Source: an optimization exercise on an open RTL-to-GDS flow (aim: small area). Production flows keep margins and buffers that such runs may drop. The RTL was checked by simulation tests, not by an equivalence proof against the original design. Not every run is shown, and edits may drop behaviour that the tests do not exercise. In runs 7 to 9 the design's own scripts or RTL, not TritonCTS, make the clock network. The clock input has no modelled driver; a real chip could not lean on it and would need a root buffer or a full tree.

File: flow/design.v
`timescale 1ns / 1ps
module Student_Project(input [3:0] IO_PB, input [7:0] IO_DSW, input M_CLOCK, input rst,
							  output reg [7:0] IO_SSEG, output reg [3:0] IO_SSEGD, output [3:0] F_LED, output IO_SSEG_COL, output reg [7:0] IO_LED);
localparam [31:0] CYCLE_COUNT = 32'd98;
reg [31:0] CycleCounter;
reg clock1;
localparam [31:0] CYCLE_COUNT200Hz = 32'd2;
reg [31:0] CycleCounter2;
reg clock2;
reg tick1;
reg tick2;
integer display;
reg [7:0] sequenceLED;
reg [3:0] sequenceHold;
reg [3:0] sequenceHold1;
reg [3:0] sequenceHold2;
reg [3:0] sequenceHold3;
reg [3:0] sequenceHold4;
reg [3:0] sequenceHold5;
reg [3:0] sequenceHold6;
reg [3:0] sequenceHold7;
reg [3:0] score0;
reg [3:0] score1;
integer decrementFlag;
reg [3:0] PBarray;
reg [7:0] score0segs;
reg [7:0] score1segs;
assign F_LED = 4'b0000;
assign IO_SSEG_COL = 1'b1;
always @* begin
	IO_LED[7:0] = sequenceLED;
	{PBarray[0], PBarray[1], PBarray[2], PBarray[3]} = ~IO_PB[3:0];
end
integer i;
integer j;
integer k;
integer l;
integer m;
integer n;
integer p;
integer a;
parameter SHOW = 0;
parameter READY = 1;
reg state;
reg [2:0] round;
reg [2:0] order;
reg [3:0] simonSays;
reg [3:0] simonSays1;
reg [3:0] simonSays2;
reg [3:0] simonSays3;
reg [3:0] simonSays4;
reg [3:0] simonSays5;
reg [3:0] simonSays6;
reg [3:0] simonSays7;
always @(posedge M_CLOCK) begin
	if(rst) begin
		CycleCounter = 0;
		clock1 = 1'b0;
		CycleCounter2 = 0;
		clock2 = 1'b0;
		display = 0;
		IO_SSEGD = 4'b1111;
		IO_SSEG = 8'b11111111;
		sequenceLED = 8'b00000000;
		sequenceHold = 4'b0000;
		sequenceHold1 = 4'b0000;
		sequenceHold2 = 4'b0000;
		sequenceHold3 = 4'b0000;
		sequenceHold4 = 4'b0000;
		sequenceHold5 = 4'b0000;
		sequenceHold6 = 4'b0000;
		sequenceHold7 = 4'b0000;
		score0 = 4'b0000;
		score1 = 4'b0000;
		decrementFlag = 0;
		i = 0;
		j = 0;
		k = 0;
		l = 0;
		m = 0;
		n = 0;
		p = 0;
		a = 0;
		state = SHOW;
		round = 3'b000;
		order = 3'b000;
		simonSays = 4'b0000;
		simonSays1 = 4'b0000;
		simonSays2 = 4'b0000;
		simonSays3 = 4'b0000;
		simonSays4 = 4'b0000;
		simonSays5 = 4'b0000;
		simonSays6 = 4'b0000;
		simonSays7 = 4'b0000;
		tick1 = 1'b0;
		tick2 = 1'b0;
		score0segs = 8'b11000000;
		score1segs = 8'b11000000;
	end
	else begin
	tick1 = (CycleCounter > CYCLE_COUNT) && (clock1 == 1'b0);
	tick2 = (CycleCounter2 > CYCLE_COUNT200Hz) && (clock2 == 1'b0);
		case(score0)
			4'b0000:	score0segs = 8'b11000000;  
			4'b0001: score0segs = 8'b11111001;  
			4'b0010: score0segs = 8'b10100100;  
			4'b0011: score0segs = 8'b10110000;  
			4'b0100: score0segs = 8'b10011001;  
			4'b0101: score0segs = 8'b10010010;  
			4'b0110: score0segs = 8'b10000010;  
			4'b0111: score0segs = 8'b11111000;  
			4'b1000: score0segs = 8'b10000000;  
			4'b1001: score0segs = 8'b10011000;  
			default: score0segs = 8'b11000000;
		endcase
		case(score1)
			4'b0000:	score1segs = 8'b11000000;  
			4'b0001: score1segs = 8'b11111001;  
			4'b0010: score1segs = 8'b10100100;  
			4'b0011: score1segs = 8'b10110000;  
			4'b0100: score1segs = 8'b10011001;  
			4'b0101: score1segs = 8'b10010010;  
			4'b0110: score1segs = 8'b10000010;  
			4'b0111: score1segs = 8'b11111000;  
			4'b1000: score1segs = 8'b10000000;  
			4'b1001: score1segs = 8'b10011000;  
			default: score1segs = 8'b11000000;
		endcase
	if(tick2) begin  
		if(display == 1)
			display = 0;				
		else
			display = display + 1;
		case(display)		
			0: begin
				IO_SSEGD[3:0] = 4'b0111;
				IO_SSEG = score0segs;  
			end
			1: begin
				IO_SSEGD[3:0] = 4'b1011;
				IO_SSEG = score1segs;  
			end
			default: begin
				IO_SSEGD[3:0] = 4'b1111;
				IO_SSEG = 8'b11001100;
			end
		endcase
	end
	if(tick1) begin
		if(state == SHOW) begin  
			if(round == 3'b000) begin  
				simonSays[2] = 1'b1;  
				sequenceLED[7:4] = simonSays;  
				sequenceHold = simonSays;
				score0 = 4'b1001;  
				score1 = 4'b0000;
				decrementFlag = 0;
				state = READY;
			end
			else if(round == 3'b001) begin  
				simonSays[0] = 1'b1;  
				simonSays1[3] = 1'b1;  
				sequenceHold = simonSays;
				sequenceHold1 = simonSays1;
				sequenceLED[7:4] = simonSays;
				i = i + 1;
				if(state == SHOW && i > 1) begin
					i = 0;
					sequenceLED[7:4] = simonSays1;
					state = READY;
				end
			end
			else if(round == 3'b010) begin  
				simonSays[0] = 1'b1;  
				simonSays1[1] = 1'b1;  
				simonSays2[2] = 1'b1;  
				sequenceHold = simonSays;
				sequenceHold1 = simonSays1;
				sequenceHold2 = simonSays2;
				sequenceLED[7:4] = simonSays;
				i = i + 1;
				if(state == SHOW && i > 1) begin
					sequenceLED[7:4] = simonSays1;
					j = j + 1;
					if(state == SHOW && j > 1) begin
						i = 0;
						j = 0;
						sequenceLED[7:4] = simonSays2;
						state = READY;
					end
				end
			end
			else if(round == 3'b011) begin  
				simonSays[3] = 1'b1;  
				simonSays1[2] = 1'b1;  
				simonSays2[1] = 1'b1;  
				simonSays3[0] = 1'b1;  
				sequenceHold = simonSays;
				sequenceHold1 = simonSays1;
				sequenceHold2 = simonSays2;
				sequenceHold3 = simonSays3;
				sequenceLED[7:4] = simonSays;
				i = i + 1;
				if(state == SHOW && i > 1) begin
					sequenceLED[7:4] = simonSays1;
					j = j + 1;
					if(state == SHOW && j > 1) begin
						sequenceLED[7:4] = simonSays2;
						k = k + 1;
						if(state == SHOW && k > 1) begin
							i = 0;
							j = 0;
							k = 0;
							sequenceLED[7:4] = simonSays3;
							state = READY;
						end
					end
				end
			end
			else if(round == 3'b100) begin  
				simonSays[2] = 1'b1;  
				simonSays1[3] = 1'b1;  
				simonSays2[2] = 1'b1;  
				simonSays3[3] = 1'b1;  
				simonSays4[0] = 1'b1;  
				sequenceHold = simonSays;
				sequenceHold1 = simonSays1;
				sequenceHold2 = simonSays2;
				sequenceHold3 = simonSays3;
				sequenceHold4 = simonSays4;
				sequenceLED[7:4] = simonSays;
				i = i + 1;
				if(state == SHOW && i > 1) begin
					sequenceLED[7:4] = simonSays1;
					j = j + 1;
					if(state == SHOW && j > 1) begin
						sequenceLED[7:4] = simonSays2;
						k = k + 1;
						if(state == SHOW && k > 1) begin
							sequenceLED[7:4] = simonSays3;
							l = l + 1;
							if(state == SHOW && l > 1) begin
								i = 0;
								j = 0;
								k = 0;
								l = 0;
								sequenceLED[7:4] = simonSays4;
								state = READY;
							end
						end
					end
				end
			end
			else if(round == 3'b101) begin  
				simonSays[3] = 1'b1;  
				simonSays1[3] = 1'b1;  
				simonSays2[0] = 1'b1;  
				simonSays3[1] = 1'b1;  
				simonSays4[2] = 1'b1;  
				simonSays5[3] = 1'b1;  
				sequenceHold = simonSays;
				sequenceHold1 = simonSays1;
				sequenceHold2 = simonSays2;
				sequenceHold3 = simonSays3;
				sequenceHold4 = simonSays4;
				sequenceHold5 = simonSays5;
				sequenceLED[7:4] = simonSays;
				i = i + 1;
				if(state == SHOW && i > 1) begin
					sequenceLED[7:4] = simonSays1;
					j = j + 1;
					if(state == SHOW && j > 1) begin
						sequenceLED[7:4] = simonSays2;
						k = k + 1;
						if(state == SHOW && k > 1) begin
							sequenceLED[7:4] = simonSays3;
							l = l + 1;
							if(state == SHOW && l > 1) begin
								sequenceLED[7:4] = simonSays4;
								m = m + 1;
								if(state == SHOW && m > 1) begin
									i = 0;
									j = 0;
									k = 0;
									l = 0;
									m = 0;
									sequenceLED[7:4] = simonSays5;
									state = READY;
								end
							end
						end
					end
				end
			end
			else if(round == 3'b110) begin  
				simonSays[2] = 1'b1;  
				simonSays1[1] = 1'b1;  
				simonSays2[3] = 1'b1;  
				simonSays3[0] = 1'b1;  
				simonSays4[1] = 1'b1;  
				simonSays5[2] = 1'b1;  
				simonSays6[2] = 1'b1;  
				sequenceHold = simonSays;
				sequenceHold1 = simonSays1;
				sequenceHold2 = simonSays2;
				sequenceHold3 = simonSays3;
				sequenceHold4 = simonSays4;
				sequenceHold5 = simonSays5;
				sequenceHold6 = simonSays6;
				sequenceLED[7:4] = simonSays;
				i = i + 1;
				if(state == SHOW && i > 1) begin
					sequenceLED[7:4] = simonSays1;
					j = j + 1;
					if(state == SHOW && j > 1) begin
						sequenceLED[7:4] = simonSays2;
						k = k + 1;
						if(state == SHOW && k > 1) begin
							sequenceLED[7:4] = simonSays3;
							l = l + 1;
							if(state == SHOW && l > 1) begin
								sequenceLED[7:4] = simonSays4;
								m = m + 1;
								if(state == SHOW && m > 1) begin
									sequenceLED[7:4] = simonSays5;
									n = n + 1;
									if(state == SHOW && n > 1) begin
										i = 0;
										j = 0;
										k = 0;
										l = 0;
										m = 0;
										n = 0;
										sequenceLED[7:4] = simonSays6;
										state = READY;
									end
								end
							end
						end
					end
				end
			end
			else if(round == 3'b111) begin  
				simonSays[1] = 1'b1;  
				simonSays1[0] = 1'b1;  
				simonSays2[3] = 1'b1;  
				simonSays3[2] = 1'b1;  
				simonSays4[1] = 1'b1;  
				simonSays5[3] = 1'b1;  
				simonSays6[1] = 1'b1;  
				simonSays7[2] = 1'b1;  
				sequenceHold = simonSays;
				sequenceHold1 = simonSays1;
				sequenceHold2 = simonSays2;
				sequenceHold3 = simonSays3;
				sequenceHold4 = simonSays4;
				sequenceHold5 = simonSays5;
				sequenceHold6 = simonSays6;
				sequenceHold7 = simonSays7;
				sequenceLED[7:4] = simonSays;
				i = i + 1;
				if(state == SHOW && i > 1) begin
					sequenceLED[7:4] = simonSays1;
					j = j + 1;
					if(state == SHOW && j > 1) begin
						sequenceLED[7:4] = simonSays2;
						k = k + 1;
						if(state == SHOW && k > 1) begin
							sequenceLED[7:4] = simonSays3;
							l = l + 1;
							if(state == SHOW && l > 1) begin
								sequenceLED[7:4] = simonSays4;
								m = m + 1;
								if(state == SHOW && m > 1) begin
									sequenceLED[7:4] = simonSays5;
									n = n + 1;
									if(state == SHOW && n > 1) begin
										sequenceLED[7:4] = simonSays6;
										p = p + 1;
										if(state == SHOW && p > 1) begin
											i = 0;
											j = 0;
											k = 0;
											l = 0;
											m = 0;
											n = 0;
											p = 0;
											sequenceLED[7:4] = simonSays7;
											state = READY;
										end
									end
								end
							end
						end
					end
				end
			end
			a = 0;
		end
		a = a + 1;
		if(state == READY && a > 1) begin
			a = 0;
			sequenceLED[7:4] = 4'b0000;
		end
		if(state == READY) begin  
			if(round == 3'b000) begin  
				if(sequenceHold == PBarray) begin
					round = 3'b001;
					state = SHOW;
					simonSays = 4'b0000;
					sequenceHold = 4'b0000;
					score0 = score0 + 1'b1;
					if(score0 > 4'b1001) begin
						score0 = score0 - 4'b1010;
						score1 = score1 + 1'b1;
					end
				end
				else begin
				round = 3'b000;
				state = READY;
					if((score0 != 4'b0000) || (score1 != 4'b0000)) begin  
						score0 = score0 - 4'b0001;
						if(decrementFlag == 1) begin
							score0 = 4'b1001;
							score1 = score1 - 4'b0001;
							decrementFlag = 0;
						end
						if(score0 == 0) begin
							decrementFlag = 1;
						end
					end
					else begin
						decrementFlag = 0;
						score0 = 1'b0;
					end
				end
			end
			else if(round == 3'b001) begin  
				if(sequenceHold == PBarray && order == 3'b000) begin
					round = 3'b001;
					state = READY;
					order = 3'b001;
					simonSays = 4'b0000;
					sequenceHold = 4'b0000;
					score0 = score0 + 1'b1;
					if(score0 > 4'b1001) begin
						score0 = score0 - 4'b1010;
						score1 = score1 + 1'b1;
					end
				end
				else if(sequenceHold1 == PBarray && order == 3'b001) begin
					round = 3'b010;  
					state = SHOW;
					order = 3'b000;
					simonSays1 = 4'b0000;
					sequenceHold1 = 4'b0000;
					score0 = score0 + 2'b10;
					if(score0 > 4'b1001) begin
						score0 = score0 - 4'b1010;
						score1 = score1 + 1'b1;
					end
				end
				else begin
				round = 3'b001;
				state = READY;
					if((score0 != 4'b0000) || (score1 != 4'b0000)) begin  
						score0 = score0 - 4'b0001;
						if(decrementFlag == 1) begin
							score0 = 4'b1001;
							score1 = score1 - 4'b0001;
							decrementFlag = 0;
						end
						if(score0 == 0) begin
							decrementFlag = 1;
						end
					end
					else begin
						decrementFlag = 0;
						score0 = 1'b0;
					end
				end
			end
			else if(round == 3'b010) begin  
				if(sequenceHold == PBarray && order == 3'b000) begin
					round = 3'b010;
					state = READY;
					order = 3'b001;
					simonSays = 4'b0000;
					sequenceHold = 4'b0000;
					score0 = score0 + 1'b1;
					if(score0 > 4'b1001) begin
						score0 = score0 - 4'b1010;
						score1 = score1 + 1'b1;
					end
				end
				else if(sequenceHold1 == PBarray && order == 3'b001) begin
					round = 3'b010;
					state = READY;
					order = 3'b010;
					simonSays1 = 4'b0000;
					sequenceHold1 = 4'b0000;
					score0 = score0 + 2'b10;
					if(score0 > 4'b1001) begin
						score0 = score0 - 4'b1010;
						score1 = score1 + 1'b1;
					end
				end
				else if(sequenceHold2 == PBarray && order == 3'b010) begin
					round = 3'b011;
					state = SHOW;
					order = 3'b000;
					simonSays2 = 4'b0000;
					sequenceHold2 = 4'b0000;
					score0 = score0 + 2'b11;
					if(score0 > 4'b1001) begin
						score0 = score0 - 4'b1010;
						score1 = score1 + 1'b1;
					end
				end
				else begin
				round = 3'b010;
				state = READY;
					if((score0 != 4'b0000) || (score1 != 4'b0000)) begin  
						score0 = score0 - 4'b0001;
						if(decrementFlag == 1) begin
							score0 = 4'b1001;
							score1 = score1 - 4'b0001;
							decrementFlag = 0;
						end
						if(score0 == 0) begin
							decrementFlag = 1;
						end
					end
					else begin
						decrementFlag = 0;
						score0 = 1'b0;
					end
				end
			end
			else if(round == 3'b011) begin  
				if(sequenceHold == PBarray && order == 3'b000) begin
					round = 3'b011;
					state = READY;
					order = 3'b001;
					simonSays = 4'b0000;
					sequenceHold = 4'b0000;
					score0 = score0 + 1'b1;
					if(score0 > 4'b1001) begin
						score0 = score0 - 4'b1010;
						score1 = score1 + 1'b1;
					end
				end
				else if(sequenceHold1 == PBarray && order == 3'b001) begin
					round = 3'b011;
					state = READY;
					order = 3'b010;
					simonSays1 = 4'b0000;
					sequenceHold1 = 4'b0000;
					score0 = score0 + 2'b10;
					if(score0 > 4'b1001) begin
						score0 = score0 - 4'b1010;
						score1 = score1 + 1'b1;
					end
				end
				else if(sequenceHold2 == PBarray && order == 3'b010) begin
					round = 3'b011;
					state = READY;
					order = 3'b011;
					simonSays2 = 4'b0000;
					sequenceHold2 = 4'b0000;
					score0 = score0 + 2'b11;
					if(score0 > 4'b1001) begin
						score0 = score0 - 4'b1010;
						score1 = score1 + 1'b1;
					end
				end
				else if(sequenceHold3 == PBarray && order == 3'b011) begin
					round = 3'b100;
					state = SHOW;
					order = 3'b000;
					simonSays3 = 4'b0000;
					sequenceHold3 = 4'b0000;
					score0 = score0 + 3'b100;
					if(score0 > 4'b1001) begin
						score0 = score0 - 4'b1010;
						score1 = score1 + 1'b1;
					end
				end
				else begin
				round = 3'b011;
				state = READY;
					if((score0 != 4'b0000) || (score1 != 4'b0000)) begin  
						score0 = score0 - 4'b0001;
						if(decrementFlag == 1) begin
							score0 = 4'b1001;
							score1 = score1 - 4'b0001;
							decrementFlag = 0;
						end
						if(score0 == 0) begin
							decrementFlag = 1;
						end
					end
					else begin
						decrementFlag = 0;
						score0 = 1'b0;
					end
				end
			end
			else if(round == 3'b100) begin  
				if(sequenceHold == PBarray && order == 3'b000) begin
					round = 3'b100;
					state = READY;
					order = 3'b001;
					simonSays = 4'b0000;
					sequenceHold = 4'b0000;
					score0 = score0 + 1'b1;
					if(score0 > 4'b1001) begin
						score0 = score0 - 4'b1010;
						score1 = score1 + 1'b1;
					end
				end
				else if(sequenceHold1 == PBarray && order == 3'b001) begin
					round = 3'b100;
					state = READY;
					order = 3'b010;
					simonSays1 = 4'b0000;
					sequenceHold1 = 4'b0000;
					score0 = score0 + 2'b10;
					if(score0 > 4'b1001) begin
						score0 = score0 - 4'b1010;
						score1 = score1 + 1'b1;
					end
				end
				else if(sequenceHold2 == PBarray && order == 3'b010) begin
					round = 3'b100;
					state = READY;
					order = 3'b011;
					simonSays2 = 4'b0000;
					sequenceHold2 = 4'b0000;
					score0 = score0 + 2'b11;
					if(score0 > 4'b1001) begin
						score0 = score0 - 4'b1010;
						score1 = score1 + 1'b1;
					end
				end
				else if(sequenceHold3 == PBarray && order == 3'b011) begin
					round = 3'b100;
					state = READY;
					order = 3'b100;
					simonSays3 = 4'b0000;
					sequenceHold3 = 4'b0000;
					score0 = score0 + 3'b100;
					if(score0 > 4'b1001) begin
						score0 = score0 - 4'b1010;
						score1 = score1 + 1'b1;
					end
				end
				else if(sequenceHold4 == PBarray && order == 3'b100) begin
					round = 3'b101;
					state = SHOW;
					order = 3'b000;
					simonSays4 = 4'b0000;
					sequenceHold4 = 4'b0000;
					score0 = score0 + 3'b101;
					if(score0 > 4'b1001) begin
						score0 = score0 - 4'b1010;
						score1 = score1 + 1'b1;
					end
				end
				else begin
				round = 3'b100;
				state = READY;
					if((score0 != 4'b0000) || (score1 != 4'b0000)) begin  
						score0 = score0 - 4'b0001;
						if(decrementFlag == 1) begin
							score0 = 4'b1001;
							score1 = score1 - 4'b0001;
							decrementFlag = 0;
						end
						if(score0 == 0) begin
							decrementFlag = 1;
						end
					end
					else begin
						decrementFlag = 0;
						score0 = 1'b0;
					end
				end
			end
			else if(round == 3'b101) begin  
				if(sequenceHold == PBarray && order == 3'b000) begin
					round = 3'b101;
					state = READY;
					order = 3'b001;
					simonSays = 4'b0000;
					sequenceHold = 4'b0000;
					score0 = score0 + 1'b1;
					if(score0 > 4'b1001) begin
						score0 = score0 - 4'b1010;
						score1 = score1 + 1'b1;
					end
				end
				else if(sequenceHold1 == PBarray && order == 3'b001) begin
					round = 3'b101;
					state = READY;
					order = 3'b010;
					simonSays1 = 4'b0000;
					sequenceHold1 = 4'b0000;
					score0 = score0 + 2'b10;
					if(score0 > 4'b1001) begin
						score0 = score0 - 4'b1010;
						score1 = score1 + 1'b1;
					end
				end
				else if(sequenceHold2 == PBarray && order == 3'b010) begin
					round = 3'b101;
					state = READY;
					order = 3'b011;
					simonSays2 = 4'b0000;
					sequenceHold2 = 4'b0000;
					score0 = score0 + 2'b11;
					if(score0 > 4'b1001) begin
						score0 = score0 - 4'b1010;
						score1 = score1 + 1'b1;
					end
				end
				else if(sequenceHold3 == PBarray && order == 3'b011) begin
					round = 3'b101;
					state = READY;
					order = 3'b100;
					simonSays3 = 4'b0000;
					sequenceHold3 = 4'b0000;
					score0 = score0 + 3'b100;
					if(score0 > 4'b1001) begin
						score0 = score0 - 4'b1010;
						score1 = score1 + 1'b1;
					end
				end
				else if(sequenceHold4 == PBarray && order == 3'b100) begin
					round = 3'b101;
					state = READY;
					order = 3'b101;
					simonSays4 = 4'b0000;
					sequenceHold4 = 4'b0000;
					score0 = score0 + 3'b101;
					if(score0 > 4'b1001) begin
						score0 = score0 - 4'b1010;
						score1 = score1 + 1'b1;
					end
				end
				else if(sequenceHold5 == PBarray && order == 3'b101) begin
					round = 3'b110;
					state = SHOW;
					order = 3'b000;
					simonSays5 = 4'b0000;
					sequenceHold5 = 4'b0000;
					score0 = score0 + 3'b110;
					if(score0 > 4'b1001) begin
						score0 = score0 - 4'b1010;
						score1 = score1 + 1'b1;
					end
				end
				else begin
				round = 3'b101;
				state = READY;
					if((score0 != 4'b0000) || (score1 != 4'b0000)) begin  
						score0 = score0 - 4'b0001;
						if(decrementFlag == 1) begin
							score0 = 4'b1001;
							score1 = score1 - 4'b0001;
							decrementFlag = 0;
						end
						if(score0 == 0) begin
							decrementFlag = 1;
						end
					end
					else begin
						decrementFlag = 0;
						score0 = 1'b0;
					end
				end
			end
			else if(round == 3'b110) begin  
				if(sequenceHold == PBarray && order == 3'b000) begin
					round = 3'b110;
					state = READY;
					order = 3'b001;
					simonSays = 4'b0000;
					sequenceHold = 4'b0000;
					score0 = score0 + 1'b1;
					if(score0 > 4'b1001) begin
						score0 = score0 - 4'b1010;
						score1 = score1 + 1'b1;
					end
				end
				else if(sequenceHold1 == PBarray && order == 3'b001) begin
					round = 3'b110;
					state = READY;
					order = 3'b010;
					simonSays1 = 4'b0000;
					sequenceHold1 = 4'b0000;
					score0 = score0 + 2'b10;
					if(score0 > 4'b1001) begin
						score0 = score0 - 4'b1010;
						score1 = score1 + 1'b1;
					end
				end
				else if(sequenceHold2 == PBarray && order == 3'b010) begin
					round = 3'b110;
					state = READY;
					order = 3'b011;
					simonSays2 = 4'b0000;
					sequenceHold2 = 4'b0000;
					score0 = score0 + 2'b11;
					if(score0 > 4'b1001) begin
						score0 = score0 - 4'b1010;
						score1 = score1 + 1'b1;
					end
				end
				else if(sequenceHold3 == PBarray && order == 3'b011) begin
					round = 3'b110;
					state = READY;
					order = 3'b100;
					simonSays3 = 4'b0000;
					sequenceHold3 = 4'b0000;
					score0 = score0 + 3'b100;
					if(score0 > 4'b1001) begin
						score0 = score0 - 4'b1010;
						score1 = score1 + 1'b1;
					end
				end
				else if(sequenceHold4 == PBarray && order == 3'b100) begin
					round = 3'b110;
					state = READY;
					order = 3'b101;
					simonSays4 = 4'b0000;
					sequenceHold4 = 4'b0000;
					score0 = score0 + 3'b101;
					if(score0 > 4'b1001) begin
						score0 = score0 - 4'b1010;
						score1 = score1 + 1'b1;
					end
				end
				else if(sequenceHold5 == PBarray && order == 3'b101) begin
					round = 3'b110;
					state = READY;
					order = 3'b110;
					simonSays5 = 4'b0000;
					sequenceHold5 = 4'b0000;
					score0 = score0 + 3'b110;
					if(score0 > 4'b1001) begin
						score0 = score0 - 4'b1010;
						score1 = score1 + 1'b1;
					end
				end
				else if(sequenceHold6 == PBarray && order == 3'b110) begin
					round = 3'b111;
					state = SHOW;
					order = 3'b000;
					simonSays6 = 4'b0000;
					sequenceHold6 = 4'b0000;
					score0 = score0 + 3'b111;
					if(score0 > 4'b1001) begin
						score0 = score0 - 4'b1010;
						score1 = score1 + 1'b1;
					end
				end
				else begin
				round = 3'b110;
				state = READY;
					if((score0 != 4'b0000) || (score1 != 4'b0000)) begin  
						score0 = score0 - 4'b0001;
						if(decrementFlag == 1) begin
							score0 = 4'b1001;
							score1 = score1 - 4'b0001;
							decrementFlag = 0;
						end
						if(score0 == 0) begin
							decrementFlag = 1;
						end
					end
					else begin
						decrementFlag = 0;
						score0 = 1'b0;
					end
				end
			end
			else if(round == 3'b111) begin  
				if(sequenceHold == PBarray && order == 3'b000) begin
					round = 3'b111;
					state = READY;
					order = 3'b001;
					simonSays = 4'b0000;
					sequenceHold = 4'b0000;
					score0 = score0 + 1'b1;
					if(score0 > 4'b1001) begin
						score0 = score0 - 4'b1010;
						score1 = score1 + 1'b1;
					end
				end
				else if(sequenceHold1 == PBarray && order == 3'b001) begin
					round = 3'b111;
					state = READY;
					order = 3'b010;
					simonSays1 = 4'b0000;
					sequenceHold1 = 4'b0000;
					score0 = score0 + 2'b10;
					if(score0 > 4'b1001) begin
						score0 = score0 - 4'b1010;
						score1 = score1 + 1'b1;
					end
				end
				else if(sequenceHold2 == PBarray && order == 3'b010) begin
					round = 3'b111;
					state = READY;
					order = 3'b011;
					simonSays2 = 4'b0000;
					sequenceHold2 = 4'b0000;
					score0 = score0 + 2'b11;
					if(score0 > 4'b1001) begin
						score0 = score0 - 4'b1010;
						score1 = score1 + 1'b1;
					end
				end
				else if(sequenceHold3 == PBarray && order == 3'b011) begin
					round = 3'b111;
					state = READY;
					order = 3'b100;
					simonSays3 = 4'b0000;
					sequenceHold3 = 4'b0000;
					score0 = score0 + 3'b100;
					if(score0 > 4'b1001) begin
						score0 = score0 - 4'b1010;
						score1 = score1 + 1'b1;
					end
				end
				else if(sequenceHold4 == PBarray && order == 3'b100) begin
					round = 3'b111;
					state = READY;
					order = 3'b101;
					simonSays4 = 4'b0000;
					sequenceHold4 = 4'b0000;
					score0 = score0 + 3'b101;
					if(score0 > 4'b1001) begin
						score0 = score0 - 4'b1010;
						score1 = score1 + 1'b1;
					end
				end
				else if(sequenceHold5 == PBarray && order == 3'b101) begin
					round = 3'b111;
					state = READY;
					order = 3'b110;
					simonSays5 = 4'b0000;
					sequenceHold5 = 4'b0000;
					score0 = score0 + 3'b110;
					if(score0 > 4'b1001) begin
						score0 = score0 - 4'b1010;
						score1 = score1 + 1'b1;
					end
				end
				else if(sequenceHold6 == PBarray && order == 3'b110) begin
					round = 3'b111;
					state = READY;
					order = 3'b111;
					simonSays6 = 4'b0000;
					sequenceHold6 = 4'b0000;
					score0 = score0 + 3'b111;
					if(score0 > 4'b1001) begin
						score0 = score0 - 4'b1010;
						score1 = score1 + 1'b1;
					end
				end
				else if(sequenceHold7 == PBarray && order == 3'b111) begin
					round = 3'b000;  
					state = SHOW;
					order = 3'b000;
					simonSays7 = 4'b0000;
					sequenceHold7 = 4'b0000;
					score0 = score0 + 4'b1000;
					if(score0 > 4'b1001) begin
						score0 = score0 - 4'b1010;
						score1 = score1 + 1'b1;
					end
				end
				else begin
				round = 3'b111;
				state = READY;
					if((score0 != 4'b0000) || (score1 != 4'b0000)) begin  
						score0 = score0 - 4'b0001;
						if(decrementFlag == 1) begin
							score0 = 4'b1001;
							score1 = score1 - 4'b0001;
							decrementFlag = 0;
						end
						if(score0 == 0) begin
							decrementFlag = 1;
						end
					end
					else begin
						decrementFlag = 0;
						score0 = 1'b0;
					end
				end
			end
		end
	end
	if(CycleCounter <= CYCLE_COUNT)	begin
		CycleCounter = CycleCounter + 1;
	end
	else begin
		CycleCounter = 0;
		clock1 = ~clock1;
	end
	if(CycleCounter2 <= CYCLE_COUNT200Hz)	begin
		CycleCounter2 = CycleCounter2 + 1;
	end
	else begin
		CycleCounter2 = 0;
		clock2 = ~clock2;
	end
	end
end
endmodule
File: flow/config.mk
export PLATFORM = sky130hd
export DESIGN_NAME = Student_Project
export DESIGN_NICKNAME = Student_Project
export VERILOG_FILES = /design/flow/design.v
export SDC_FILE = /design/flow/constraint.sdc
export NUM_CORES = 4
export LEC_CHECK = 0
export CAP_MARGIN = 20
export CORE_MARGIN = 2
export CORE_UTILIZATION = 40
export PLACE_DENSITY = 0.6
export SLEW_MARGIN = 20
File: flow/constraint.sdc
create_clock -name core_clock -period 10.0 [get_ports {M_CLOCK}]
set_input_delay 2.0000 -clock core_clock [delete_from_list [all_inputs] [get_ports {M_CLOCK}]]
set_output_delay 2.0000 -clock core_clock [all_outputs]
set_load 0.01 [all_outputs]
File: flow/run.sh
#!/bin/bash
# synth_recipe.tcl (not shown) runs the flow's synth.tcl, then flattens the netlist and writes it again
# the make line also repeats each setting of config.mk as NAME=value (left out here)
make -C /OpenROAD-flow-scripts/flow DESIGN_CONFIG=/design/flow/config.mk WORK_HOME=/design/flow/orfs CLKGATE_MAP_FILE= SYNTH_SCRIPT=/design/flow/synth_recipe.tcl finish
### Clock network drawn from the DEF, run 1

Bar = 100 um.
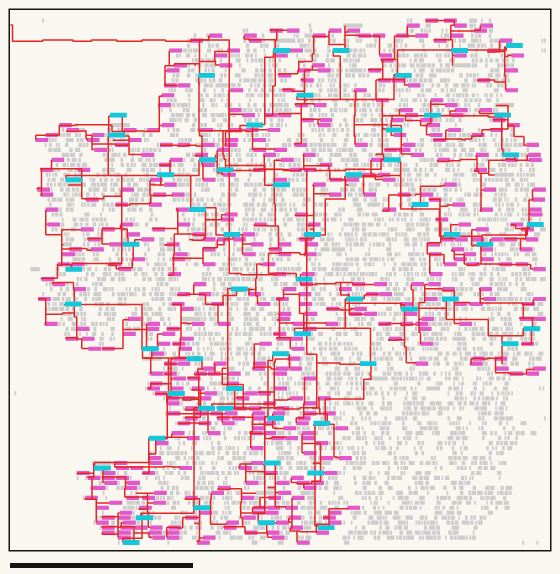
Cyan shows clock drivers, count 58. Magenta shows flip-flops, count 488. Red shows clock wires, length 7,320 um.
There are 59 routed clock nets.
clock skew: 40.1 ps

### The whole layout, all layers, run 1

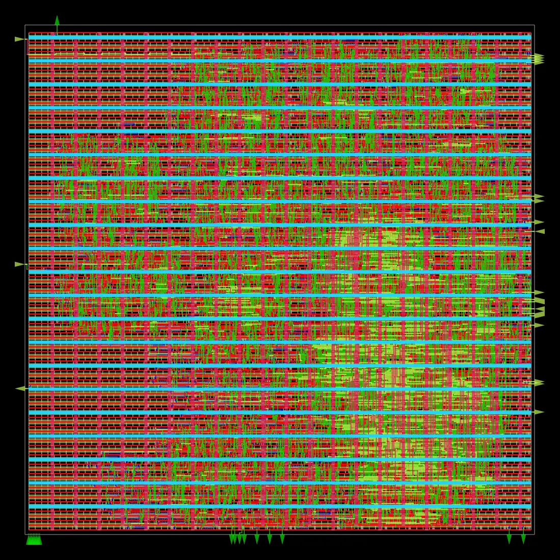
Layout Utilization: 44.2%
Post-Layout Cell Count: 5,712
io pins: 39

### Routed metal, one colour a layer, run 1

Only two layers are drawn.
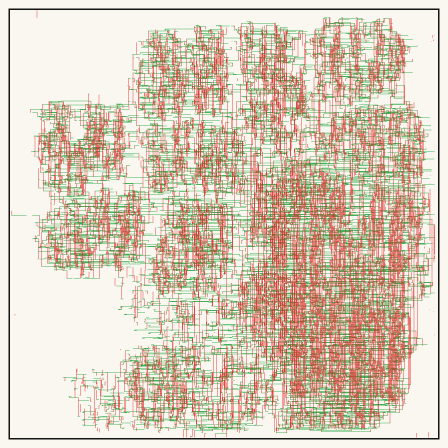
Red shows metal 2, wire length 47.9 mm. Green shows metal 1, wire length 51.1 mm.
DR WL/cell: 19.9 um
Total GRT Usage: 25.1%
vias: 35,700
routed wire length: 113 mm

-- run 1: cell families after synthesis --
kind of cell | synth area share [%]
buffers and inverters | 5.68
XOR/XNOR | 4.25
flip-flops | 28.7
multiplexers | 1.33
other | 0.0221
AND/OR/NAND/NOR | 31.0
adder cells (fa/ha/maj) | 2.26
AO/OA/AOI/OAI | 26.7
-- run 1: final timing paths --
kind,start,endpoint,cells past startpoint
setup / recovery,IO_PB[0],register,14
hold reg to reg,sequenceHold4[1]$_SDFFE_PP0P_,sequenceHold4[1]$_SDFFE_PP0P_,2
setup reg to reg,round[1]$_SDFFE_PP0P_,register,17
hold / removal,sequenceHold4[1]$_SDFFE_PP0P_,sequenceHold4[1]$_SDFFE_PP0P_,2
-- run 1: registers in the layout (all words and copies together), names as in the netlist, 7 cells and up, named ones only --
name and cells:
CycleCounter 32, display 32, m 32, k 32, decrementFlag 32, j 32
CycleCounter2 32, a 32, n 32, IO_SSEG 7, l 32, p 32
i 32
-- run 1: through the flow --
step	setup WS (ps)	cells
floorplan	4230	4743
global placement	2540	5602
detailed placement	2510	5602
CTS	3130	5712
global route	2680	5712
finish	2880	5712
==> flow_summary_export.csv, run 1 <==
group,metric,value,unit
global_routing,grt_max_degree,85,
global_routing,use_met2,38.0,%
clocking,cts_resized,0,
layout,area_delta_synth_final,9.11,%
setup_path,rrSetupSlack,3410,ps
clocking,cts_tree,"done",
detailed_routing,drc_errors,0,
layout,clk_share,5.84,%
synth,yosysSeqAreaShare,28.7,%
sta,finalSetupViolCount,0,
floorplanning,dieArea,0.0873,mm^2
run_status,status,"complete, no violations",
sta,rsz0062_at_grt,"false",
synth,avgSynthCellArea,7.27,um^2
clocking,cts-hold-fix-buffers,0,
global_routing,grtUsageMet3,4.79,%
layout,seq_cell_count,488,
synth,yosysUniqueCellTypes,118,
clocking,cts_setup_buffers,0,
floorplanning,start_util,40.5,%
synth,synth_ff_type,"dfxtp_1",
clocking,h-tree-depth,2,
sta,relSlewSlack,23.9,%
placement,place_hpwl,75.2,mm
layout,buf_share,2.00,%
global_routing,grt_antenna_before_repair,2,
layout,largest_cell_class,"multi-input gates",
detailed_routing,first_pass_iters,9,
setup_path,cp_top_family,"compound AO/OA/AOI/OAI gates",
setup_path,path_cells,"clkdlybuf4s50_1 -> xor2_1 -> nand2_1 -> o221a_2 -> a221oi_1 -> and2_1 -> nor3_2 -> a21oi_1 -> a31oi_1 -> a221o_1 -> a211oi_1 -> mux2i_1 -> mux2_2 -> o211ai_1",
clocking,clk_latency,650,ps
layout,nets,4601,
sta,clock.fmax,140,MHz
floorplanning,die_h,296,um
synth,synth_common_cells,"nor2_1, dfxtp_1, a21oi_1",
clocking,clk_path_buf_depth,3,
sta,min_period,7120,ps
detailed_routing,dr_wl_met2,47.9,mm
layout,finalInstanceArea,0.0371,mm^2
floorplanning,tapCellCount,1134,
floorplanning,die_w,296,um
clocking,cts.clk_slew.worst_paths,60,ps
layout,final_cell_mix,"nor2_1, dfxtp_1, a21oi_1",
synth,yosysMostFrequentCell,"nor2_1",
sta,worst_pin_slew,1140,ps
floorplanning,core_area,0.0840,mm^2
setup_path,critPathCaptureType,"register",
setup_path,cp.required,10530,ps
setup_path,critPathLaunchType,"input pin",
sta,holdWs,449,ps
layout,final_common_cell,"nor2_1",
clocking,clock-root-buffer,"clkbuf_16",
layout,fillCellCount,8586,
synth,synth-edff-count,0,
floorplanning,rows,106,
layout,multi_input_gates,3779,
detailed_routing,ant_nets,0,
setup_path,criticalPathCategory,"in2reg",
sta,finalHoldViolCount,0,
layout,seq_share,26.3,%
layout,num_antenna_cells,0,
layout,multi_input_area,0.0226,mm^2
layout,ff_latch_area,0.00977,mm^2
sta,drv_slew,0,
placement,io_buffer_count,18,
sta,period_share,71.2,%
run,drv_cap,0,
placement,placed_area,0.0349,mm^2
setup_path,cp_max_fo,19,
layout,drive_gt1_share,6.84,%
setup_path,crit_buf_inv,1,
synth,synth_area_leaders,"dfxtp_1, a21oi_1, o21ai_0",
detailed_routing,top_layer,"met4",
synth,syn_inst,4679,
global_routing,grt_pass1_vias,32200,
global_routing,grtUsageMet1,35.0,%
min_path,min_path_type,"reg2reg",
synth,yosysWarnings,1,
synth,yosys.area.top_type,"dfxtp_1",
global_routing,grt_overflow,0,
global_routing,gr-max-usage-layer,"met2",
layout,inverters,109,
setup_path,cpPeakStageDelay,930,ps
setup_path,cpMaxStageDelayCell,"clkdlybuf4s50_1",
setup_path,worst_ep_arrival_time,7660,ps
sta,final.setup.tns,0,ps
synth,ys_ff_latch,488,
synth,yosysTopAreaCellShare,28.7,%
layout,buffers,92,
detailed_routing,drt-met1-wl,51.1,mm
global_routing,grt_pass1_wl,180,mm
detailed_routing,route.met3.wl,9.90,mm
clocking,cts_made_buffers,58,
clocking,clock_sinks,488,
synth,async_reset_ff_share,0,%
placement,place.gp.congestion,1.03,
layout,multi_input_area_share,60.9,%
### M2 wires, run 1

Bar = 100 um. Cells faint in the background.
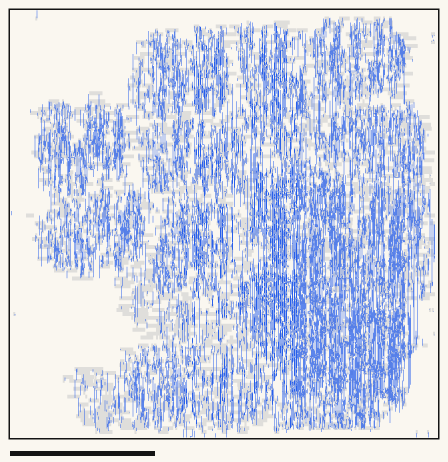

==> run 1 -> run 2 <==
==> flow/design.v (replaced) <==
module Student_Project(input [3:0] IO_PB, input [7:0] IO_DSW, input M_CLOCK, input rst,
		       output [7:0] IO_SSEG, output [3:0] IO_SSEGD, output [3:0] F_LED, output IO_SSEG_COL, output [7:0] IO_LED);
assign F_LED = 4'b0000;
assign IO_SSEG_COL = 1'b1;
reg [2:0] c8;
reg [4:0] c25;
reg ph;          
wire t2 = &c8;
wire blank = c25[4] & c25[3] & c25[0];
wire t1 = t2 & (c25 == 5'd11);
wire ap = t2 & (c25 == 5'd12);
always @(posedge M_CLOCK) begin
	if (rst) begin
		c8 <= 3'd4;
		c25 <= 5'd31;
	end else begin
		c8 <= c8 + 3'd1;
		if (t2)
			c25 <= (c25[4] & c25[3]) ? 5'd0 : c25 + 5'd1;
	end
	if (t2)
		ph <= blank | ~ph;
end
reg S;           
reg [2:0] r;     
reg [2:0] p;     
reg L;           
reg eok;         
reg [1:0] sp;
always @* begin
	case ({r, p})
		6'o00: sp = 2;
		6'o10: sp = 0; 6'o11: sp = 3; 6'o17: sp = 2;
		6'o20: sp = 0; 6'o21: sp = 1; 6'o22: sp = 2;
		6'o30: sp = 3; 6'o31: sp = 2; 6'o32: sp = 1; 6'o33: sp = 0;
		6'o40: sp = 2; 6'o41: sp = 3; 6'o42: sp = 2; 6'o43: sp = 3; 6'o44: sp = 0;
		6'o50: sp = 3; 6'o51: sp = 3; 6'o52: sp = 0; 6'o53: sp = 1; 6'o54: sp = 2; 6'o55: sp = 3;
		6'o60: sp = 2; 6'o61: sp = 1; 6'o62: sp = 3; 6'o63: sp = 0; 6'o64: sp = 1; 6'o65: sp = 2; 6'o66: sp = 2;
		6'o70: sp = 1; 6'o71: sp = 0; 6'o72: sp = 3; 6'o73: sp = 2; 6'o74: sp = 1; 6'o75: sp = 3; 6'o76: sp = 1; 6'o77: sp = 2;
		default: sp = 2'bxx;
	endcase
end
reg [1:0] sf, sl;
always @* begin
	case (r)
		3'd0: begin sf = 2; sl = 2; end
		3'd1: begin sf = 0; sl = 3; end
		3'd2: begin sf = 0; sl = 2; end
		3'd3: begin sf = 3; sl = 0; end
		3'd4: begin sf = 2; sl = 0; end
		3'd5: begin sf = 3; sl = 3; end
		3'd6: begin sf = 2; sl = 2; end
		default: begin sf = 1; sl = 2; end
	endcase
end
wire [1:0] ci = S ? sp : sf;
wire ok = (IO_PB == ~(4'b1000 >> ci));
wire [2:0] n = p + 3'd1;
always @(posedge M_CLOCK) begin
	if (rst) begin
		S <= 1'b0;
		r <= 3'd0;
		p <= 3'd7;
		L <= 1'b0;
	end else if (t1) begin
		L <= ~S;
		if (!S) begin
			if (n == r) begin
				if (ok) begin
					if (r == 3'd0) begin
						r <= 3'd1;
						p <= 3'd7;
					end else begin
						p <= 3'd1;
						S <= 1'b1;
					end
				end else begin
					p <= 3'd0;
					S <= 1'b1;
				end
			end else
				p <= n;
		end else if (ok) begin
			if (p == r) begin
				r <= r + 3'd1;
				p <= 3'd7;
				S <= 1'b0;
			end else
				p <= n;
		end
	end
	if (t1)
		eok <= ok;
end
reg [3:0] s0, s1;
reg fl;
wire base = L & ((S & (r == 3'd0)) | (~S & (r == 3'd1) & (p == 3'd7)));
wire chk = ~(L & ~S & (p != 3'd7));
wire [3:0] inc = S ? {1'b0, p} : {r == 3'd0, r};
wire nz = (s0 != 4'd0) | (s1 != 4'd0);
wire dec = ~eok & nz;
wire [3:0] sum = s0 + (eok ? inc : 4'd15);
wire cy = eok & sum[3] & (sum[2] | sum[1]);
wire [3:0] s0n = base ? {~eok, 3'b000} : (dec & fl) ? 4'd9 : cy ? sum + 4'd6 : (eok | dec) ? sum : s0;
wire [3:0] s1n = base ? {3'b000, eok} : s1 + {{3{dec & fl}}, cy | (dec & fl)};
wire fln = base ? 1'b0 : eok ? fl : dec ? (~fl & (s0 == 4'd1)) : 1'b0;
always @(posedge M_CLOCK) begin
	if (rst) begin
		s0 <= 4'd0;
		s1 <= 4'd0;
	end else if (ap && chk) begin
		s0 <= s0n;
		s1 <= s1n;
	end
	if (ap && chk)
		fl <= fln;
end
wire [3:0] dig = ph ? s1 : s0;
reg [6:0] sg;
always @*
	case (dig)
		4'd1: sg = 7'b1111001;
		4'd2: sg = 7'b0100100;
		4'd3: sg = 7'b0110000;
		4'd4: sg = 7'b0011001;
		4'd5: sg = 7'b0010010;
		4'd6: sg = 7'b0000010;
		4'd7: sg = 7'b1111000;
		4'd8: sg = 7'b0000000;
		4'd9: sg = 7'b0011000;
		default: sg = 7'b1000000;
	endcase
assign IO_SSEG = {1'b1, blank ? 7'h7F : sg};
assign IO_SSEGD = {blank | ph, blank | ~ph, 2'b11};
wire [1:0] li = S ? sl : sp;
assign IO_LED = {L ? (4'b0001 << li) : 4'b0000, 4'b0000};
endmodule
### M2 wires, run 2

Bar = 20 um. Cells faint in the background.
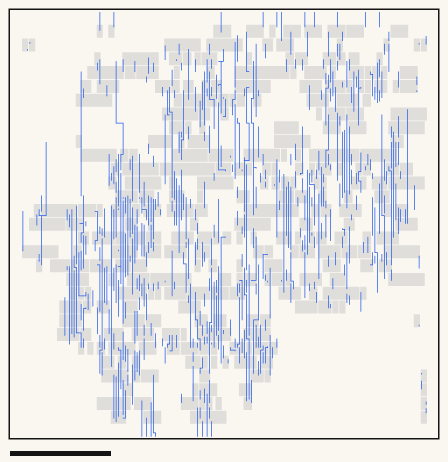
288 nets have wire on it. The longest straight run is 31.6 um.

### Clock network drawn from the DEF, run 2

Bar = 20 um.
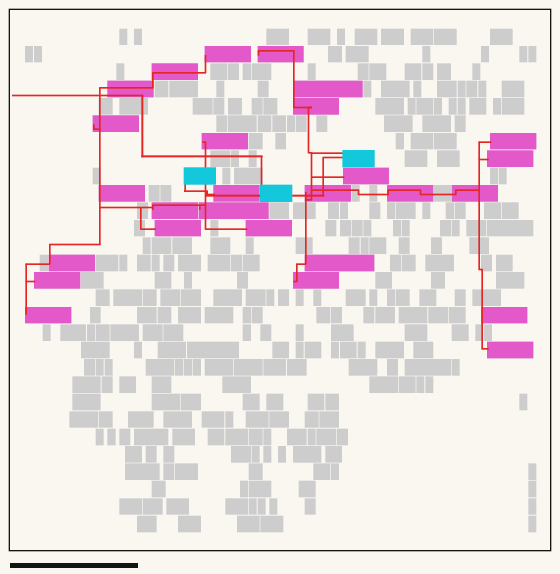
Cyan shows clock drivers, count 3. Magenta shows flip-flops, count 27. Red shows clock wires, length 335 um.
There are 4 routed clock nets.
clock skew: 5.88 ps

==> run 2 against run 1 <==
Effect of this change: still clean on timing, DRC and antenna; critical path depth is 5 lower; maximum frequency is 29% higher; register-to-register slack better by 2800 ps; die area is 92% lower; design area is 92% lower; via count is 94% lower; critical path type is now reg2out; largest cell class unchanged.
==> flow_summary_export.csv, run 2 <==
group,metric,value,unit
sta,drv_slew,0,
sta,worst_pin_slew,884,ps
min_path,hp-start,"c8[0]$_SDFF_PP0_",
synth,synth_ff_type,"dfxtp_1",
run_status,status,"complete, no violations",
layout,final_common_cell,"nand2_1",
clocking,cts_tree,"done",
synth,yosysUniqueCellTypes,67,
clocking,clock-root-buffer,"clkbuf_8",
setup_path,cp_max_fo,15,
setup_path,cpPeakStageDelay,640,ps
detailed_routing,route.met3.wl,209,um
clocking,clk_latency,270,ps
detailed_routing,dr_wl_met2,2.44,mm
layout,drive_gt1_share,4.91,%
layout,finalInstanceArea,0.00279,mm^2
clocking,h-tree-depth,1,
sta,finalSetupViolCount,0,
sta,clock.fmax,181,MHz
sta,finalHoldViolCount,0,
global_routing,grt_antenna_before_repair,0,
synth,yosysWarnings,1,
placement,place_ws,4760,ps
sta,holdWs,431,ps
floorplanning,start_util,41.0,%
detailed_routing,top_layer,"met4",
clocking,cts_setup_buffers,0,
layout,reg.largest.list,"c25: 5 flops, s0: 4 flops, s1: 4 flops",
min_path,whs_path_depth,1,
detailed_routing,first_pass_iters,4,
global_routing,grt_use_total,15.3,%
setup_path,r2r_end,"s1[3]$_SDFFE_PP0P_",
setup_path,critPathLaunchType,"register",
layout,final_cell_mix,"nand2_1, ha_1, nor2_1",
clocking,cts.clk_slew.worst_paths,80,ps
floorplanning,core_area,0.00631,mm^2
min_path,min_path_type,"reg2reg",
detailed_routing,drc_errors,0,
global_routing,grtUsageMet1,21.3,%
setup_path,cpMaxStageDelayCell,"dfxtp_1",
synth,syn_inst,322,
setup_path,criticalPathCategory,"reg2out",
setup_path,rr_worst_depth,16,
detailed_routing,via_count,2221,
sta,relSlewSlack,40.2,%
placement,placed_area,0.00274,mm^2
global_routing,grt_pass1_vias,2019,
clocking,clock_sinks,27,
synth,ys_ff_latch,27,
layout,area_delta_synth_final,7.64,%
synth,synth_common_cells,"nand2_1, ha_1, nor2_1",
sta,min_period,5530,ps
detailed_routing,wire_per_inst,13.1,um
setup_path,rrSetupSlack,6190,ps
layout,top_register,"c25",
sta,final.setup.tns,0,ps
layout,fin_util,44.1,%
sta,period_share,55.3,%
setup_path,cp.depth,9,
setup_path,path_cells,"inv_1 -> ha_1 -> clkinv_1 -> mux4_2 -> o211a_1 -> o31a_1 -> or2_2 -> nor2_1 -> clkdlybuf4s50_1",
placement,dp_cells,399,
setup_path,crit_buf_inv,3,
layout,fin_cells,403,
### The whole layout, all layers, run 2

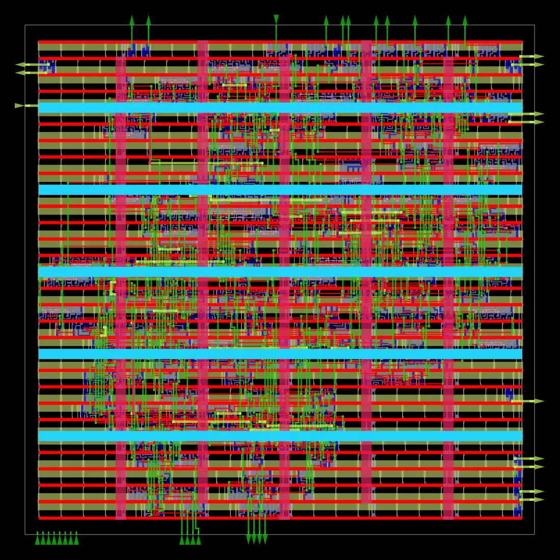
routed wire length: 5.27 mm
row cnt: 29
Die Wd: 84.4 um
Die ar.: 0.00713 mm^2

### Power grid, run 2

Pins as bars on the die edge. Tap cells in grey.
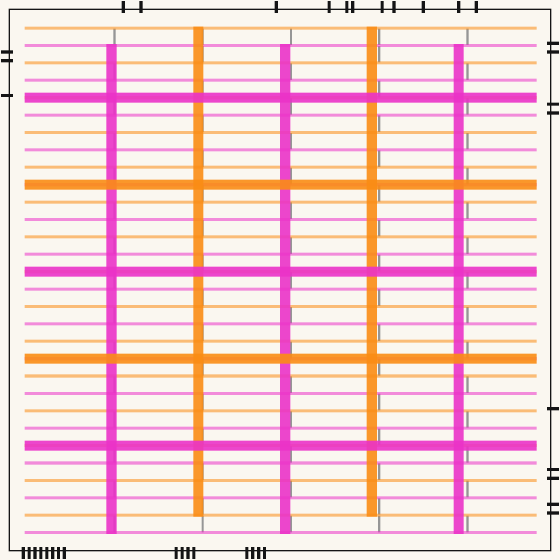
Magenta shows VSS. Orange shows VDD.
5 straps on met5. 77 tap cells. 30 met1 rails follow the rows. 39 signal pins sit on the boundary.
Die Height: 84.4 um

[run 2: cell types whose count changed after synthesis, sizes merged, moves of 87 or more]
cell and delta:
a21oi -416, a31oi -91, clkbuf -267, dfxtp -464, inv -87, nand2 -295, nand3 -182, nand4 -136
nor2 -490, nor3 -148, nor4 -107, o21ai -385, or3 -111, xnor2 -113
[run 2: kinds of logic (layout without fill, tap and decap cells)]
| group | after synthesis | in the layout | synth area share, % |
|---|---|---|---|
| buffers and inverters | 51 | 45 | 9.72 |
| AO/OA/AOI/OAI | 76 | 76 | 20.7 |
| multiplexers | 11 | 11 | 4.84 |
| other | 2 | 12 | 0.290 |
| adder cells (fa/ha/maj) | 30 | 30 | 15.1 |
| flip-flops | 27 | 27 | 22.1 |
| XOR/XNOR | 12 | 12 | 4.06 |
| AND/OR/NAND/NOR | 113 | 113 | 23.3 |
[run 2: final cells by class]
| class | count | area (um^2) |
|---|---|---|
| Inverter | 22 | 82.6 |
| Multi-Input combinational cell | 254 | 1800 |
| Timing Repair Buffer | 19 | 188 |
| Fill cell | 655 | 3530 |
| Tap cell | 77 | 96.3 |
| Sequential cell | 27 | 571 |
| Clock buffer | 4 | 45.0 |
### Routed metal, one colour a layer, run 2

Only two layers are drawn.
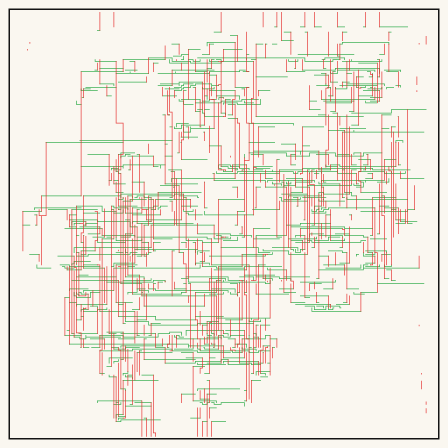

==> run 2 -> run 3 <==
==> flow/flow/run.sh (new file) <==
#!/bin/bash
# Standard synthesis, then the combinational logic re-mapped for area (registers
# untouched), then the standard layout with small port buffers.
set -euo pipefail
R=orfs/results/sky130hd/Student_Project/base
export LIB=$FLOW_HOME/platforms/sky130hd/lib/sky130_fd_sc_hd__tt_025C_1v80.lib
export DONT_USE="$(grep -o 'cell *( *"*sky130_fd_sc_hd__\(lpflow\|probe\)[a-z0-9_]*' $LIB | sed 's/.*(\s*"*//' | sort -u | tr '\n' ' ')"
bash standard.sh synth > 1_standard_synth.log 2>&1
cp $R/1_2_yosys.v std_netlist.v
for i in 1 2 3; do
	IN=std_netlist.v OUT=reopt_$i.v ABCSCRIPT=flow/abc_$i.script yosys -c flow/reopt.tcl > 2_reopt_$i.log 2>&1 &
done
wait
best=std_netlist.v
besta=1e12
for i in 1 2 3; do
	a=$(grep "Chip area for module '.Student_Project'" 2_reopt_$i.log | tail -1 | awk '{print $NF}' || true)
	[[ -n "$a" && -s reopt_$i.v ]] || continue
	if GOLD=std_netlist.v GATE=reopt_$i.v yosys -c flow/equiv.tcl > 3_equiv_$i.log 2>&1; then
		if python3 -c "import sys; sys.exit(0 if float('$a') < float('$besta') else 1)"; then
			best=reopt_$i.v; besta=$a
		fi
	fi
done
echo "chosen netlist: $best ($besta)" > chosen.log
cp $best $R/1_2_yosys.v
rm -f $R/1_synth.odb $R/1_synth.sdc
bash standard.sh BUFFER_PORTS_ARGS="-buffer_cell sky130_fd_sc_hd__buf_1" finish > 4_standard_finish.log 2>&1
==> flow/flow/abc_1.script (new file) <==
&get -n
&st
&deepsyn -T 30
&dch -f
&nf -R 1000
&put
==> flow/flow/abc_2.script (new file) <==
&get -n
&st
&deepsyn -T 30
&put
dch -f
map -a
topo
==> flow/flow/abc_3.script (new file) <==
strash
dch -f
map -a
topo
==> flow/flow/equiv.tcl (new file) <==
# Prove that the re-mapped netlist equals the standard synthesis netlist.
yosys -import
read_liberty -overwrite -ignore_miss_func $::env(LIB)
read_verilog $::env(GOLD)
rename Student_Project gold
read_verilog $::env(GATE)
rename Student_Project gate
flatten gold gate
opt_clean
equiv_make gold gate equiv
hierarchy -top equiv
equiv_simple -seq 2
equiv_induct -seq 2
equiv_status -assert
==> flow/flow/reopt.tcl (new file) <==
# Re-map the combinational logic of the standard synthesis netlist for area.
# Flip-flops (and tie cells) are kept as they are, under their own names.
yosys -import
set lib $::env(LIB)
read_liberty -overwrite -ignore_miss_func -setattr liberty_cell $lib
read_verilog -overwrite $::env(IN)
hierarchy -top Student_Project
setattr -mod -set keep_hierarchy 1 sky130_fd_sc_hd__df* sky130_fd_sc_hd__edf* sky130_fd_sc_hd__sdf* sky130_fd_sc_hd__conb_1
flatten
opt -purge
set dont_use {}
foreach c [split $::env(DONT_USE) " "] { if {$c ne ""} { lappend dont_use -dont_use $c } }
abc -liberty $lib {*}$dont_use -script $::env(ABCSCRIPT)
opt_clean -purge
rename -enumerate
stat -liberty $lib
select Student_Project
write_verilog -noattr -noexpr -selected $::env(OUT)
==> flow/standard.sh (new file) <==
#!/bin/bash
# synth_recipe.tcl (not shown) runs the flow's synth.tcl, then flattens the netlist and writes it again
# the make line also repeats each setting of config.mk as NAME=value (left out here)
make -C /OpenROAD-flow-scripts/flow DESIGN_CONFIG=/design/flow/config.mk WORK_HOME=/design/flow/orfs CLKGATE_MAP_FILE= SYNTH_SCRIPT=/design/flow/synth_recipe.tcl "${@:-finish}"
removed: flow/run.sh
### Routed metal, one colour a layer, run 3

Only two layers are drawn.
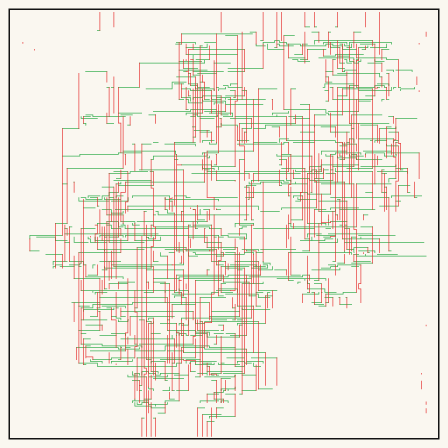
Red shows metal 2, wire length 2,440 um. Green shows metal 1, wire length 2,630 um.

### The whole layout, all layers, run 3

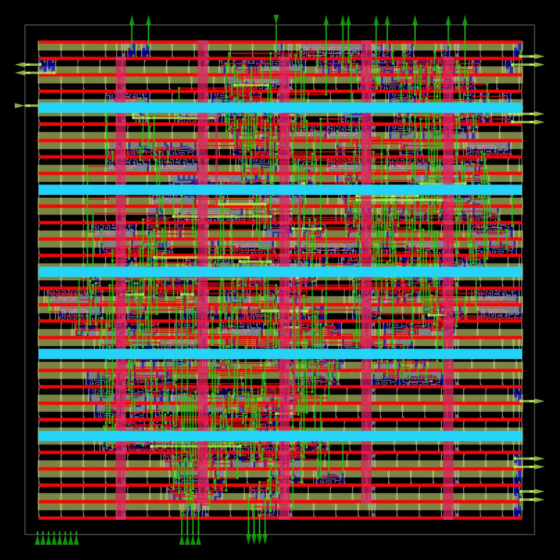
design area: 0.00267 mm^2
routed wire length: 5.32 mm

### Clock network drawn from the DEF, run 3

Bar = 20 um.
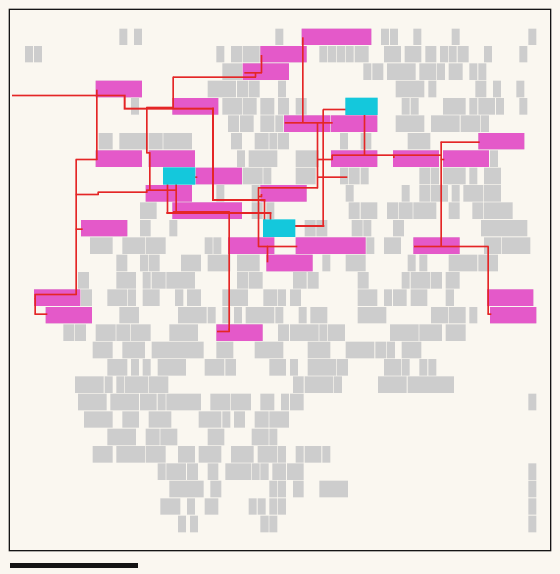
Red shows clock wires, length 392 um. Cyan shows clock drivers, count 3. Magenta shows flip-flops, count 27.
There are 4 routed clock nets.

### M2 wires, run 3

Bar = 20 um. Cells faint in the background.
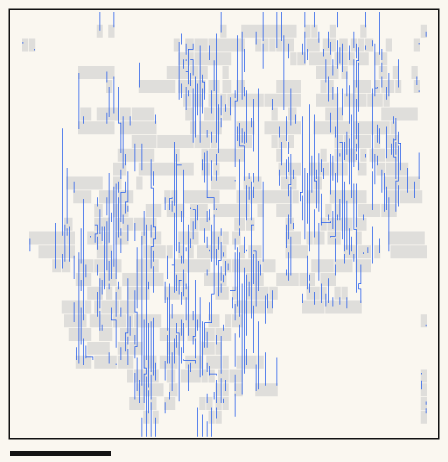
The wires run mostly vertical. The layer carries 2,440 um of wire.

==> run 3 against run 2 <==
Effect of this change: via count is 1.5% lower; design area shrank 4.3%; maximum frequency increased by 6.7%; final cell count down 0.25%; critical endpoint unchanged; largest cell class unchanged; highest routed layer unchanged.
==> flow_summary_export.csv, run 3 <==
group,metric,value,unit
run_status,status,"complete, no violations",
clocking,clk_path_buf_depth,2,
synth,yosysSeqAreaShare,22.1,%
setup_path,cpMaxStageDelayCell,"dfxtp_1",
synth,async_reset_ff_share,0,%
layout,reg.largest.list,"c25: 5 flops, s0: 4 flops, s1: 4 flops",
synth,synth-edff-count,3,
synth,yosysTopAreaCellShare,18.6,%
setup_path,cp_max_fo,15,
floorplanning,die_w,84.4,um
clocking,clk_latency,270,ps
sta,relSlewSlack,37.0,%
layout,top_register,"c25",
setup_path,cpPeakStageDelay,670,ps
sta,min_period,5180,ps
setup_path,rr_worst_depth,16,
global_routing,grt_antenna_before_repair,0,
setup_path,startpoint,"p[0]$_SDFFE_PP1P_",
min_path,whs_path_depth,1,
floorplanning,dieArea,0.00713,mm^2
synth,yosysWarnings,1,
layout,final_common_cell,"nand2_1",
clocking,cts-hold-fix-buffers,0,
placement,place.gp.congestion,0.854,
synth,synth_area_leaders,"dfxtp_1, ha_1, nand2_1",
global_routing,grt_overflow,0,
placement,placed_area,0.00262,mm^2
layout,num_antenna_cells,0,
global_routing,grt_pass1_vias,1959,
setup_path,timing.rr.start,"r[0]$_SDFFE_PP0P_",
clocking,clock-root-buffer,"clkbuf_8",
sta,clock.fmax,193,MHz
layout,drive_gt1_share,4.62,%
floorplanning,die_h,84.4,um
clocking,h-tree-depth,1,
setup_path,r2r_end,"s1[3]$_SDFFE_PP0P_",
setup_path,worst_ep_arrival_time,3180,ps
sta,finalSetupViolCount,0,
floorplanning,start_util,41.0,%
synth,yosysUniqueCellTypes,67,
sta,worst_pin_slew,945,ps
setup_path,path_cells,"inv_1 -> ha_1 -> clkinv_1 -> mux4_2 -> o211a_1 -> o31a_1 -> or2_2 -> nor2_1 -> buf_1",
setup_path,cp.required,8000,ps
layout,area_delta_synth_final,3.00,%
detailed_routing,drc_errors,0,
detailed_routing,drt-met1-wl,2.63,mm
synth,avgSynthCellArea,8.04,um^2
clocking,cts_made_buffers,3,
layout,largest_register_ffs,5,
setup_path,cp.depth,9,
synth,ys_ff_latch,27,
run 3: per-layer routing:
metal,vias up,global-route usage [%]
met2,44,25.5
met4,0,3.46
met3,6,2.75
li1,1136,-
met1,1002,21.5
met5,-,0
run 3: layout make-up:
| cell class | count | area, um^2 |
|---|---|---|
| timing repair buffer | 18 | 67.6 |
| fill | 648 | 3650 |
| inverter | 22 | 82.6 |
| clock buffer | 4 | 45.0 |
| multi-input combinational | 254 | 1800 |
| tap | 77 | 96.3 |
| sequential | 27 | 571 |
run 3: logic make-up (layout without fill, tap and decap cells):
group,Yosys count,in the layout,synth area share [%]
compound gates,76,76,20.7
mux,11,11,4.84
other cells,2,12,0.290
xor+xnor,12,12,4.06
simple gates,113,113,23.3
flops,27,27,22.1
buf+inv,51,44,9.72
fa+ha+maj,30,30,15.1
run 3: through the flow:
step	setup WS, ps	cells	util, %
final	4820	402	42.2
after global routing	4630	402	42.2
after CTS	4810	402	42.2
after detailed placement	5140	398	41.5
after global placement	5130	398	41.5
after floorplan	5510	332	-
==> run 3 -> run 4 <==
==> flow/flow/equiv.tcl (replaced) <==
# Prove that the re-mapped netlist equals the standard synthesis netlist.
# Both keep the same flip-flop instances; only ports and flip-flop nets are
# matched by name.
yosys -import
read_liberty -overwrite -ignore_miss_func $::env(LIB)
read_verilog $::env(GOLD)
yosys rename Student_Project gold
read_verilog $::env(GATE)
yosys rename Student_Project gate
flatten gold gate
yosys rename -hide gold/w:_* gate/w:_*
opt_clean
equiv_make gold gate equiv
hierarchy -top equiv
equiv_simple -seq 2
equiv_induct -seq 2
equiv_status -assert
--- a/flow/flow/reopt.tcl
+++ b/flow/flow/reopt.tcl
@@ -13,5 +13,5 @@
 abc -liberty $lib {*}$dont_use -script $::env(ABCSCRIPT)
 opt_clean -purge
-rename -enumerate
+yosys rename -enumerate
 stat -liberty $lib
 select Student_Project
### Clock network drawn from the DEF, run 4

Bar = 20 um.
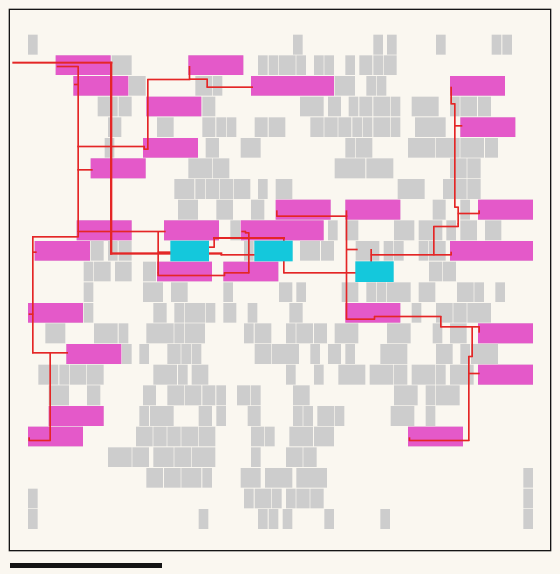
Cyan shows clock drivers, count 3. Red shows clock wires, length 350 um. Magenta shows flip-flops, count 27.
There are 4 routed clock nets.
clock latency on the worst-skew pair: 280 ps
clock skew: 2.26 ps

### M2 wires, run 4

Bar = 20 um. Cells faint in the background.
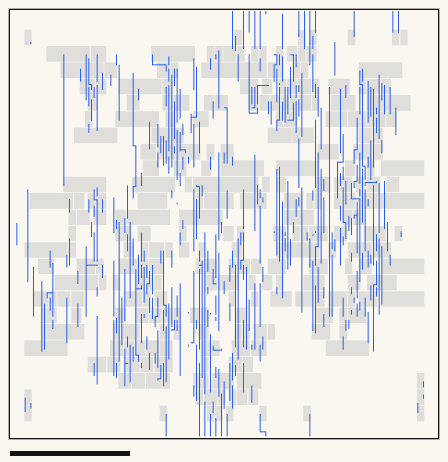
The longest straight run is 38.1 um. The layer holds 47% of the routed length. 231 nets have wire on it.
vias: 1,782
routed wire length: 3.99 mm
GR Layer Usage met2: 27.5%

==> run 4 against run 3 <==
Effect of this change: final cell count fell by 19%; sequential cell count unchanged; still clean; highest routed layer unchanged; critical endpoint is now IO_LED[6]; hold slack improved by 35 ps.
==> flow_summary_export.csv, run 4 <==
group,metric,value,unit
run_status,status,"complete, no violations",
global_routing,grt_max_degree,19,
sta,clock.fmax,229,MHz
clocking,cts_setup_buffers,0,
sta,holdWs,459,ps
layout,multi_input_area,0.00125,mm^2
global_routing,grt_pass1_vias,1584,
placement,io_buffer_count,18,
layout,num_antenna_cells,0,
clocking,clock_sinks,27,
layout,reg.largest.list,"c25: 5 flops, s0: 4 flops, s1: 4 flops",
setup_path,cp.required,8000,ps
detailed_routing,ant_nets,0,
layout,nets,287,
sta,final.setup.tns,0,ps
global_routing,grt_overflow,0,
layout,top_register,"c25",
global_routing,grt_antenna_before_repair,0,
setup_path,rr_worst_depth,12,
synth,avgSynthCellArea,7.53,um^2
placement,place.gp.congestion,0.876,
setup_path,timing.rr.start,"S$_SDFFE_PP0P_",
sta,rsz0062_at_grt,"false",
setup_path,cp-endpoint,"IO_LED[6]",
min_path,whs_path_depth,1,
min_path,hp-start,"c8[0]$_SDFF_PP0_",
detailed_routing,first_pass_iters,4,
sta,drv_slew,0,
floorplanning,core_area,0.00435,mm^2
clocking,cts.clk_slew.worst_paths,100,ps
clocking,cts_tree,"done",
layout,final_cell_mix,"nor2_1, dfxtp_1, nand2_1",
setup_path,critPathCaptureType,"output pin",
layout,final_common_cell,"nor2_1",
clocking,h-tree-depth,1,
layout,area_delta_synth_final,12.2,%
synth,syn_inst,240,
sta,period_share,43.7,%
layout,drive_gt1_share,1.47,%
sta,finalHoldViolCount,0,
sta,finalSetupViolCount,0,
clocking,cts-hold-fix-buffers,0,
placement,place_hpwl,3.02,mm
global_routing,grt_pass1_wl,6.96,mm
sta,worst_pin_slew,765,ps
clocking,clock-root-buffer,"clkbuf_8",
floorplanning,start_util,41.5,%
floorplanning,rows,24,
clocking,cts_resized,0,
setup_path,rrSetupSlack,6600,ps
setup_path,critPathLaunchType,"register",
clocking,clk_path_buf_depth,2,
sta,min_period,4370,ps
sta,relSlewSlack,49.0,%
floorplanning,num_io_pins,39,
setup_path,criticalPathCategory,"reg2out",
detailed_routing,drc_errors,0,
floorplanning,dieArea,0.00507,mm^2
layout,ff_latch_area,571,um^2
setup_path,startpoint,"r[1]$_SDFFE_PP0P_",
layout,fillCellCount,454,
min_path,min_path_type,"reg2reg",
setup_path,worst_ep_arrival_time,2370,ps
### The whole layout, all layers, run 4

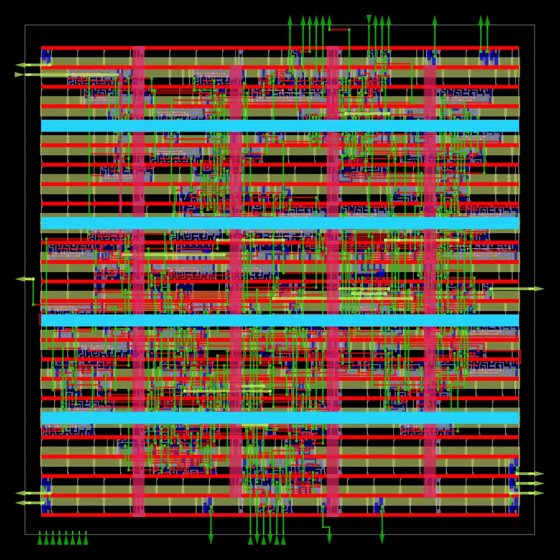
Die Height: 71.2 um
Layout Utilization: 46.6%
Die Wd: 71.2 um

### Routed metal, one colour a layer, run 4

Only two layers are drawn.
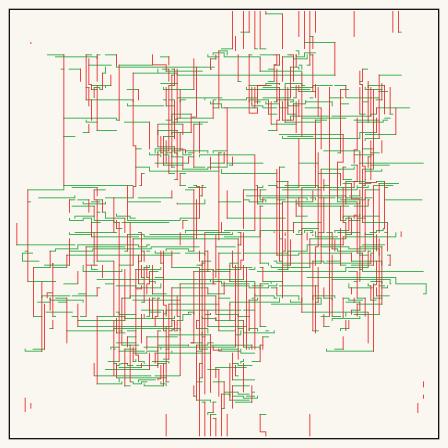
Green shows metal 1, wire length 1,980 um. Red shows metal 2, wire length 1,860 um.
DR WL/cell: 12.3 um
Total GRT Usage: 16.5%

[run 4: through the flow]
stage | cells | worst slack, ps | instance area, um^2 | utilization, %
2_1_floorplan | 250 | 6410 | 1840 | -
3_3_place_gp | 320 | 5950 | 1980 | 45.4
3_5_place_dp | 320 | 5950 | 1980 | 45.4
4_1_cts | 324 | 5620 | 2030 | 46.6
5_1_grt | 324 | 5430 | 2030 | 46.6
6_report | 324 | 5630 | 2030 | 46.6
[run 4: routing by layer]
layer | routed length [um] | up-vias | global-route usage, %
li1 | - | 926 | -
met1 | 1980 | 824 | 22.5
met2 | 1860 | 30 | 27.5
met3 | 124 | 2 | 3.13
met4 | 25 | 0 | 2.94
met5 | 0 | - | 0
[run 4: final cells by class]
type	count	area share (%)
Clock buffer	3	2.04
Inverter	6	1.11
Timing Repair Buffer	18	3.33
Sequential cell	27	28.1
Multi-Input combinational cell	217	61.7
Clock inverter	1	0.432
Tap cell	52	3.21
[run 4: critical path, stage by stage (launching register included)]
cell	delay, ps
dfxtp_1	610
nor2b_1	230
nor2_1	80
nand2_1	80
nor2_1	50
o21ai_0	140
nand3_1	130
o21ai_0	330
and3_1	270
buf_1	160
### Power grid, run 4

Pins as bars on the die edge. Tap cells in grey.
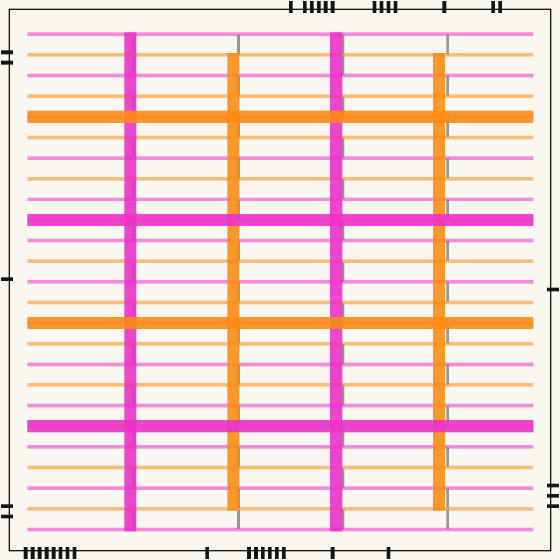

==> run 4 -> run 5 <==
==> flow/flow/run.sh (replaced) <==
#!/bin/bash
# Standard synthesis, then the combinational logic re-mapped for area (registers
# untouched, result proven equal to the standard netlist), then the standard
# layout with small port buffers and a small clock tree.
set -euo pipefail
R=orfs/results/sky130hd/Student_Project/base
export LIB=$FLOW_HOME/platforms/sky130hd/lib/sky130_fd_sc_hd__tt_025C_1v80.lib
export DONT_USE="$(grep -o 'cell *( *"*sky130_fd_sc_hd__\(lpflow\|probe\)[a-z0-9_]*' $LIB | sed 's/.*(\s*"*//' | sort -u | tr '\n' ' ')"
bash standard.sh synth > 1_standard_synth.log 2>&1
cp $R/1_2_yosys.v std_netlist.v
# candidate ABC scripts: deepsyn with several seeds, and a plain area mapping
printf 'strash\ndch -f\nmap -a\ntopo\n' > abc_0.script
for s in 1 2 3 4 5 6 7; do
	printf '&get -n\n&st\n&deepsyn -T 60 -S %d\n&dch -f\n&nf -R 1000\n&put\n' $s > abc_$s.script
done
run_one() {
	IN=std_netlist.v OUT=reopt_$1.v ABCSCRIPT=abc_$1.script yosys -c flow/reopt.tcl > 2_reopt_$1.log 2>&1 || true
}
for s in 0 1 2 3; do run_one $s & done; wait
for s in 4 5 6 7; do run_one $s & done; wait
best=std_netlist.v
besta=1e12
for s in 0 1 2 3 4 5 6 7; do
	a=$(grep "Chip area for top module '.Student_Project'" 2_reopt_$s.log | tail -1 | awk '{print $NF}' || true)
	[[ -n "$a" && -s reopt_$s.v ]] || continue
	python3 -c "import sys; sys.exit(0 if float('$a') < float('$besta') else 1)" || continue
	if GOLD=std_netlist.v GATE=reopt_$s.v yosys -c flow/equiv.tcl > 3_equiv_$s.log 2>&1; then
		best=reopt_$s.v; besta=$a
	fi
done
echo "chosen netlist: $best ($besta)" > chosen.log
cp $best $R/1_2_yosys.v
rm -f $R/1_synth.odb $R/1_synth.sdc
bash standard.sh BUFFER_PORTS_ARGS="-buffer_cell sky130_fd_sc_hd__buf_1" \
	CTS_ARGS="-sink_clustering_enable -repair_clock_nets -dont_use_dummy_load -buf_list sky130_fd_sc_hd__clkbuf_8 -root_buf sky130_fd_sc_hd__clkbuf_8 -sink_clustering_size 30 -sink_clustering_max_diameter 500" \
	finish > 4_standard_finish.log 2>&1
removed: flow/flow/abc_1.script
removed: flow/flow/abc_2.script
removed: flow/flow/abc_3.script
### Power grid, run 5

Pins as bars on the die edge. Tap cells in grey.
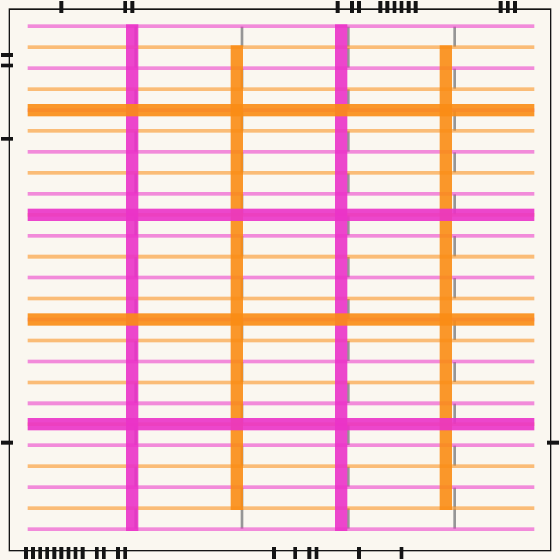
Magenta shows VSS. Orange shows VDD.
4 straps on met5. 4 straps on met4. 25 met1 rails follow the rows. The core has 24 rows. 39 signal pins sit on the boundary.
Die Wd: 70.1 um
core area: 0.00429 mm^2

### Clock network drawn from the DEF, run 5

Bar = 20 um.
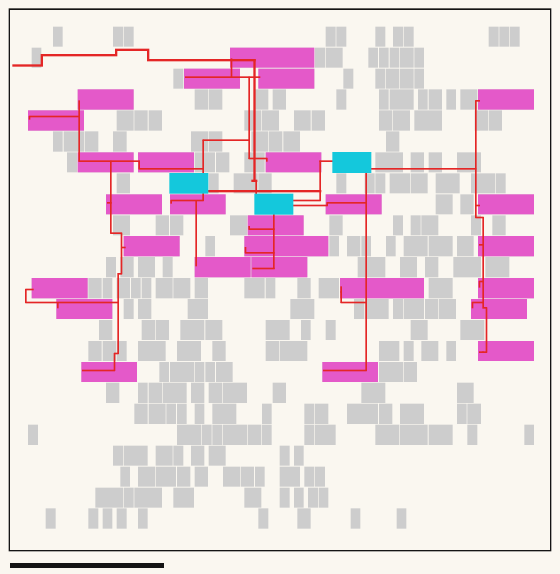
Red shows clock wires, length 342 um. Cyan shows clock drivers, count 3. Magenta shows flip-flops, count 27.
There are 4 routed clock nets.
clock skew: 8.72 ps
clock latency on the worst-skew pair: 270 ps

==> run 5 against run 4 <==
Effect of this change: sequential share of layout area grew 0.97 points; clock skew grew 6.5 ps; core utilization shrank 0.92 points; first-iteration DRC count shrank 15%; global-route usage shrank 0.68 points; maximum frequency grew 1.5%; design area shrank 3.3%; count of clock-buffer cells in the layout is the same.
==> flow_summary_export.csv, run 5 <==
group,metric,value,unit
run_status,status,"complete, no violations",
layout,final_cell_mix,"nor2_1, a21oi_1, dfxtp_1",
placement,io_buffer_count,18,
synth,yosysWarnings,1,
detailed_routing,wire_per_inst,12.0,um
layout,num_antenna_cells,0,
clocking,cts-hold-fix-buffers,0,
detailed_routing,dr_wl_met2,1.81,mm
setup_path,worst_ep_arrival_time,2310,ps
global_routing,grtUsageMet3,3.03,%
floorplanning,num_io_pins,39,
clocking,clk_path_buf_depth,2,
detailed_routing,drc_errors,0,
detailed_routing,routed_via_density,5.35,
layout,top_register,"c25",
global_routing,grt_antenna_before_repair,0,
sta,final.setup.tns,0,ps
clocking,h-tree-depth,1,
run,drv_cap,0,
sta,rsz0062_at_grt,"false",
global_routing,grt_pass1_wl,6.52,mm
sta,drv_slew,0,
placement,place_hpwl,2.90,mm
sta,period_share,43.1,%
sta,worst_pin_slew,620,ps
synth,syn_inst,233,
placement,placed_area,0.00192,mm^2
global_routing,grt_use_total,15.8,%
placement,place.gp.congestion,0.841,
clocking,clock_sinks,27,
layout,final_common_cell,"nor2_1",
detailed_routing,route.met3.wl,105,um
layout,nets,280,
layout,ff_latch_area,571,um^2
clocking,cts.clk_slew.worst_paths,90,ps
clocking,cts_tree,"done",
sta,holdWs,466,ps
floorplanning,start_util,40.7,%
synth,synthesis.area,0.00175,mm^2
layout,multi_input_area,0.00118,mm^2
detailed_routing,drt-met1-wl,1.87,mm
sta,finalSetupViolCount,0,
floorplanning,dieArea,0.00491,mm^2
global_routing,grt_pass1_vias,1414,
layout,largest_register_ffs,5,
sta,relSlewSlack,58.2,%
sta,min_period,4310,ps
placement,place_ws,6050,ps
global_routing,grtUsageMet1,22.1,%
global_routing,gr-max-usage-layer,"met2",
clocking,cts_made_buffers,3,
setup_path,cp.required,8000,ps
synth,avgSynthCellArea,7.50,um^2
min_path,min_path_type,"reg2reg",
sta,finalHoldViolCount,0,
clocking,cts_resized,0,
detailed_routing,first_pass_iters,4,
placement,dp_cells,313,
global_routing,grt_max_degree,18,
global_routing,grt_overflow,0,
setup_path,critPathLaunchType,"register",
clocking,clock-root-buffer,"clkbuf_8",
setup_path,cp_max_fo,17,
sta,clock.fmax,232,MHz
detailed_routing,ant_nets,0,
layout,drive_gt1_share,1.14,%
detailed_routing,drt_iter0_drc,95,
setup_path,criticalPathCategory,"reg2out",
layout,reg.largest.list,"c25: 5 flops, s0: 4 flops, s1: 4 flops",
clocking,cts_setup_buffers,0,
layout,area_delta_synth_final,12.1,%
detailed_routing,top_layer,"met4",
layout,fillCellCount,452,
setup_path,critPathCaptureType,"output pin",
layout,fin_util,45.6,%
sta,post-route-worst-setup-slack,5690,ps
### M2 wires, run 5

Bar = 20 um. Cells faint in the background.
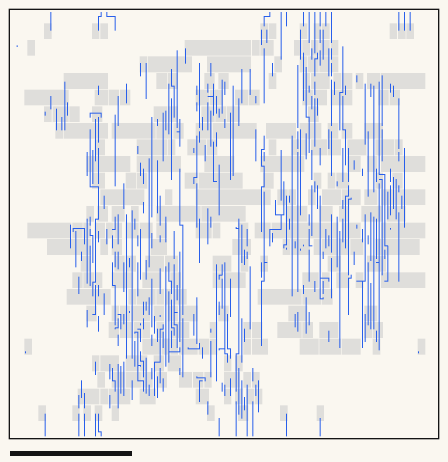
The layer carries 1,810 um of wire. The wires run mostly vertical. 225 nets have wire on it. The longest straight run is 27.2 um.
GR Layer Usage met2: 25.3%
routed wire length: 3.80 mm
vias: 1,691

### The whole layout, all layers, run 5

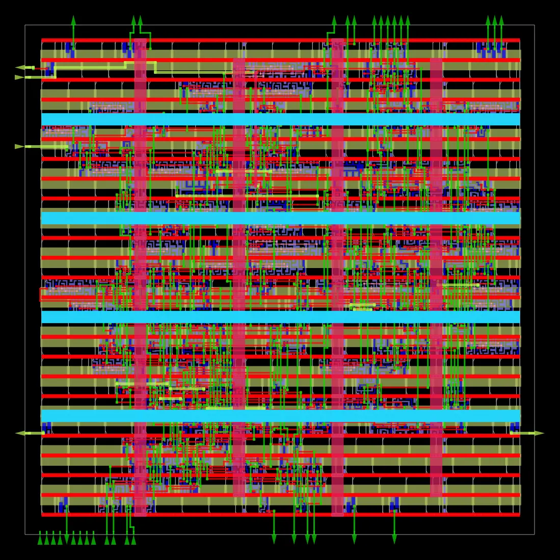
row cnt: 24
design area: 0.00196 mm^2
Post-Layout Cell Count: 316

## run 5: area by class of cell
cell class,count,area share [%]
Multi-Input combinational cell,207,60.3
Clock buffer,3,2.11
Inverter,9,1.72
Tap cell,52,3.32
Timing Repair Buffer,18,3.45
Sequential cell,27,29.1
## run 5: path summary, 6_finish.rpt
kind	slack, ps	cells after the start	startpoint	to
setup / recovery	5690	8	r[1]$_SDFFE_PP0P_	IO_LED[6]
hold / removal	470	1	c8[0]$_SDFF_PP0_	c8[0]$_SDFF_PP0_
setup reg to reg	6460	14	S$_SDFFE_PP0P_	s1[3]$_SDFFE_PP0P_
hold reg to reg	470	1	c8[0]$_SDFF_PP0_	c8[0]$_SDFF_PP0_
## run 5: critical path, stage by stage, from the launching register on
cell	delay, ps
dfxtp_1	690
xor2_1	200
a22o_1	220
nand2_1	60
o2111ai_1	170
a21oi_1	240
nand2_1	90
nor3_1	180
buf_1	170
### Routed metal, one colour a layer, run 5

Only two layers are drawn.
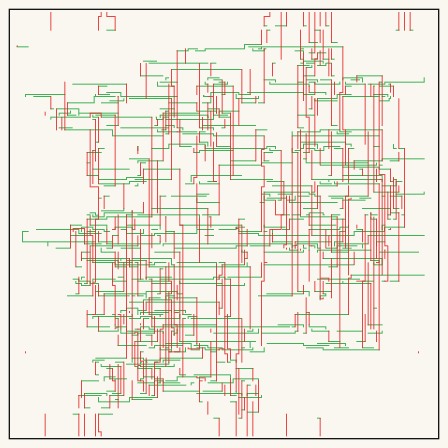

==> run 5 -> run 6 <==
--- a/flow/design.v
+++ b/flow/design.v
@@ -27,18 +27,7 @@
 reg L;           
 reg eok;         
-reg [1:0] sp;
-always @* begin
-	case ({r, p})
-		6'o00: sp = 2;
-		6'o10: sp = 0; 6'o11: sp = 3; 6'o17: sp = 2;
-		6'o20: sp = 0; 6'o21: sp = 1; 6'o22: sp = 2;
-		6'o30: sp = 3; 6'o31: sp = 2; 6'o32: sp = 1; 6'o33: sp = 0;
-		6'o40: sp = 2; 6'o41: sp = 3; 6'o42: sp = 2; 6'o43: sp = 3; 6'o44: sp = 0;
-		6'o50: sp = 3; 6'o51: sp = 3; 6'o52: sp = 0; 6'o53: sp = 1; 6'o54: sp = 2; 6'o55: sp = 3;
-		6'o60: sp = 2; 6'o61: sp = 1; 6'o62: sp = 3; 6'o63: sp = 0; 6'o64: sp = 1; 6'o65: sp = 2; 6'o66: sp = 2;
-		6'o70: sp = 1; 6'o71: sp = 0; 6'o72: sp = 3; 6'o73: sp = 2; 6'o74: sp = 1; 6'o75: sp = 3; 6'o76: sp = 1; 6'o77: sp = 2;
-		default: sp = 2'bxx;
-	endcase
-end
+wire [1:0] sp;
+assign sp[0] = r[1]&p[2]&~p[1]&~p[0] | r[0]&p[2]&~p[1]&p[0] | r[2]&~r[1]&r[0]&~p[2]&~p[1] | r[1]&r[0]&~p[0] | ~r[1]&~p[2]&p[0] | ~r[0]&~p[2]&~p[1]&p[0] | r[2]&r[1]&~p[2]&p[1]&~p[0];
+assign sp[1] = r[2]&r[1]&r[0]&~p[2]&p[1] | ~r[2]&~r[1]&p[0] | ~r[2]&r[1]&r[0]&~p[1] | r[2]&~r[0]&~p[2]&~p[0] | ~r[0]&p[1]&~p[0] | ~r[1]&~r[0]&~p[2] | p[2]&p[0] | r[2]&~r[1]&r[0]&~p[1];
 reg [1:0] sf, sl;
 always @* begin
### Routed metal, one colour a layer, run 6

Only two layers are drawn.
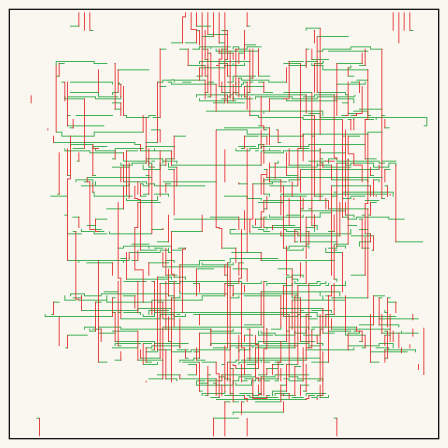
Green shows metal 1, wire length 2,000 um. Red shows metal 2, wire length 1,690 um.

### The whole layout, all layers, run 6

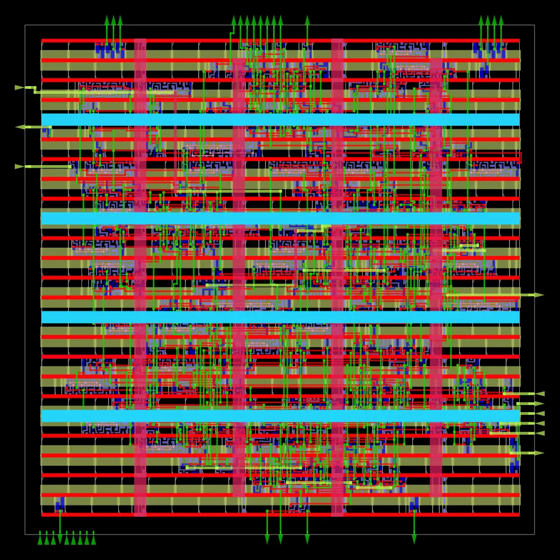
Die Wd: 70.2 um
design area: 0.00196 mm^2
Post-Layout Cell Count: 313

### Power grid, run 6

Pins as bars on the die edge. Tap cells in grey.
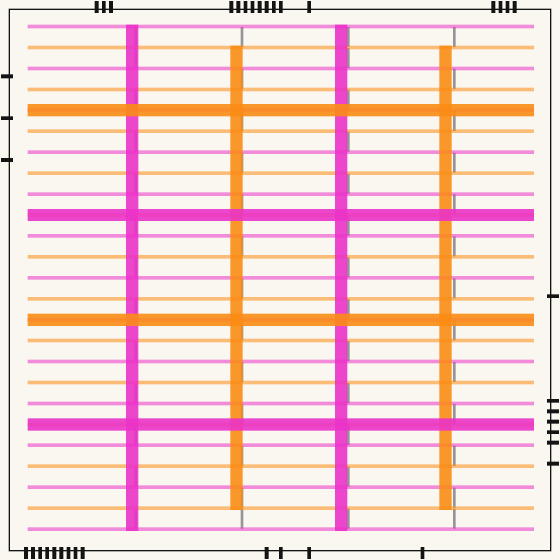
Magenta shows VSS. Orange shows VDD.
25 met1 rails follow the rows. 52 tap cells. 4 straps on met4. The core has 24 rows. 39 signal pins sit on the boundary.
Die Height: 70.2 um

### M2 wires, run 6

Bar = 20 um. Cells faint in the background.
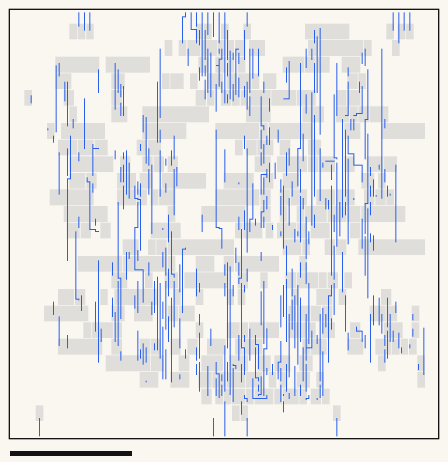
The layer carries 1,690 um of wire. The longest straight run is 24.5 um. The layer holds 44% of the routed length. The wires run mostly vertical.
GR Layer Usage met2: 26.2%
vias: 1,726
routed wire length: 3.86 mm

==> run 6 against run 5 <==
Effect of this change: count of clock-buffer cells in the layout unchanged; synthesized cell count down 1.3%; critical path depth rose by 2; via count rose by 2.1%; largest cell class unchanged; final cell count is 0.95% lower; setup slack got worse by 12 ps; design area up 0.13%.
==> flow_summary_export.csv, run 6 <==
group,metric,value,unit
run_status,status,"complete, no violations",
sta,final.setup.tns,0,ps
layout,nets,277,
setup_path,timing.rr.start,"S$_SDFFE_PP0P_",
placement,place.gp.congestion,0.834,
clocking,clock_sinks,27,
detailed_routing,routed_via_density,5.51,
layout,multi_input_area,0.00121,mm^2
layout,final_cell_mix,"nand2_1, dfxtp_1, a21oi_1",
layout,top_register,"c25",
clocking,cts_tree,"done",
global_routing,grt_antenna_before_repair,0,
detailed_routing,dr_wl_met2,1.69,mm
detailed_routing,wire_per_inst,12.3,um
sta,holdWs,467,ps
sta,min_period,4320,ps
clocking,cts_made_buffers,3,
detailed_routing,first_pass_iters,4,
min_path,min_path_type,"reg2reg",
setup_path,worst_ep_arrival_time,2320,ps
clocking,cts.clk_slew.worst_paths,100,ps
floorplanning,rows,24,
layout,fillCellCount,469,
clocking,h-tree-depth,1,
synth,avgSynthCellArea,7.61,um^2
global_routing,gr-max-usage-layer,"met2",
global_routing,grtUsageMet3,3.75,%
floorplanning,num_io_pins,39,
floorplanning,dieArea,0.00492,mm^2
setup_path,criticalPathCategory,"reg2out",
layout,area_delta_synth_final,12.1,%
clocking,clock-root-buffer,"clkbuf_8",
global_routing,grt_pass1_wl,6.89,mm
sta,skew,20.8,ps
detailed_routing,drt_iter0_drc,182,
setup_path,cp_max_fo,13,
min_path,min_to,"c8[0]$_SDFF_PP0_",
clocking,clk_path_buf_depth,2,
min_path,hp-start,"c8[0]$_SDFF_PP0_",
sta,finalHoldViolCount,0,
sta,period_share,43.2,%
placement,place_ws,6000,ps
clocking,cts_setup_buffers,0,
floorplanning,core_area,0.00429,mm^2
setup_path,rrSetupSlack,6000,ps
min_path,whs_path_depth,1,
placement,place_hpwl,2.95,mm
global_routing,grt_use_total,16.7,%
global_routing,grt_max_degree,19,
clocking,clk_latency,280,ps
placement,dp_cells,310,
run 6: cell type report:
cell class                      instances  share of cell area (%)
Tap cell                               52                    3.32
Timing Repair Buffer                   18                    3.44
Inverter                                1                   0.191
Sequential cell                        27                    29.1
Clock buffer                            3                    2.10
Multi-Input combinational cell        212                    61.9
run 6: worst max-delay path by stage:
stage / to / from
2_1_floorplan: IO_LED[7] / r[1]$_SDFFE_PP0P_
3_3_place_gp: IO_LED[7] / r[1]$_SDFFE_PP0P_
3_5_place_dp: IO_LED[7] / r[1]$_SDFFE_PP0P_
4_1_cts: IO_LED[7] / r[1]$_SDFFE_PP0P_
5_1_grt: IO_LED[7] / r[1]$_SDFFE_PP0P_
6_report: IO_LED[7] / r[1]$_SDFFE_PP0P_
run 6: critical path, cell delays in order (launching register included):
cell and delay (ps):
dfxtp_1 450, nor2_1 340, nor2b_1 140, nand2b_1 90
o211ai_1 90, a41oi_1 320, nand2_1 110, nand2_1 70
nor2_1 50, nor3b_1 200, buf_1 170
run 6: stage by stage:
step / util [%] / area (um^2)
floorplan: - / 1790
global placement: 44.7 / 1920
detailed placement: 44.7 / 1920
CTS: 45.7 / 1960
global route: 45.7 / 1960
finish: 45.7 / 1960
### Clock network drawn from the DEF, run 6

Bar = 20 um.
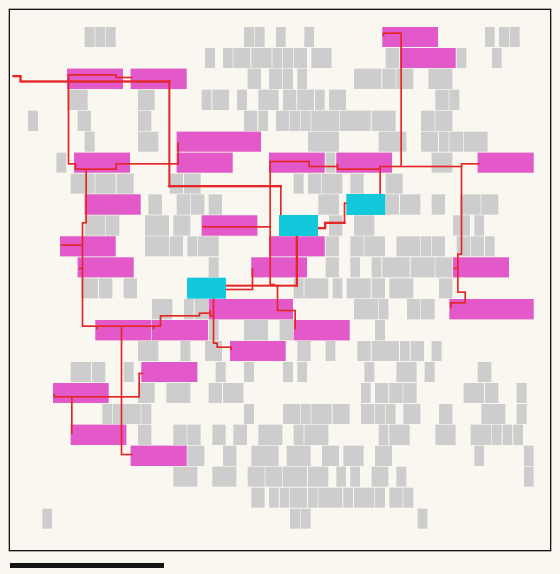

==> run 6 -> run 7 <==
--- a/flow/flow/run.sh
+++ b/flow/flow/run.sh
@@ -32,5 +32,5 @@
 cp $best $R/1_2_yosys.v
 rm -f $R/1_synth.odb $R/1_synth.sdc
-bash standard.sh BUFFER_PORTS_ARGS="-buffer_cell sky130_fd_sc_hd__buf_1" \
+bash standard.sh POST_CTS_TCL=$PWD/flow/post_cts.tcl POST_FLOORPLAN_TCL=$PWD/flow/post_floorplan.tcl BUFFER_PORTS_ARGS="-buffer_cell sky130_fd_sc_hd__buf_1" \
 	CTS_ARGS="-sink_clustering_enable -repair_clock_nets -dont_use_dummy_load -buf_list sky130_fd_sc_hd__clkbuf_8 -root_buf sky130_fd_sc_hd__clkbuf_8 -sink_clustering_size 30 -sink_clustering_max_diameter 500" \
 	finish > 4_standard_finish.log 2>&1
==> flow/flow/post_cts.tcl (new file) <==
# Collapse the clock tree to its root buffer (made a clkbuf_16): the leaf buffers that the root
# drives are removed and their sinks moved onto the root buffer's net.
set block [ord::get_db_block]
set port_net [$block findNet M_CLOCK]
set root ""
foreach it [$port_net getITerms] {
	if {[string match "sky130_fd_sc_hd__clkbuf_*" [[[$it getInst] getMaster] getName]]} { set root [$it getInst] }
}
if {$root ne ""} {
	set rootnet [[$root findITerm X] getNet]
	set moved 0
	foreach it [$rootnet getITerms] {
		set inst [$it getInst]
		if {$inst eq $root} continue
		if {![string match "sky130_fd_sc_hd__clkbuf_*" [[$inst getMaster] getName]]} continue
		set onet [[$inst findITerm X] getNet]
		foreach s [$onet getITerms] {
			if {[$s getInst] eq $inst} continue
			$s disconnect
			$s connect $rootnet
			incr moved
		}
		odb::dbInst_destroy $inst
		odb::dbNet_destroy $onet
	}
	puts "post_cts: moved $moved clock sinks onto [$rootnet getName]"
	# one strong buffer keeps the flip-flop clock-pin slew low
	$root swapMaster [[ord::get_db] findMaster sky130_fd_sc_hd__clkbuf_16]
	detailed_placement
	check_placement -verbose
	estimate_parasitics -placement
	report_check_types -max_slew -max_capacitance -violators
}
==> flow/flow/post_floorplan.tcl (new file) <==
# Share tie cells: each tie-high cell's net is moved onto the HI pin of a
# tie-low cell, and the tie-high cell is removed.
set block [ord::get_db_block]
set lo {}
set hi {}
foreach inst [$block getInsts] {
	if {[[$inst getMaster] getName] ne "sky130_fd_sc_hd__conb_1"} continue
	set l [[$inst findITerm LO] getNet]
	set h [[$inst findITerm HI] getNet]
	if {$l ne "NULL" && $h eq "NULL"} { lappend lo $inst }
	if {$h ne "NULL" && $l eq "NULL"} { lappend hi $inst }
}
set n 0
foreach a $lo b $hi {
	if {$a eq "" || $b eq ""} break
	set bh [$b findITerm HI]
	set net [$bh getNet]
	$bh disconnect
	[$a findITerm HI] connect $net
	odb::dbInst_destroy $b
	incr n
}
puts "post_floorplan: merged $n tie cells"
### Clock network drawn from the DEF, run 7

Bar = 20 um.
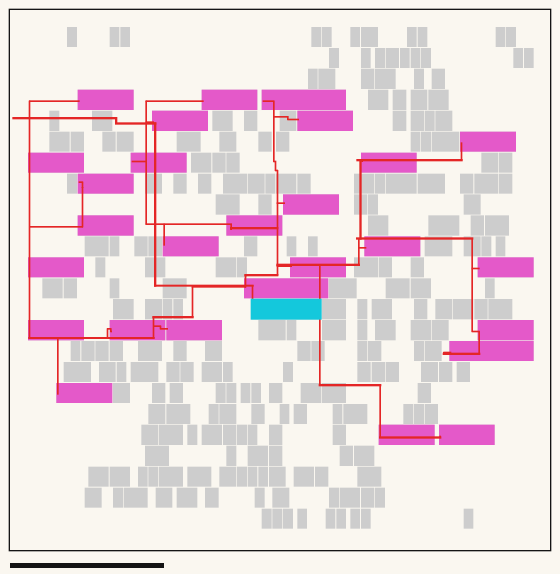
Magenta shows flip-flops, count 27. Red shows clock wires, length 352 um. Cyan shows clock drivers, count 1.
There are 2 routed clock nets.
clock latency on the worst-skew pair: 170 ps

### The whole layout, all layers, run 7

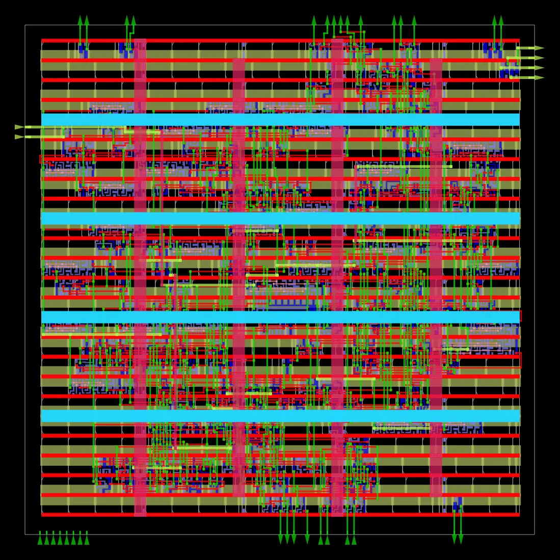
Layout Utilization: 45.0%
routed wire length: 3.79 mm
design area: 0.00193 mm^2
Die ar.: 0.00492 mm^2

### Routed metal, one colour a layer, run 7

Only two layers are drawn.
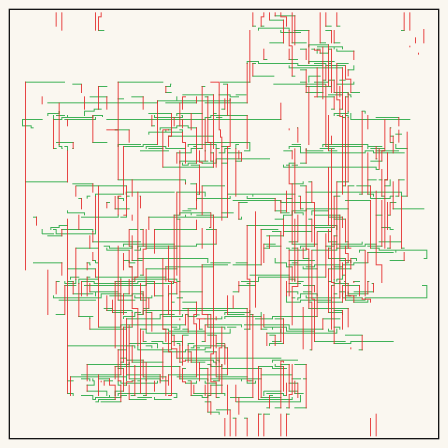
Green shows metal 1, wire length 1,790 um. Red shows metal 2, wire length 1,780 um.
Total GRT Usage: 17.5%
DR WL/cell: 12.3 um

### M2 wires, run 7

Bar = 20 um. Cells faint in the background.
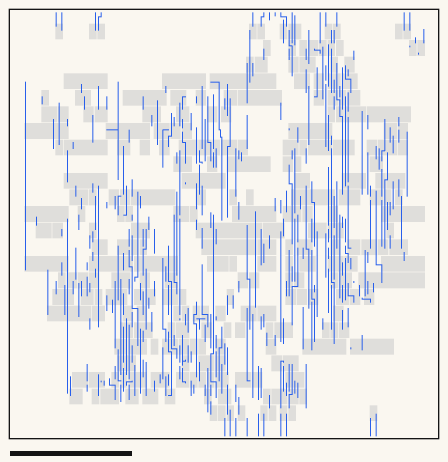
The layer holds 47% of the routed length. 223 nets have wire on it. The layer carries 1,780 um of wire. The longest straight run is 30.8 um. The wires run mostly vertical.

==> run 7 against run 6 <==
Effect of this change: register-to-register slack better by 30 ps; design area is 1.6% lower; die area stayed put; hold slack better by 2.8 ps; clock skew is 18 ps lower; critical endpoint unchanged; synthesized cell count stayed put; count of clock-buffer cells in the layout is 2 lower.
==> flow_summary_export.csv, run 7 <==
group,metric,value,unit
synth,synthesis.area,0.00175,mm^2
floorplanning,die_h,70.2,um
sta,skew,2.72,ps
setup_path,criticalPathCategory,"reg2out",
setup_path,crit_buf_inv,1,
layout,top_register,"c25",
layout,largest_register_ffs,5,
sta,final.setup.tns,0,ps
sta,rsz0062_at_grt,"false",
sta,min_period,4270,ps
global_routing,grt_overflow,0,
global_routing,grt_pass1_wl,6.47,mm
setup_path,critPathLaunchType,"register",
floorplanning,die_w,70.2,um
placement,dp_cells,306,
min_path,whs_path_depth,1,
run_status,status,"complete, no violations",
setup_path,rr_worst_depth,14,
layout,reg.largest.list,"c25: 5 flops, s0: 4 flops, s1: 4 flops",
layout,area_delta_synth_final,10.3,%
sta,post-route-worst-setup-slack,5730,ps
placement,place_hpwl,2.82,mm
setup_path,cp-endpoint,"IO_LED[7]",
setup_path,rrSetupSlack,6030,ps
detailed_routing,ant_nets,0,
placement,io_buffer_count,18,
setup_path,cpPeakStageDelay,460,ps
setup_path,cp.required,8000,ps
setup_path,critPathCaptureType,"output pin",
global_routing,grt_max_degree,28,
layout,num_antenna_cells,0,
detailed_routing,top_layer,"met4",
sta,period_share,42.7,%
setup_path,timing.rr.start,"S$_SDFFE_PP0P_",
placement,place.gp.congestion,0.864,
layout,nets,275,
run,drv_cap,0,
detailed_routing,first_pass_iters,5,
floorplanning,num_io_pins,39,
setup_path,cp_top_family,"simple AND/OR/NAND/NOR gates",
detailed_routing,routed_via_density,5.62,
setup_path,startpoint,"r[1]$_SDFFE_PP0P_",
sta,holdWs,470,ps
layout,final_common_cell,"nand2_1",
sta,relSlewSlack,39.9,%
placement,placed_area,0.00191,mm^2
detailed_routing,dr_wl_met2,1.78,mm
min_path,min_path_type,"reg2reg",
placement,place_ws,5960,ps
sta,clock.fmax,234,MHz
sta,drv_slew,0,
layout,final_cell_mix,"nand2_1, dfxtp_1, a21oi_1",
layout,fin_cells,307,
setup_path,path_cells,"nor2_1 -> nor2b_1 -> nand2b_1 -> o211ai_1 -> a41oi_1 -> nand2_1 -> nand2_1 -> nor2_1 -> nor3b_1 -> buf_1",
clocking,cts.clk_slew.worst_paths,110,ps
layout,drive_gt1_share,0.392,%
floorplanning,start_util,40.8,%
setup_path,cpMaxStageDelayCell,"dfxtp_1",
floorplanning,rows,24,
setup_path,r2r_end,"s1[2]$_SDFFE_PP0P_",
detailed_routing,drt_iter0_drc,120,
detailed_routing,drc_errors,0,
[run 7: routing by layer]
layer | global-route usage [%] | up-vias
met1 | 25.8 | 784
met4 | 4.27 | 0
li1 | - | 896
met3 | 2.31 | 6
met5 | 0 | -
met2 | 27.2 | 40
[run 7: layout make-up]
| class | instances | area [um^2] | share of cell area (%) |
|---|---|---|---|
| clock buffers | 1 | 25.0 | 1.30 |
| inverters | 1 | 3.75 | 0.194 |
| flip-flops and latches | 27 | 571 | 29.6 |
| multi-input cells | 208 | 1200 | 62.1 |
| well taps | 52 | 65.1 | 3.37 |
| repair buffers | 18 | 67.6 | 3.50 |
[run 7: worst min path at each step]
stage | from | end | slack, ps
after global routing | c8[0]$_SDFF_PP0_ | c8[0]$_SDFF_PP0_ | 500
after detailed placement | c8[0]$_SDFF_PP0_ | c8[0]$_SDFF_PP0_ | 440
after global placement | c8[0]$_SDFF_PP0_ | c8[0]$_SDFF_PP0_ | 440
after floorplan | c8[0]$_SDFF_PP0_ | c8[0]$_SDFF_PP0_ | 420
final | c8[0]$_SDFF_PP0_ | c8[0]$_SDFF_PP0_ | 470
### Power grid, run 7

Pins as bars on the die edge. Tap cells in grey.
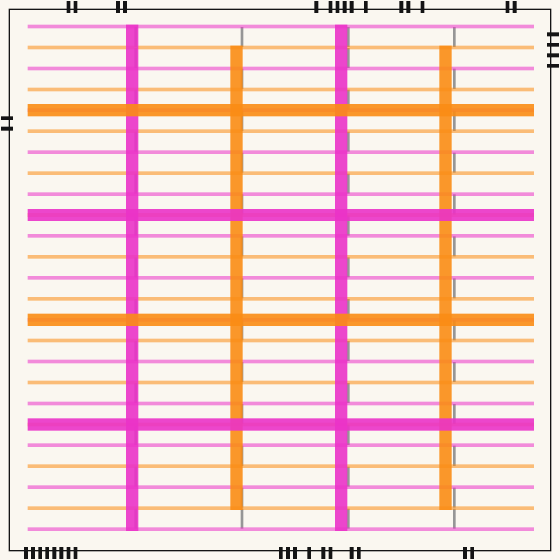

==> run 7 -> run 8 <==
--- a/flow/flow/run.sh
+++ b/flow/flow/run.sh
@@ -12,5 +12,5 @@
 printf 'strash\ndch -f\nmap -a\ntopo\n' > abc_0.script
 for s in 1 2 3 4 5 6 7; do
-	printf '&get -n\n&st\n&deepsyn -T 60 -S %d\n&dch -f\n&nf -R 1000\n&put\n' $s > abc_$s.script
+	printf '&get -n\n&st\n&deepsyn -T 60 -S %d\n&dch -f\n&nf -R 1000 -p\n&put\n' $s > abc_$s.script
 done
 run_one() {
### Power grid, run 8

Pins as bars on the die edge. Tap cells in grey.
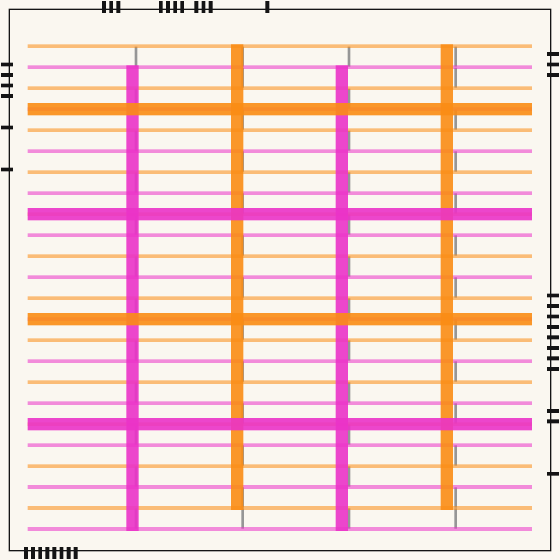
Magenta shows VSS. Orange shows VDD.
50 tap cells. The core has 23 rows.

### Routed metal, one colour a layer, run 8

Only two layers are drawn.
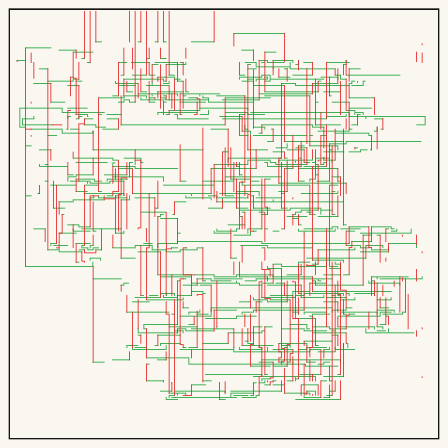
Red shows metal 2, wire length 1,580 um. Green shows metal 1, wire length 1,920 um.
DR WL/cell: 12.2 um
Total GRT Usage: 16.9%
routed wire length: 3.72 mm
vias: 1,711

### Clock network drawn from the DEF, run 8

Bar = 20 um.
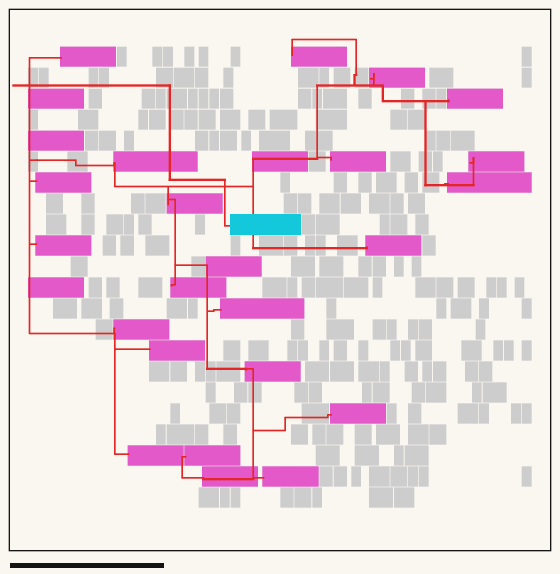
Red shows clock wires, length 349 um. Cyan shows clock drivers, count 1. Magenta shows flip-flops, count 27.
Position of the flops: spread over the die.
clock skew: 3.28 ps

### M2 wires, run 8

Bar = 20 um. Cells faint in the background.
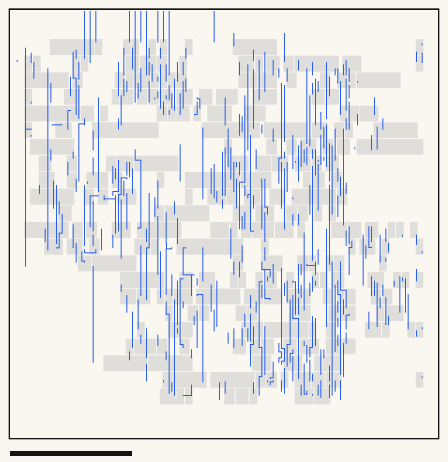
The longest straight run is 35.7 um. 221 nets have wire on it. The layer carries 1,580 um of wire.

==> run 8 against run 7 <==
Effect of this change: still clean; sequential cell count stayed put; hold slack worse by 2.9 ps; die area is 0.54% lower; critical path depth unchanged; maximum frequency rose by 1.1%; first-iteration DRC count is 62% higher; global-route usage decreased by 0.64 points.
==> flow_summary_export.csv, run 8 <==
group,metric,value,unit
run_status,status,"complete, no violations",
global_routing,grt_max_degree,28,
global_routing,grt_overflow,0,
sta,finalHoldViolCount,0,
clocking,clk_latency,170,ps
layout,area_delta_synth_final,10.2,%
setup_path,cpPeakStageDelay,440,ps
layout,top_register,"c25",
sta,holdWs,467,ps
sta,drv_slew,0,
sta,relSlewSlack,47.2,%
setup_path,criticalPathCategory,"reg2out",
layout,final_cell_mix,"nand2_1, dfxtp_1, a21oi_1",
layout,largest_register_ffs,5,
floorplanning,start_util,42.6,%
layout,final_common_cell,"nand2_1",
placement,place_hpwl,2.81,mm
layout,fin_cells,304,
floorplanning,rows,23,
detailed_routing,routed_via_density,5.63,
setup_path,cp_max_fo,13,
layout,finalInstanceArea,0.00192,mm^2
setup_path,critPathCaptureType,"output pin",
placement,place.gp.congestion,0.802,
setup_path,rr_worst_depth,14,
detailed_routing,drc_errors,0,
synth,avgSynthCellArea,7.60,um^2
sta,post-route-worst-setup-slack,5780,ps
global_routing,grt_antenna_before_repair,0,
sta,final.setup.tns,0,ps
setup_path,crit_buf_inv,1,
detailed_routing,first_pass_iters,4,
min_path,min_to,"c8[0]$_SDFF_PP0_",
placement,dp_cells,303,
setup_path,cp_top_family,"simple AND/OR/NAND/NOR gates",
setup_path,cpMaxStageDelayCell,"dfxtp_1",
global_routing,grt_pass1_vias,1390,
min_path,hp-start,"c8[0]$_SDFF_PP0_",
floorplanning,dieArea,0.00489,mm^2
sta,period_share,42.2,%
setup_path,rrSetupSlack,6150,ps
placement,io_buffer_count,18,
sta,rsz0062_at_grt,"false",
layout,nets,274,
min_path,min_path_type,"reg2reg",
min_path,whs_path_depth,1,
detailed_routing,ant_nets,0,
layout,num_antenna_cells,0,
setup_path,critPathLaunchType,"register",
clocking,clock_sinks,27,
synth,synthesis.area,0.00174,mm^2
floorplanning,die_h,70.0,um
synth,syn_inst,229,
detailed_routing,drt_iter0_drc,194,
layout,reg.largest.list,"c25: 5 flops, s0: 4 flops, s1: 4 flops",
placement,placed_area,0.00189,mm^2
sta,finalSetupViolCount,0,
sta,min_period,4220,ps
layout,fin_util,46.9,%
placement,place_ws,6020,ps
sta,clock.fmax,237,MHz
clocking,cts.clk_slew.worst_paths,110,ps
global_routing,grt_pass1_wl,6.29,mm
floorplanning,die_w,70.0,um
setup_path,timing.rr.start,"S$_SDFFE_PP0P_",
setup_path,path_cells,"nor2_1 -> nor2b_1 -> nand2b_1 -> o211ai_1 -> a41oi_1 -> nand2_1 -> nand2_1 -> nor2_1 -> nor3b_1 -> buf_1",
synth,yosysWarnings,1,
setup_path,worst_ep_arrival_time,2220,ps
setup_path,cp.required,8000,ps
floorplanning,core_area,0.00409,mm^2
run,drv_cap,0,
sta,worst_pin_slew,781,ps
setup_path,r2r_end,"s1[2]$_SDFFE_PP0P_",
setup_path,cp.depth,10,
floorplanning,num_io_pins,39,
layout,drive_gt1_share,0.394,%
==> run 8: worst max path at each step <==
stage                       from         to  slack (ps)
3_5_place_dp   r[1]$_SDFFE_PP0P_  IO_LED[7]        6020
2_1_floorplan  r[1]$_SDFFE_PP0P_  IO_LED[7]        6330
5_1_grt        r[1]$_SDFFE_PP0P_  IO_LED[4]        5560
3_3_place_gp   r[1]$_SDFFE_PP0P_  IO_LED[7]        6000
6_report       r[1]$_SDFFE_PP0P_  IO_LED[7]        5780
==> run 8: routing by layer <==
layer,vias to the layer above,wire length [um],GRT usage (%)
li1,886,-,-
met1,766,1920,26.1
met2,55,1580,26.0
met3,4,198,2.02
met4,0,23,1.50
met5,-,0,0
==> run 8: layout make-up <==
class | count | area [um^2]
fill | 419 | 2170
multi-input combinational | 207 | 1190
sequential | 27 | 571
timing repair buffer | 18 | 67.6
tap | 50 | 62.6
clock buffer | 1 | 25.0
inverter | 1 | 3.75
### The whole layout, all layers, run 8

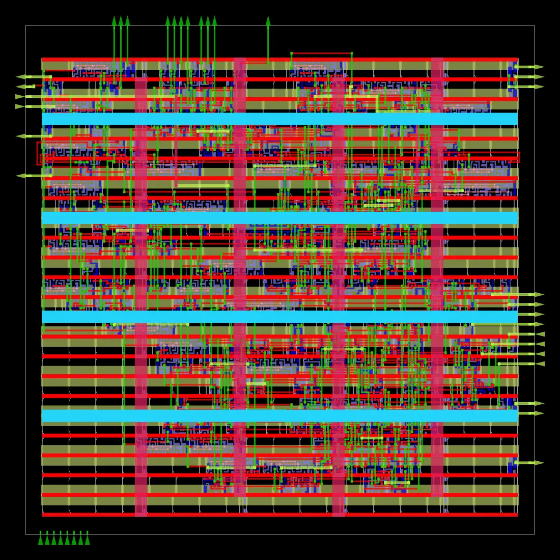

==> run 8 -> run 9 <==
--- a/flow/design.v
+++ b/flow/design.v
@@ -7,15 +7,16 @@
 reg ph;          
 wire t2 = &c8;
-wire blank = c25[4] & c25[3] & c25[0];
-wire t1 = t2 & (c25 == 5'd11);
-wire ap = t2 & (c25 == 5'd12);
+wire blank = ~c25[4] & ~c25[3] & ~c25[0];
+wire t1 = t2 & ~c25[3] & ~c25[2] & c25[1] & ~c25[0];
+wire ap = t2 & ~c25[3] & ~c25[2] & c25[1] & c25[0];
+wire [5:0] c25i = c25 + 5'd1;
 always @(posedge M_CLOCK) begin
 	if (rst) begin
 		c8 <= 3'd4;
-		c25 <= 5'd31;
+		c25 <= 5'd6;
 	end else begin
 		c8 <= c8 + 3'd1;
 		if (t2)
-			c25 <= (c25[4] & c25[3]) ? 5'd0 : c25 + 5'd1;
+			c25 <= {c25i[4:3], c25i[2:0] | {3{c25i[5]}}};
 	end
 	if (t2)
@@ -89,19 +90,21 @@
 wire nz = (s0 != 4'd0) | (s1 != 4'd0);
 wire dec = ~eok & nz;
-wire [3:0] sum = s0 + (eok ? inc : 4'd15);
-wire cy = eok & sum[3] & (sum[2] | sum[1]);
-wire [3:0] s0n = base ? {~eok, 3'b000} : (dec & fl) ? 4'd9 : cy ? sum + 4'd6 : (eok | dec) ? sum : s0;
-wire [3:0] s1n = base ? {3'b000, eok} : s1 + {{3{dec & fl}}, cy | (dec & fl)};
-wire fln = base ? 1'b0 : eok ? fl : dec ? (~fl & (s0 == 4'd1)) : 1'b0;
+wire ab = ap & chk & base;
+wire ao = ap & chk & ~base;
+wire [3:0] sum = s0 + ((ao & eok) ? inc : {4{ao & nz}});
+wire cy = ao & eok & sum[3] & (sum[2] | sum[1]);
+wire dn = ao & dec & fl;
+wire [3:0] s0n = ab ? {~eok, 3'b000} : dn ? 4'd9 : {sum[3] & ~cy, sum[2] ^ (cy & ~sum[1]), sum[1] ^ cy, sum[0]};
+wire [3:0] s1n = ab ? {3'b000, eok} : s1 + {dn, dn, dn, cy | dn};
+wire fln = ab ? 1'b0 : (ao & ~eok) ? (dec & ~fl & (s0 == 4'd1)) : fl;
 always @(posedge M_CLOCK) begin
 	if (rst) begin
 		s0 <= 4'd0;
 		s1 <= 4'd0;
-	end else if (ap && chk) begin
+	end else begin
 		s0 <= s0n;
 		s1 <= s1n;
 	end
-	if (ap && chk)
-		fl <= fln;
+	fl <= fln;
 end
 wire [3:0] dig = ph ? s1 : s0;
--- a/flow/flow/run.sh
+++ b/flow/flow/run.sh
@@ -9,8 +9,12 @@
 bash standard.sh synth > 1_standard_synth.log 2>&1
 cp $R/1_2_yosys.v std_netlist.v
-# candidate ABC scripts: deepsyn with several seeds, and a plain area mapping
+# candidate ABC scripts: deepsyn with several seeds (two variants), and a
+# plain area mapping
 printf 'strash\ndch -f\nmap -a\ntopo\n' > abc_0.script
-for s in 1 2 3 4 5 6 7; do
+for s in 1 2 3 4 5 6 7 8; do
 	printf '&get -n\n&st\n&deepsyn -T 60 -S %d\n&dch -f\n&nf -R 1000 -p\n&put\n' $s > abc_$s.script
+done
+for s in 9 10 11; do
+	printf '&get -n\n&st\n&deepsyn -T 60 -S %d -t\n&dch -f\n&nf -R 1000 -p\n&put\n' $s > abc_$s.script
 done
 run_one() {
@@ -19,7 +23,8 @@
 for s in 0 1 2 3; do run_one $s & done; wait
 for s in 4 5 6 7; do run_one $s & done; wait
+for s in 8 9 10 11; do run_one $s & done; wait
 best=std_netlist.v
 besta=1e12
-for s in 0 1 2 3 4 5 6 7; do
+for s in 0 1 2 3 4 5 6 7 8 9 10 11; do
 	a=$(grep "Chip area for top module '.Student_Project'" 2_reopt_$s.log | tail -1 | awk '{print $NF}' || true)
 	[[ -n "$a" && -s reopt_$s.v ]] || continue
### The whole layout, all layers, run 9

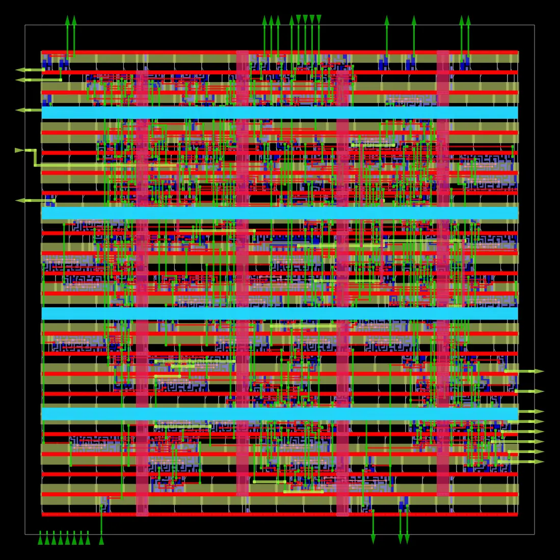
Die Wd: 69.0 um
Die ar.: 0.00476 mm^2

### Power grid, run 9

Pins as bars on the die edge. Tap cells in grey.
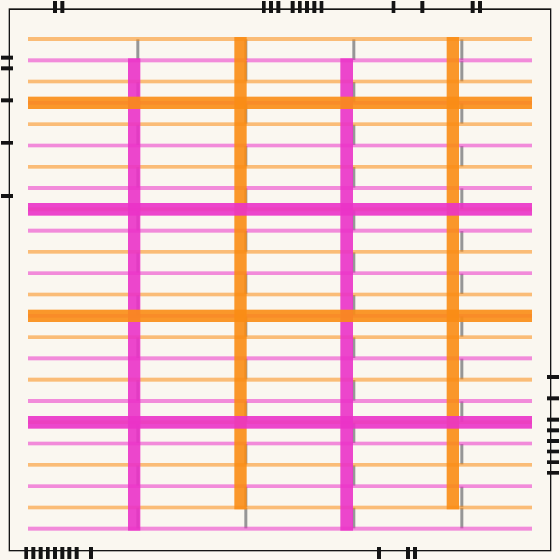
Orange shows VDD. Magenta shows VSS.
4 straps on met4. 24 met1 rails follow the rows. 39 signal pins sit on the boundary. 4 straps on met5. The core has 23 rows.
Die Height: 69.0 um
core area: 0.00403 mm^2

### M2 wires, run 9

Bar = 20 um. Cells faint in the background.
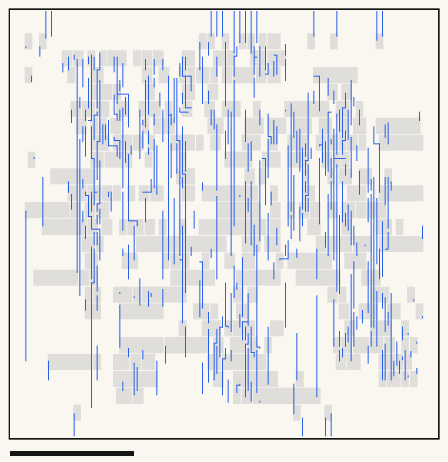
The layer holds 47% of the routed length. The wires run mostly vertical.
GR Layer Usage met2: 29.2%
vias: 1,661
routed wire length: 3.67 mm

### Clock network drawn from the DEF, run 9

Bar = 20 um.
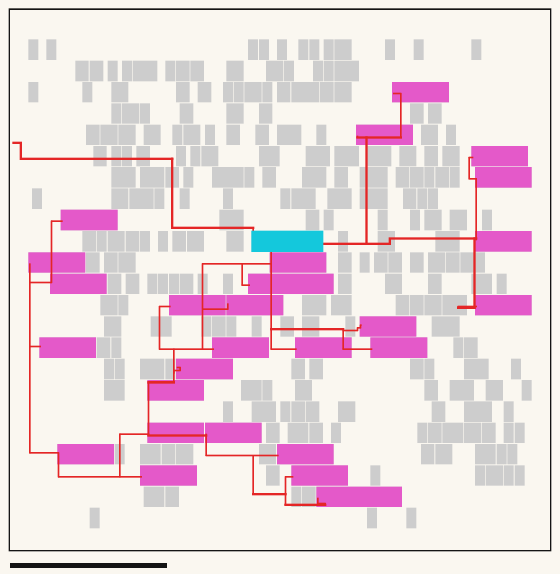
Cyan shows clock drivers, count 1. Magenta shows flip-flops, count 27. Red shows clock wires, length 317 um.
There are 2 routed clock nets.

==> run 9 against run 8 <==
Effect of this change: sequential cell count did not move; non-clock buffer count did not move; first-iteration DRC count fell by 52%; count of clock-buffer cells in the layout did not move; die area fell by 2.8%; global-route usage rose by 1.5 points; clock skew rose by 1.3 ps; setup slack improved by 96 ps; critical path type unchanged; largest cell class unchanged.
==> flow_summary_export.csv, run 9 <==
group,metric,value,unit
run_status,status,"complete, no violations",
placement,place.gp.congestion,0.818,
setup_path,crit_buf_inv,1,
global_routing,grtUsageMet3,2.27,%
placement,dp_cells,306,
clocking,cts.clk_slew.worst_paths,100,ps
min_path,whs_path_depth,1,
setup_path,critPathLaunchType,"register",
min_path,min_path_type,"reg2reg",
detailed_routing,top_layer,"met4",
setup_path,cpMaxStageDelayCell,"dfxtp_1",
layout,final_common_cell,"nor2_1",
setup_path,timing.rr.start,"c8[0]$_SDFF_PP0_",
global_routing,grt_overflow,0,
setup_path,critPathCaptureType,"output pin",
layout,num_antenna_cells,0,
layout,fin_cells,307,
setup_path,cp_top_family,"compound AO/OA/AOI/OAI gates",
sta,period_share,41.3,%
global_routing,grt_max_degree,28,
detailed_routing,drt-met1-wl,1.73,mm
placement,place_hpwl,2.83,mm
layout,reg.largest.list,"c25: 5 flops, s0: 4 flops, s1: 4 flops",
global_routing,grt_pass1_wl,6.04,mm
detailed_routing,route.met3.wl,157,um
setup_path,r2r_end,"s1[3]$_SDFF_PP0_",
detailed_routing,ant_nets,0,
sta,finalSetupViolCount,0,
setup_path,path_cells,"nand2_1 -> o21ai_0 -> a21oi_1 -> o221ai_1 -> o21ai_0 -> nand2b_1 -> nor2_1 -> buf_1",
setup_path,rr_worst_depth,15,
layout,fin_util,46.3,%
synth,synthesis.area,0.00169,mm^2
sta,clock.fmax,242,MHz
layout,nets,277,
synth,avgSynthCellArea,7.28,um^2
detailed_routing,wire_per_inst,11.9,um
sta,post-route-worst-setup-slack,5870,ps
sta,holdWs,469,ps
setup_path,cp.required,8000,ps
floorplanning,rows,23,
placement,placed_area,0.00184,mm^2
setup_path,rrSetupSlack,6330,ps
setup_path,worst_ep_arrival_time,2130,ps
setup_path,cp_common_cell,"o21ai_0",
placement,place_ws,6060,ps
run,drv_cap,0,
layout,final_cell_mix,"nor2_1, a21oi_1, nand2_1",
placement,io_buffer_count,18,
detailed_routing,drt_iter0_drc,94,
clocking,clk_latency,160,ps
min_path,min_to,"c8[0]$_SDFF_PP0_",
global_routing,grtUsageMet1,27.0,%
==> run 9: cell count changes in the layout (fill, tap and decap cells not counted), sizes merged, moves of 5 or more <==
cell    change
a21oi       +6
clkinv      +5
nand2       -7
nor2       +12
o211ai      -6
==> run 9: area by class of cell <==
class | count | area (um^2) | area share (%)
Multi-Input combinational cell | 205 | 1130 | 60.5
Sequential cell | 27 | 561 | 30.0
Tap cell | 50 | 62.6 | 3.35
Timing Repair Buffer | 18 | 67.6 | 3.62
Clock buffer | 1 | 25.0 | 1.34
Inverter | 6 | 22.5 | 1.21
==> run 9: worst max path at each step <==
| stage | startpoint | end | depth (start not counted) |
|---|---|---|---|
| 2_1_floorplan | s0[0]$_SDFF_PP0_ | IO_SSEG[5] | 6 |
| 3_3_place_gp | r[0]$_SDFFE_PP0P_ | IO_LED[6] | 8 |
| 3_5_place_dp | r[0]$_SDFFE_PP0P_ | IO_LED[6] | 8 |
| 5_1_grt | r[0]$_SDFFE_PP0P_ | IO_LED[6] | 8 |
| 6_report | r[0]$_SDFFE_PP0P_ | IO_LED[6] | 8 |

port drivers added, routing unchanged:
How much do the figures lean on ideal ports? The routed layouts below were timed once more, with nothing changed but the port constraints. Step 1: set_driving_cell puts a clkbuf_16 on M_CLOCK and a buf_2 on each other input, an assumption about the parent block. Step 2 adds t to the input delays and takes it off the output delays; t is the mean of the earliest and latest rising clock arrival at the registers after step 1. Input paths then give back, and output paths get back, about the clock's delay inside the block. Three values: no drivers, after step 1, after step 2; two values: the first two.
run | t, ns | setup WS [ns] | clock arrival spread, ns
run 1 | 0.699 | 2.876 / 2.920 / 2.221 | 0.041 / 0.041
run 2 | 0.290 | 4.469 / 4.444 / 4.734 | 0.006 / 0.006
run 3 | 0.299 | 4.816 / 4.790 / 5.089 | 0.004 / 0.004
run 4 | 0.300 | 5.629 / 5.603 / 5.903 | 0.003 / 0.002
run 5 | 0.291 | 5.693 / 5.668 / 5.959 | 0.008 / 0.009
run 6 | 0.290 | 5.681 / 5.656 / 5.946 | 0.021 / 0.021
run 7 | 0.195 | 5.728 / 5.697 / 5.892 | 0.003 / 0.003
run 8 | 0.194 | 5.776 / 5.748 / 5.941 | 0.004 / 0.003
run 9 | 0.191 | 5.872 / 5.843 / 6.034 | 0.004 / 0.004
After both steps setup and hold are still met in every run listed. For run 1, which loses most, drivers alone change the setup slack by +0.044 ns; drivers and shift together by -0.655 ns.
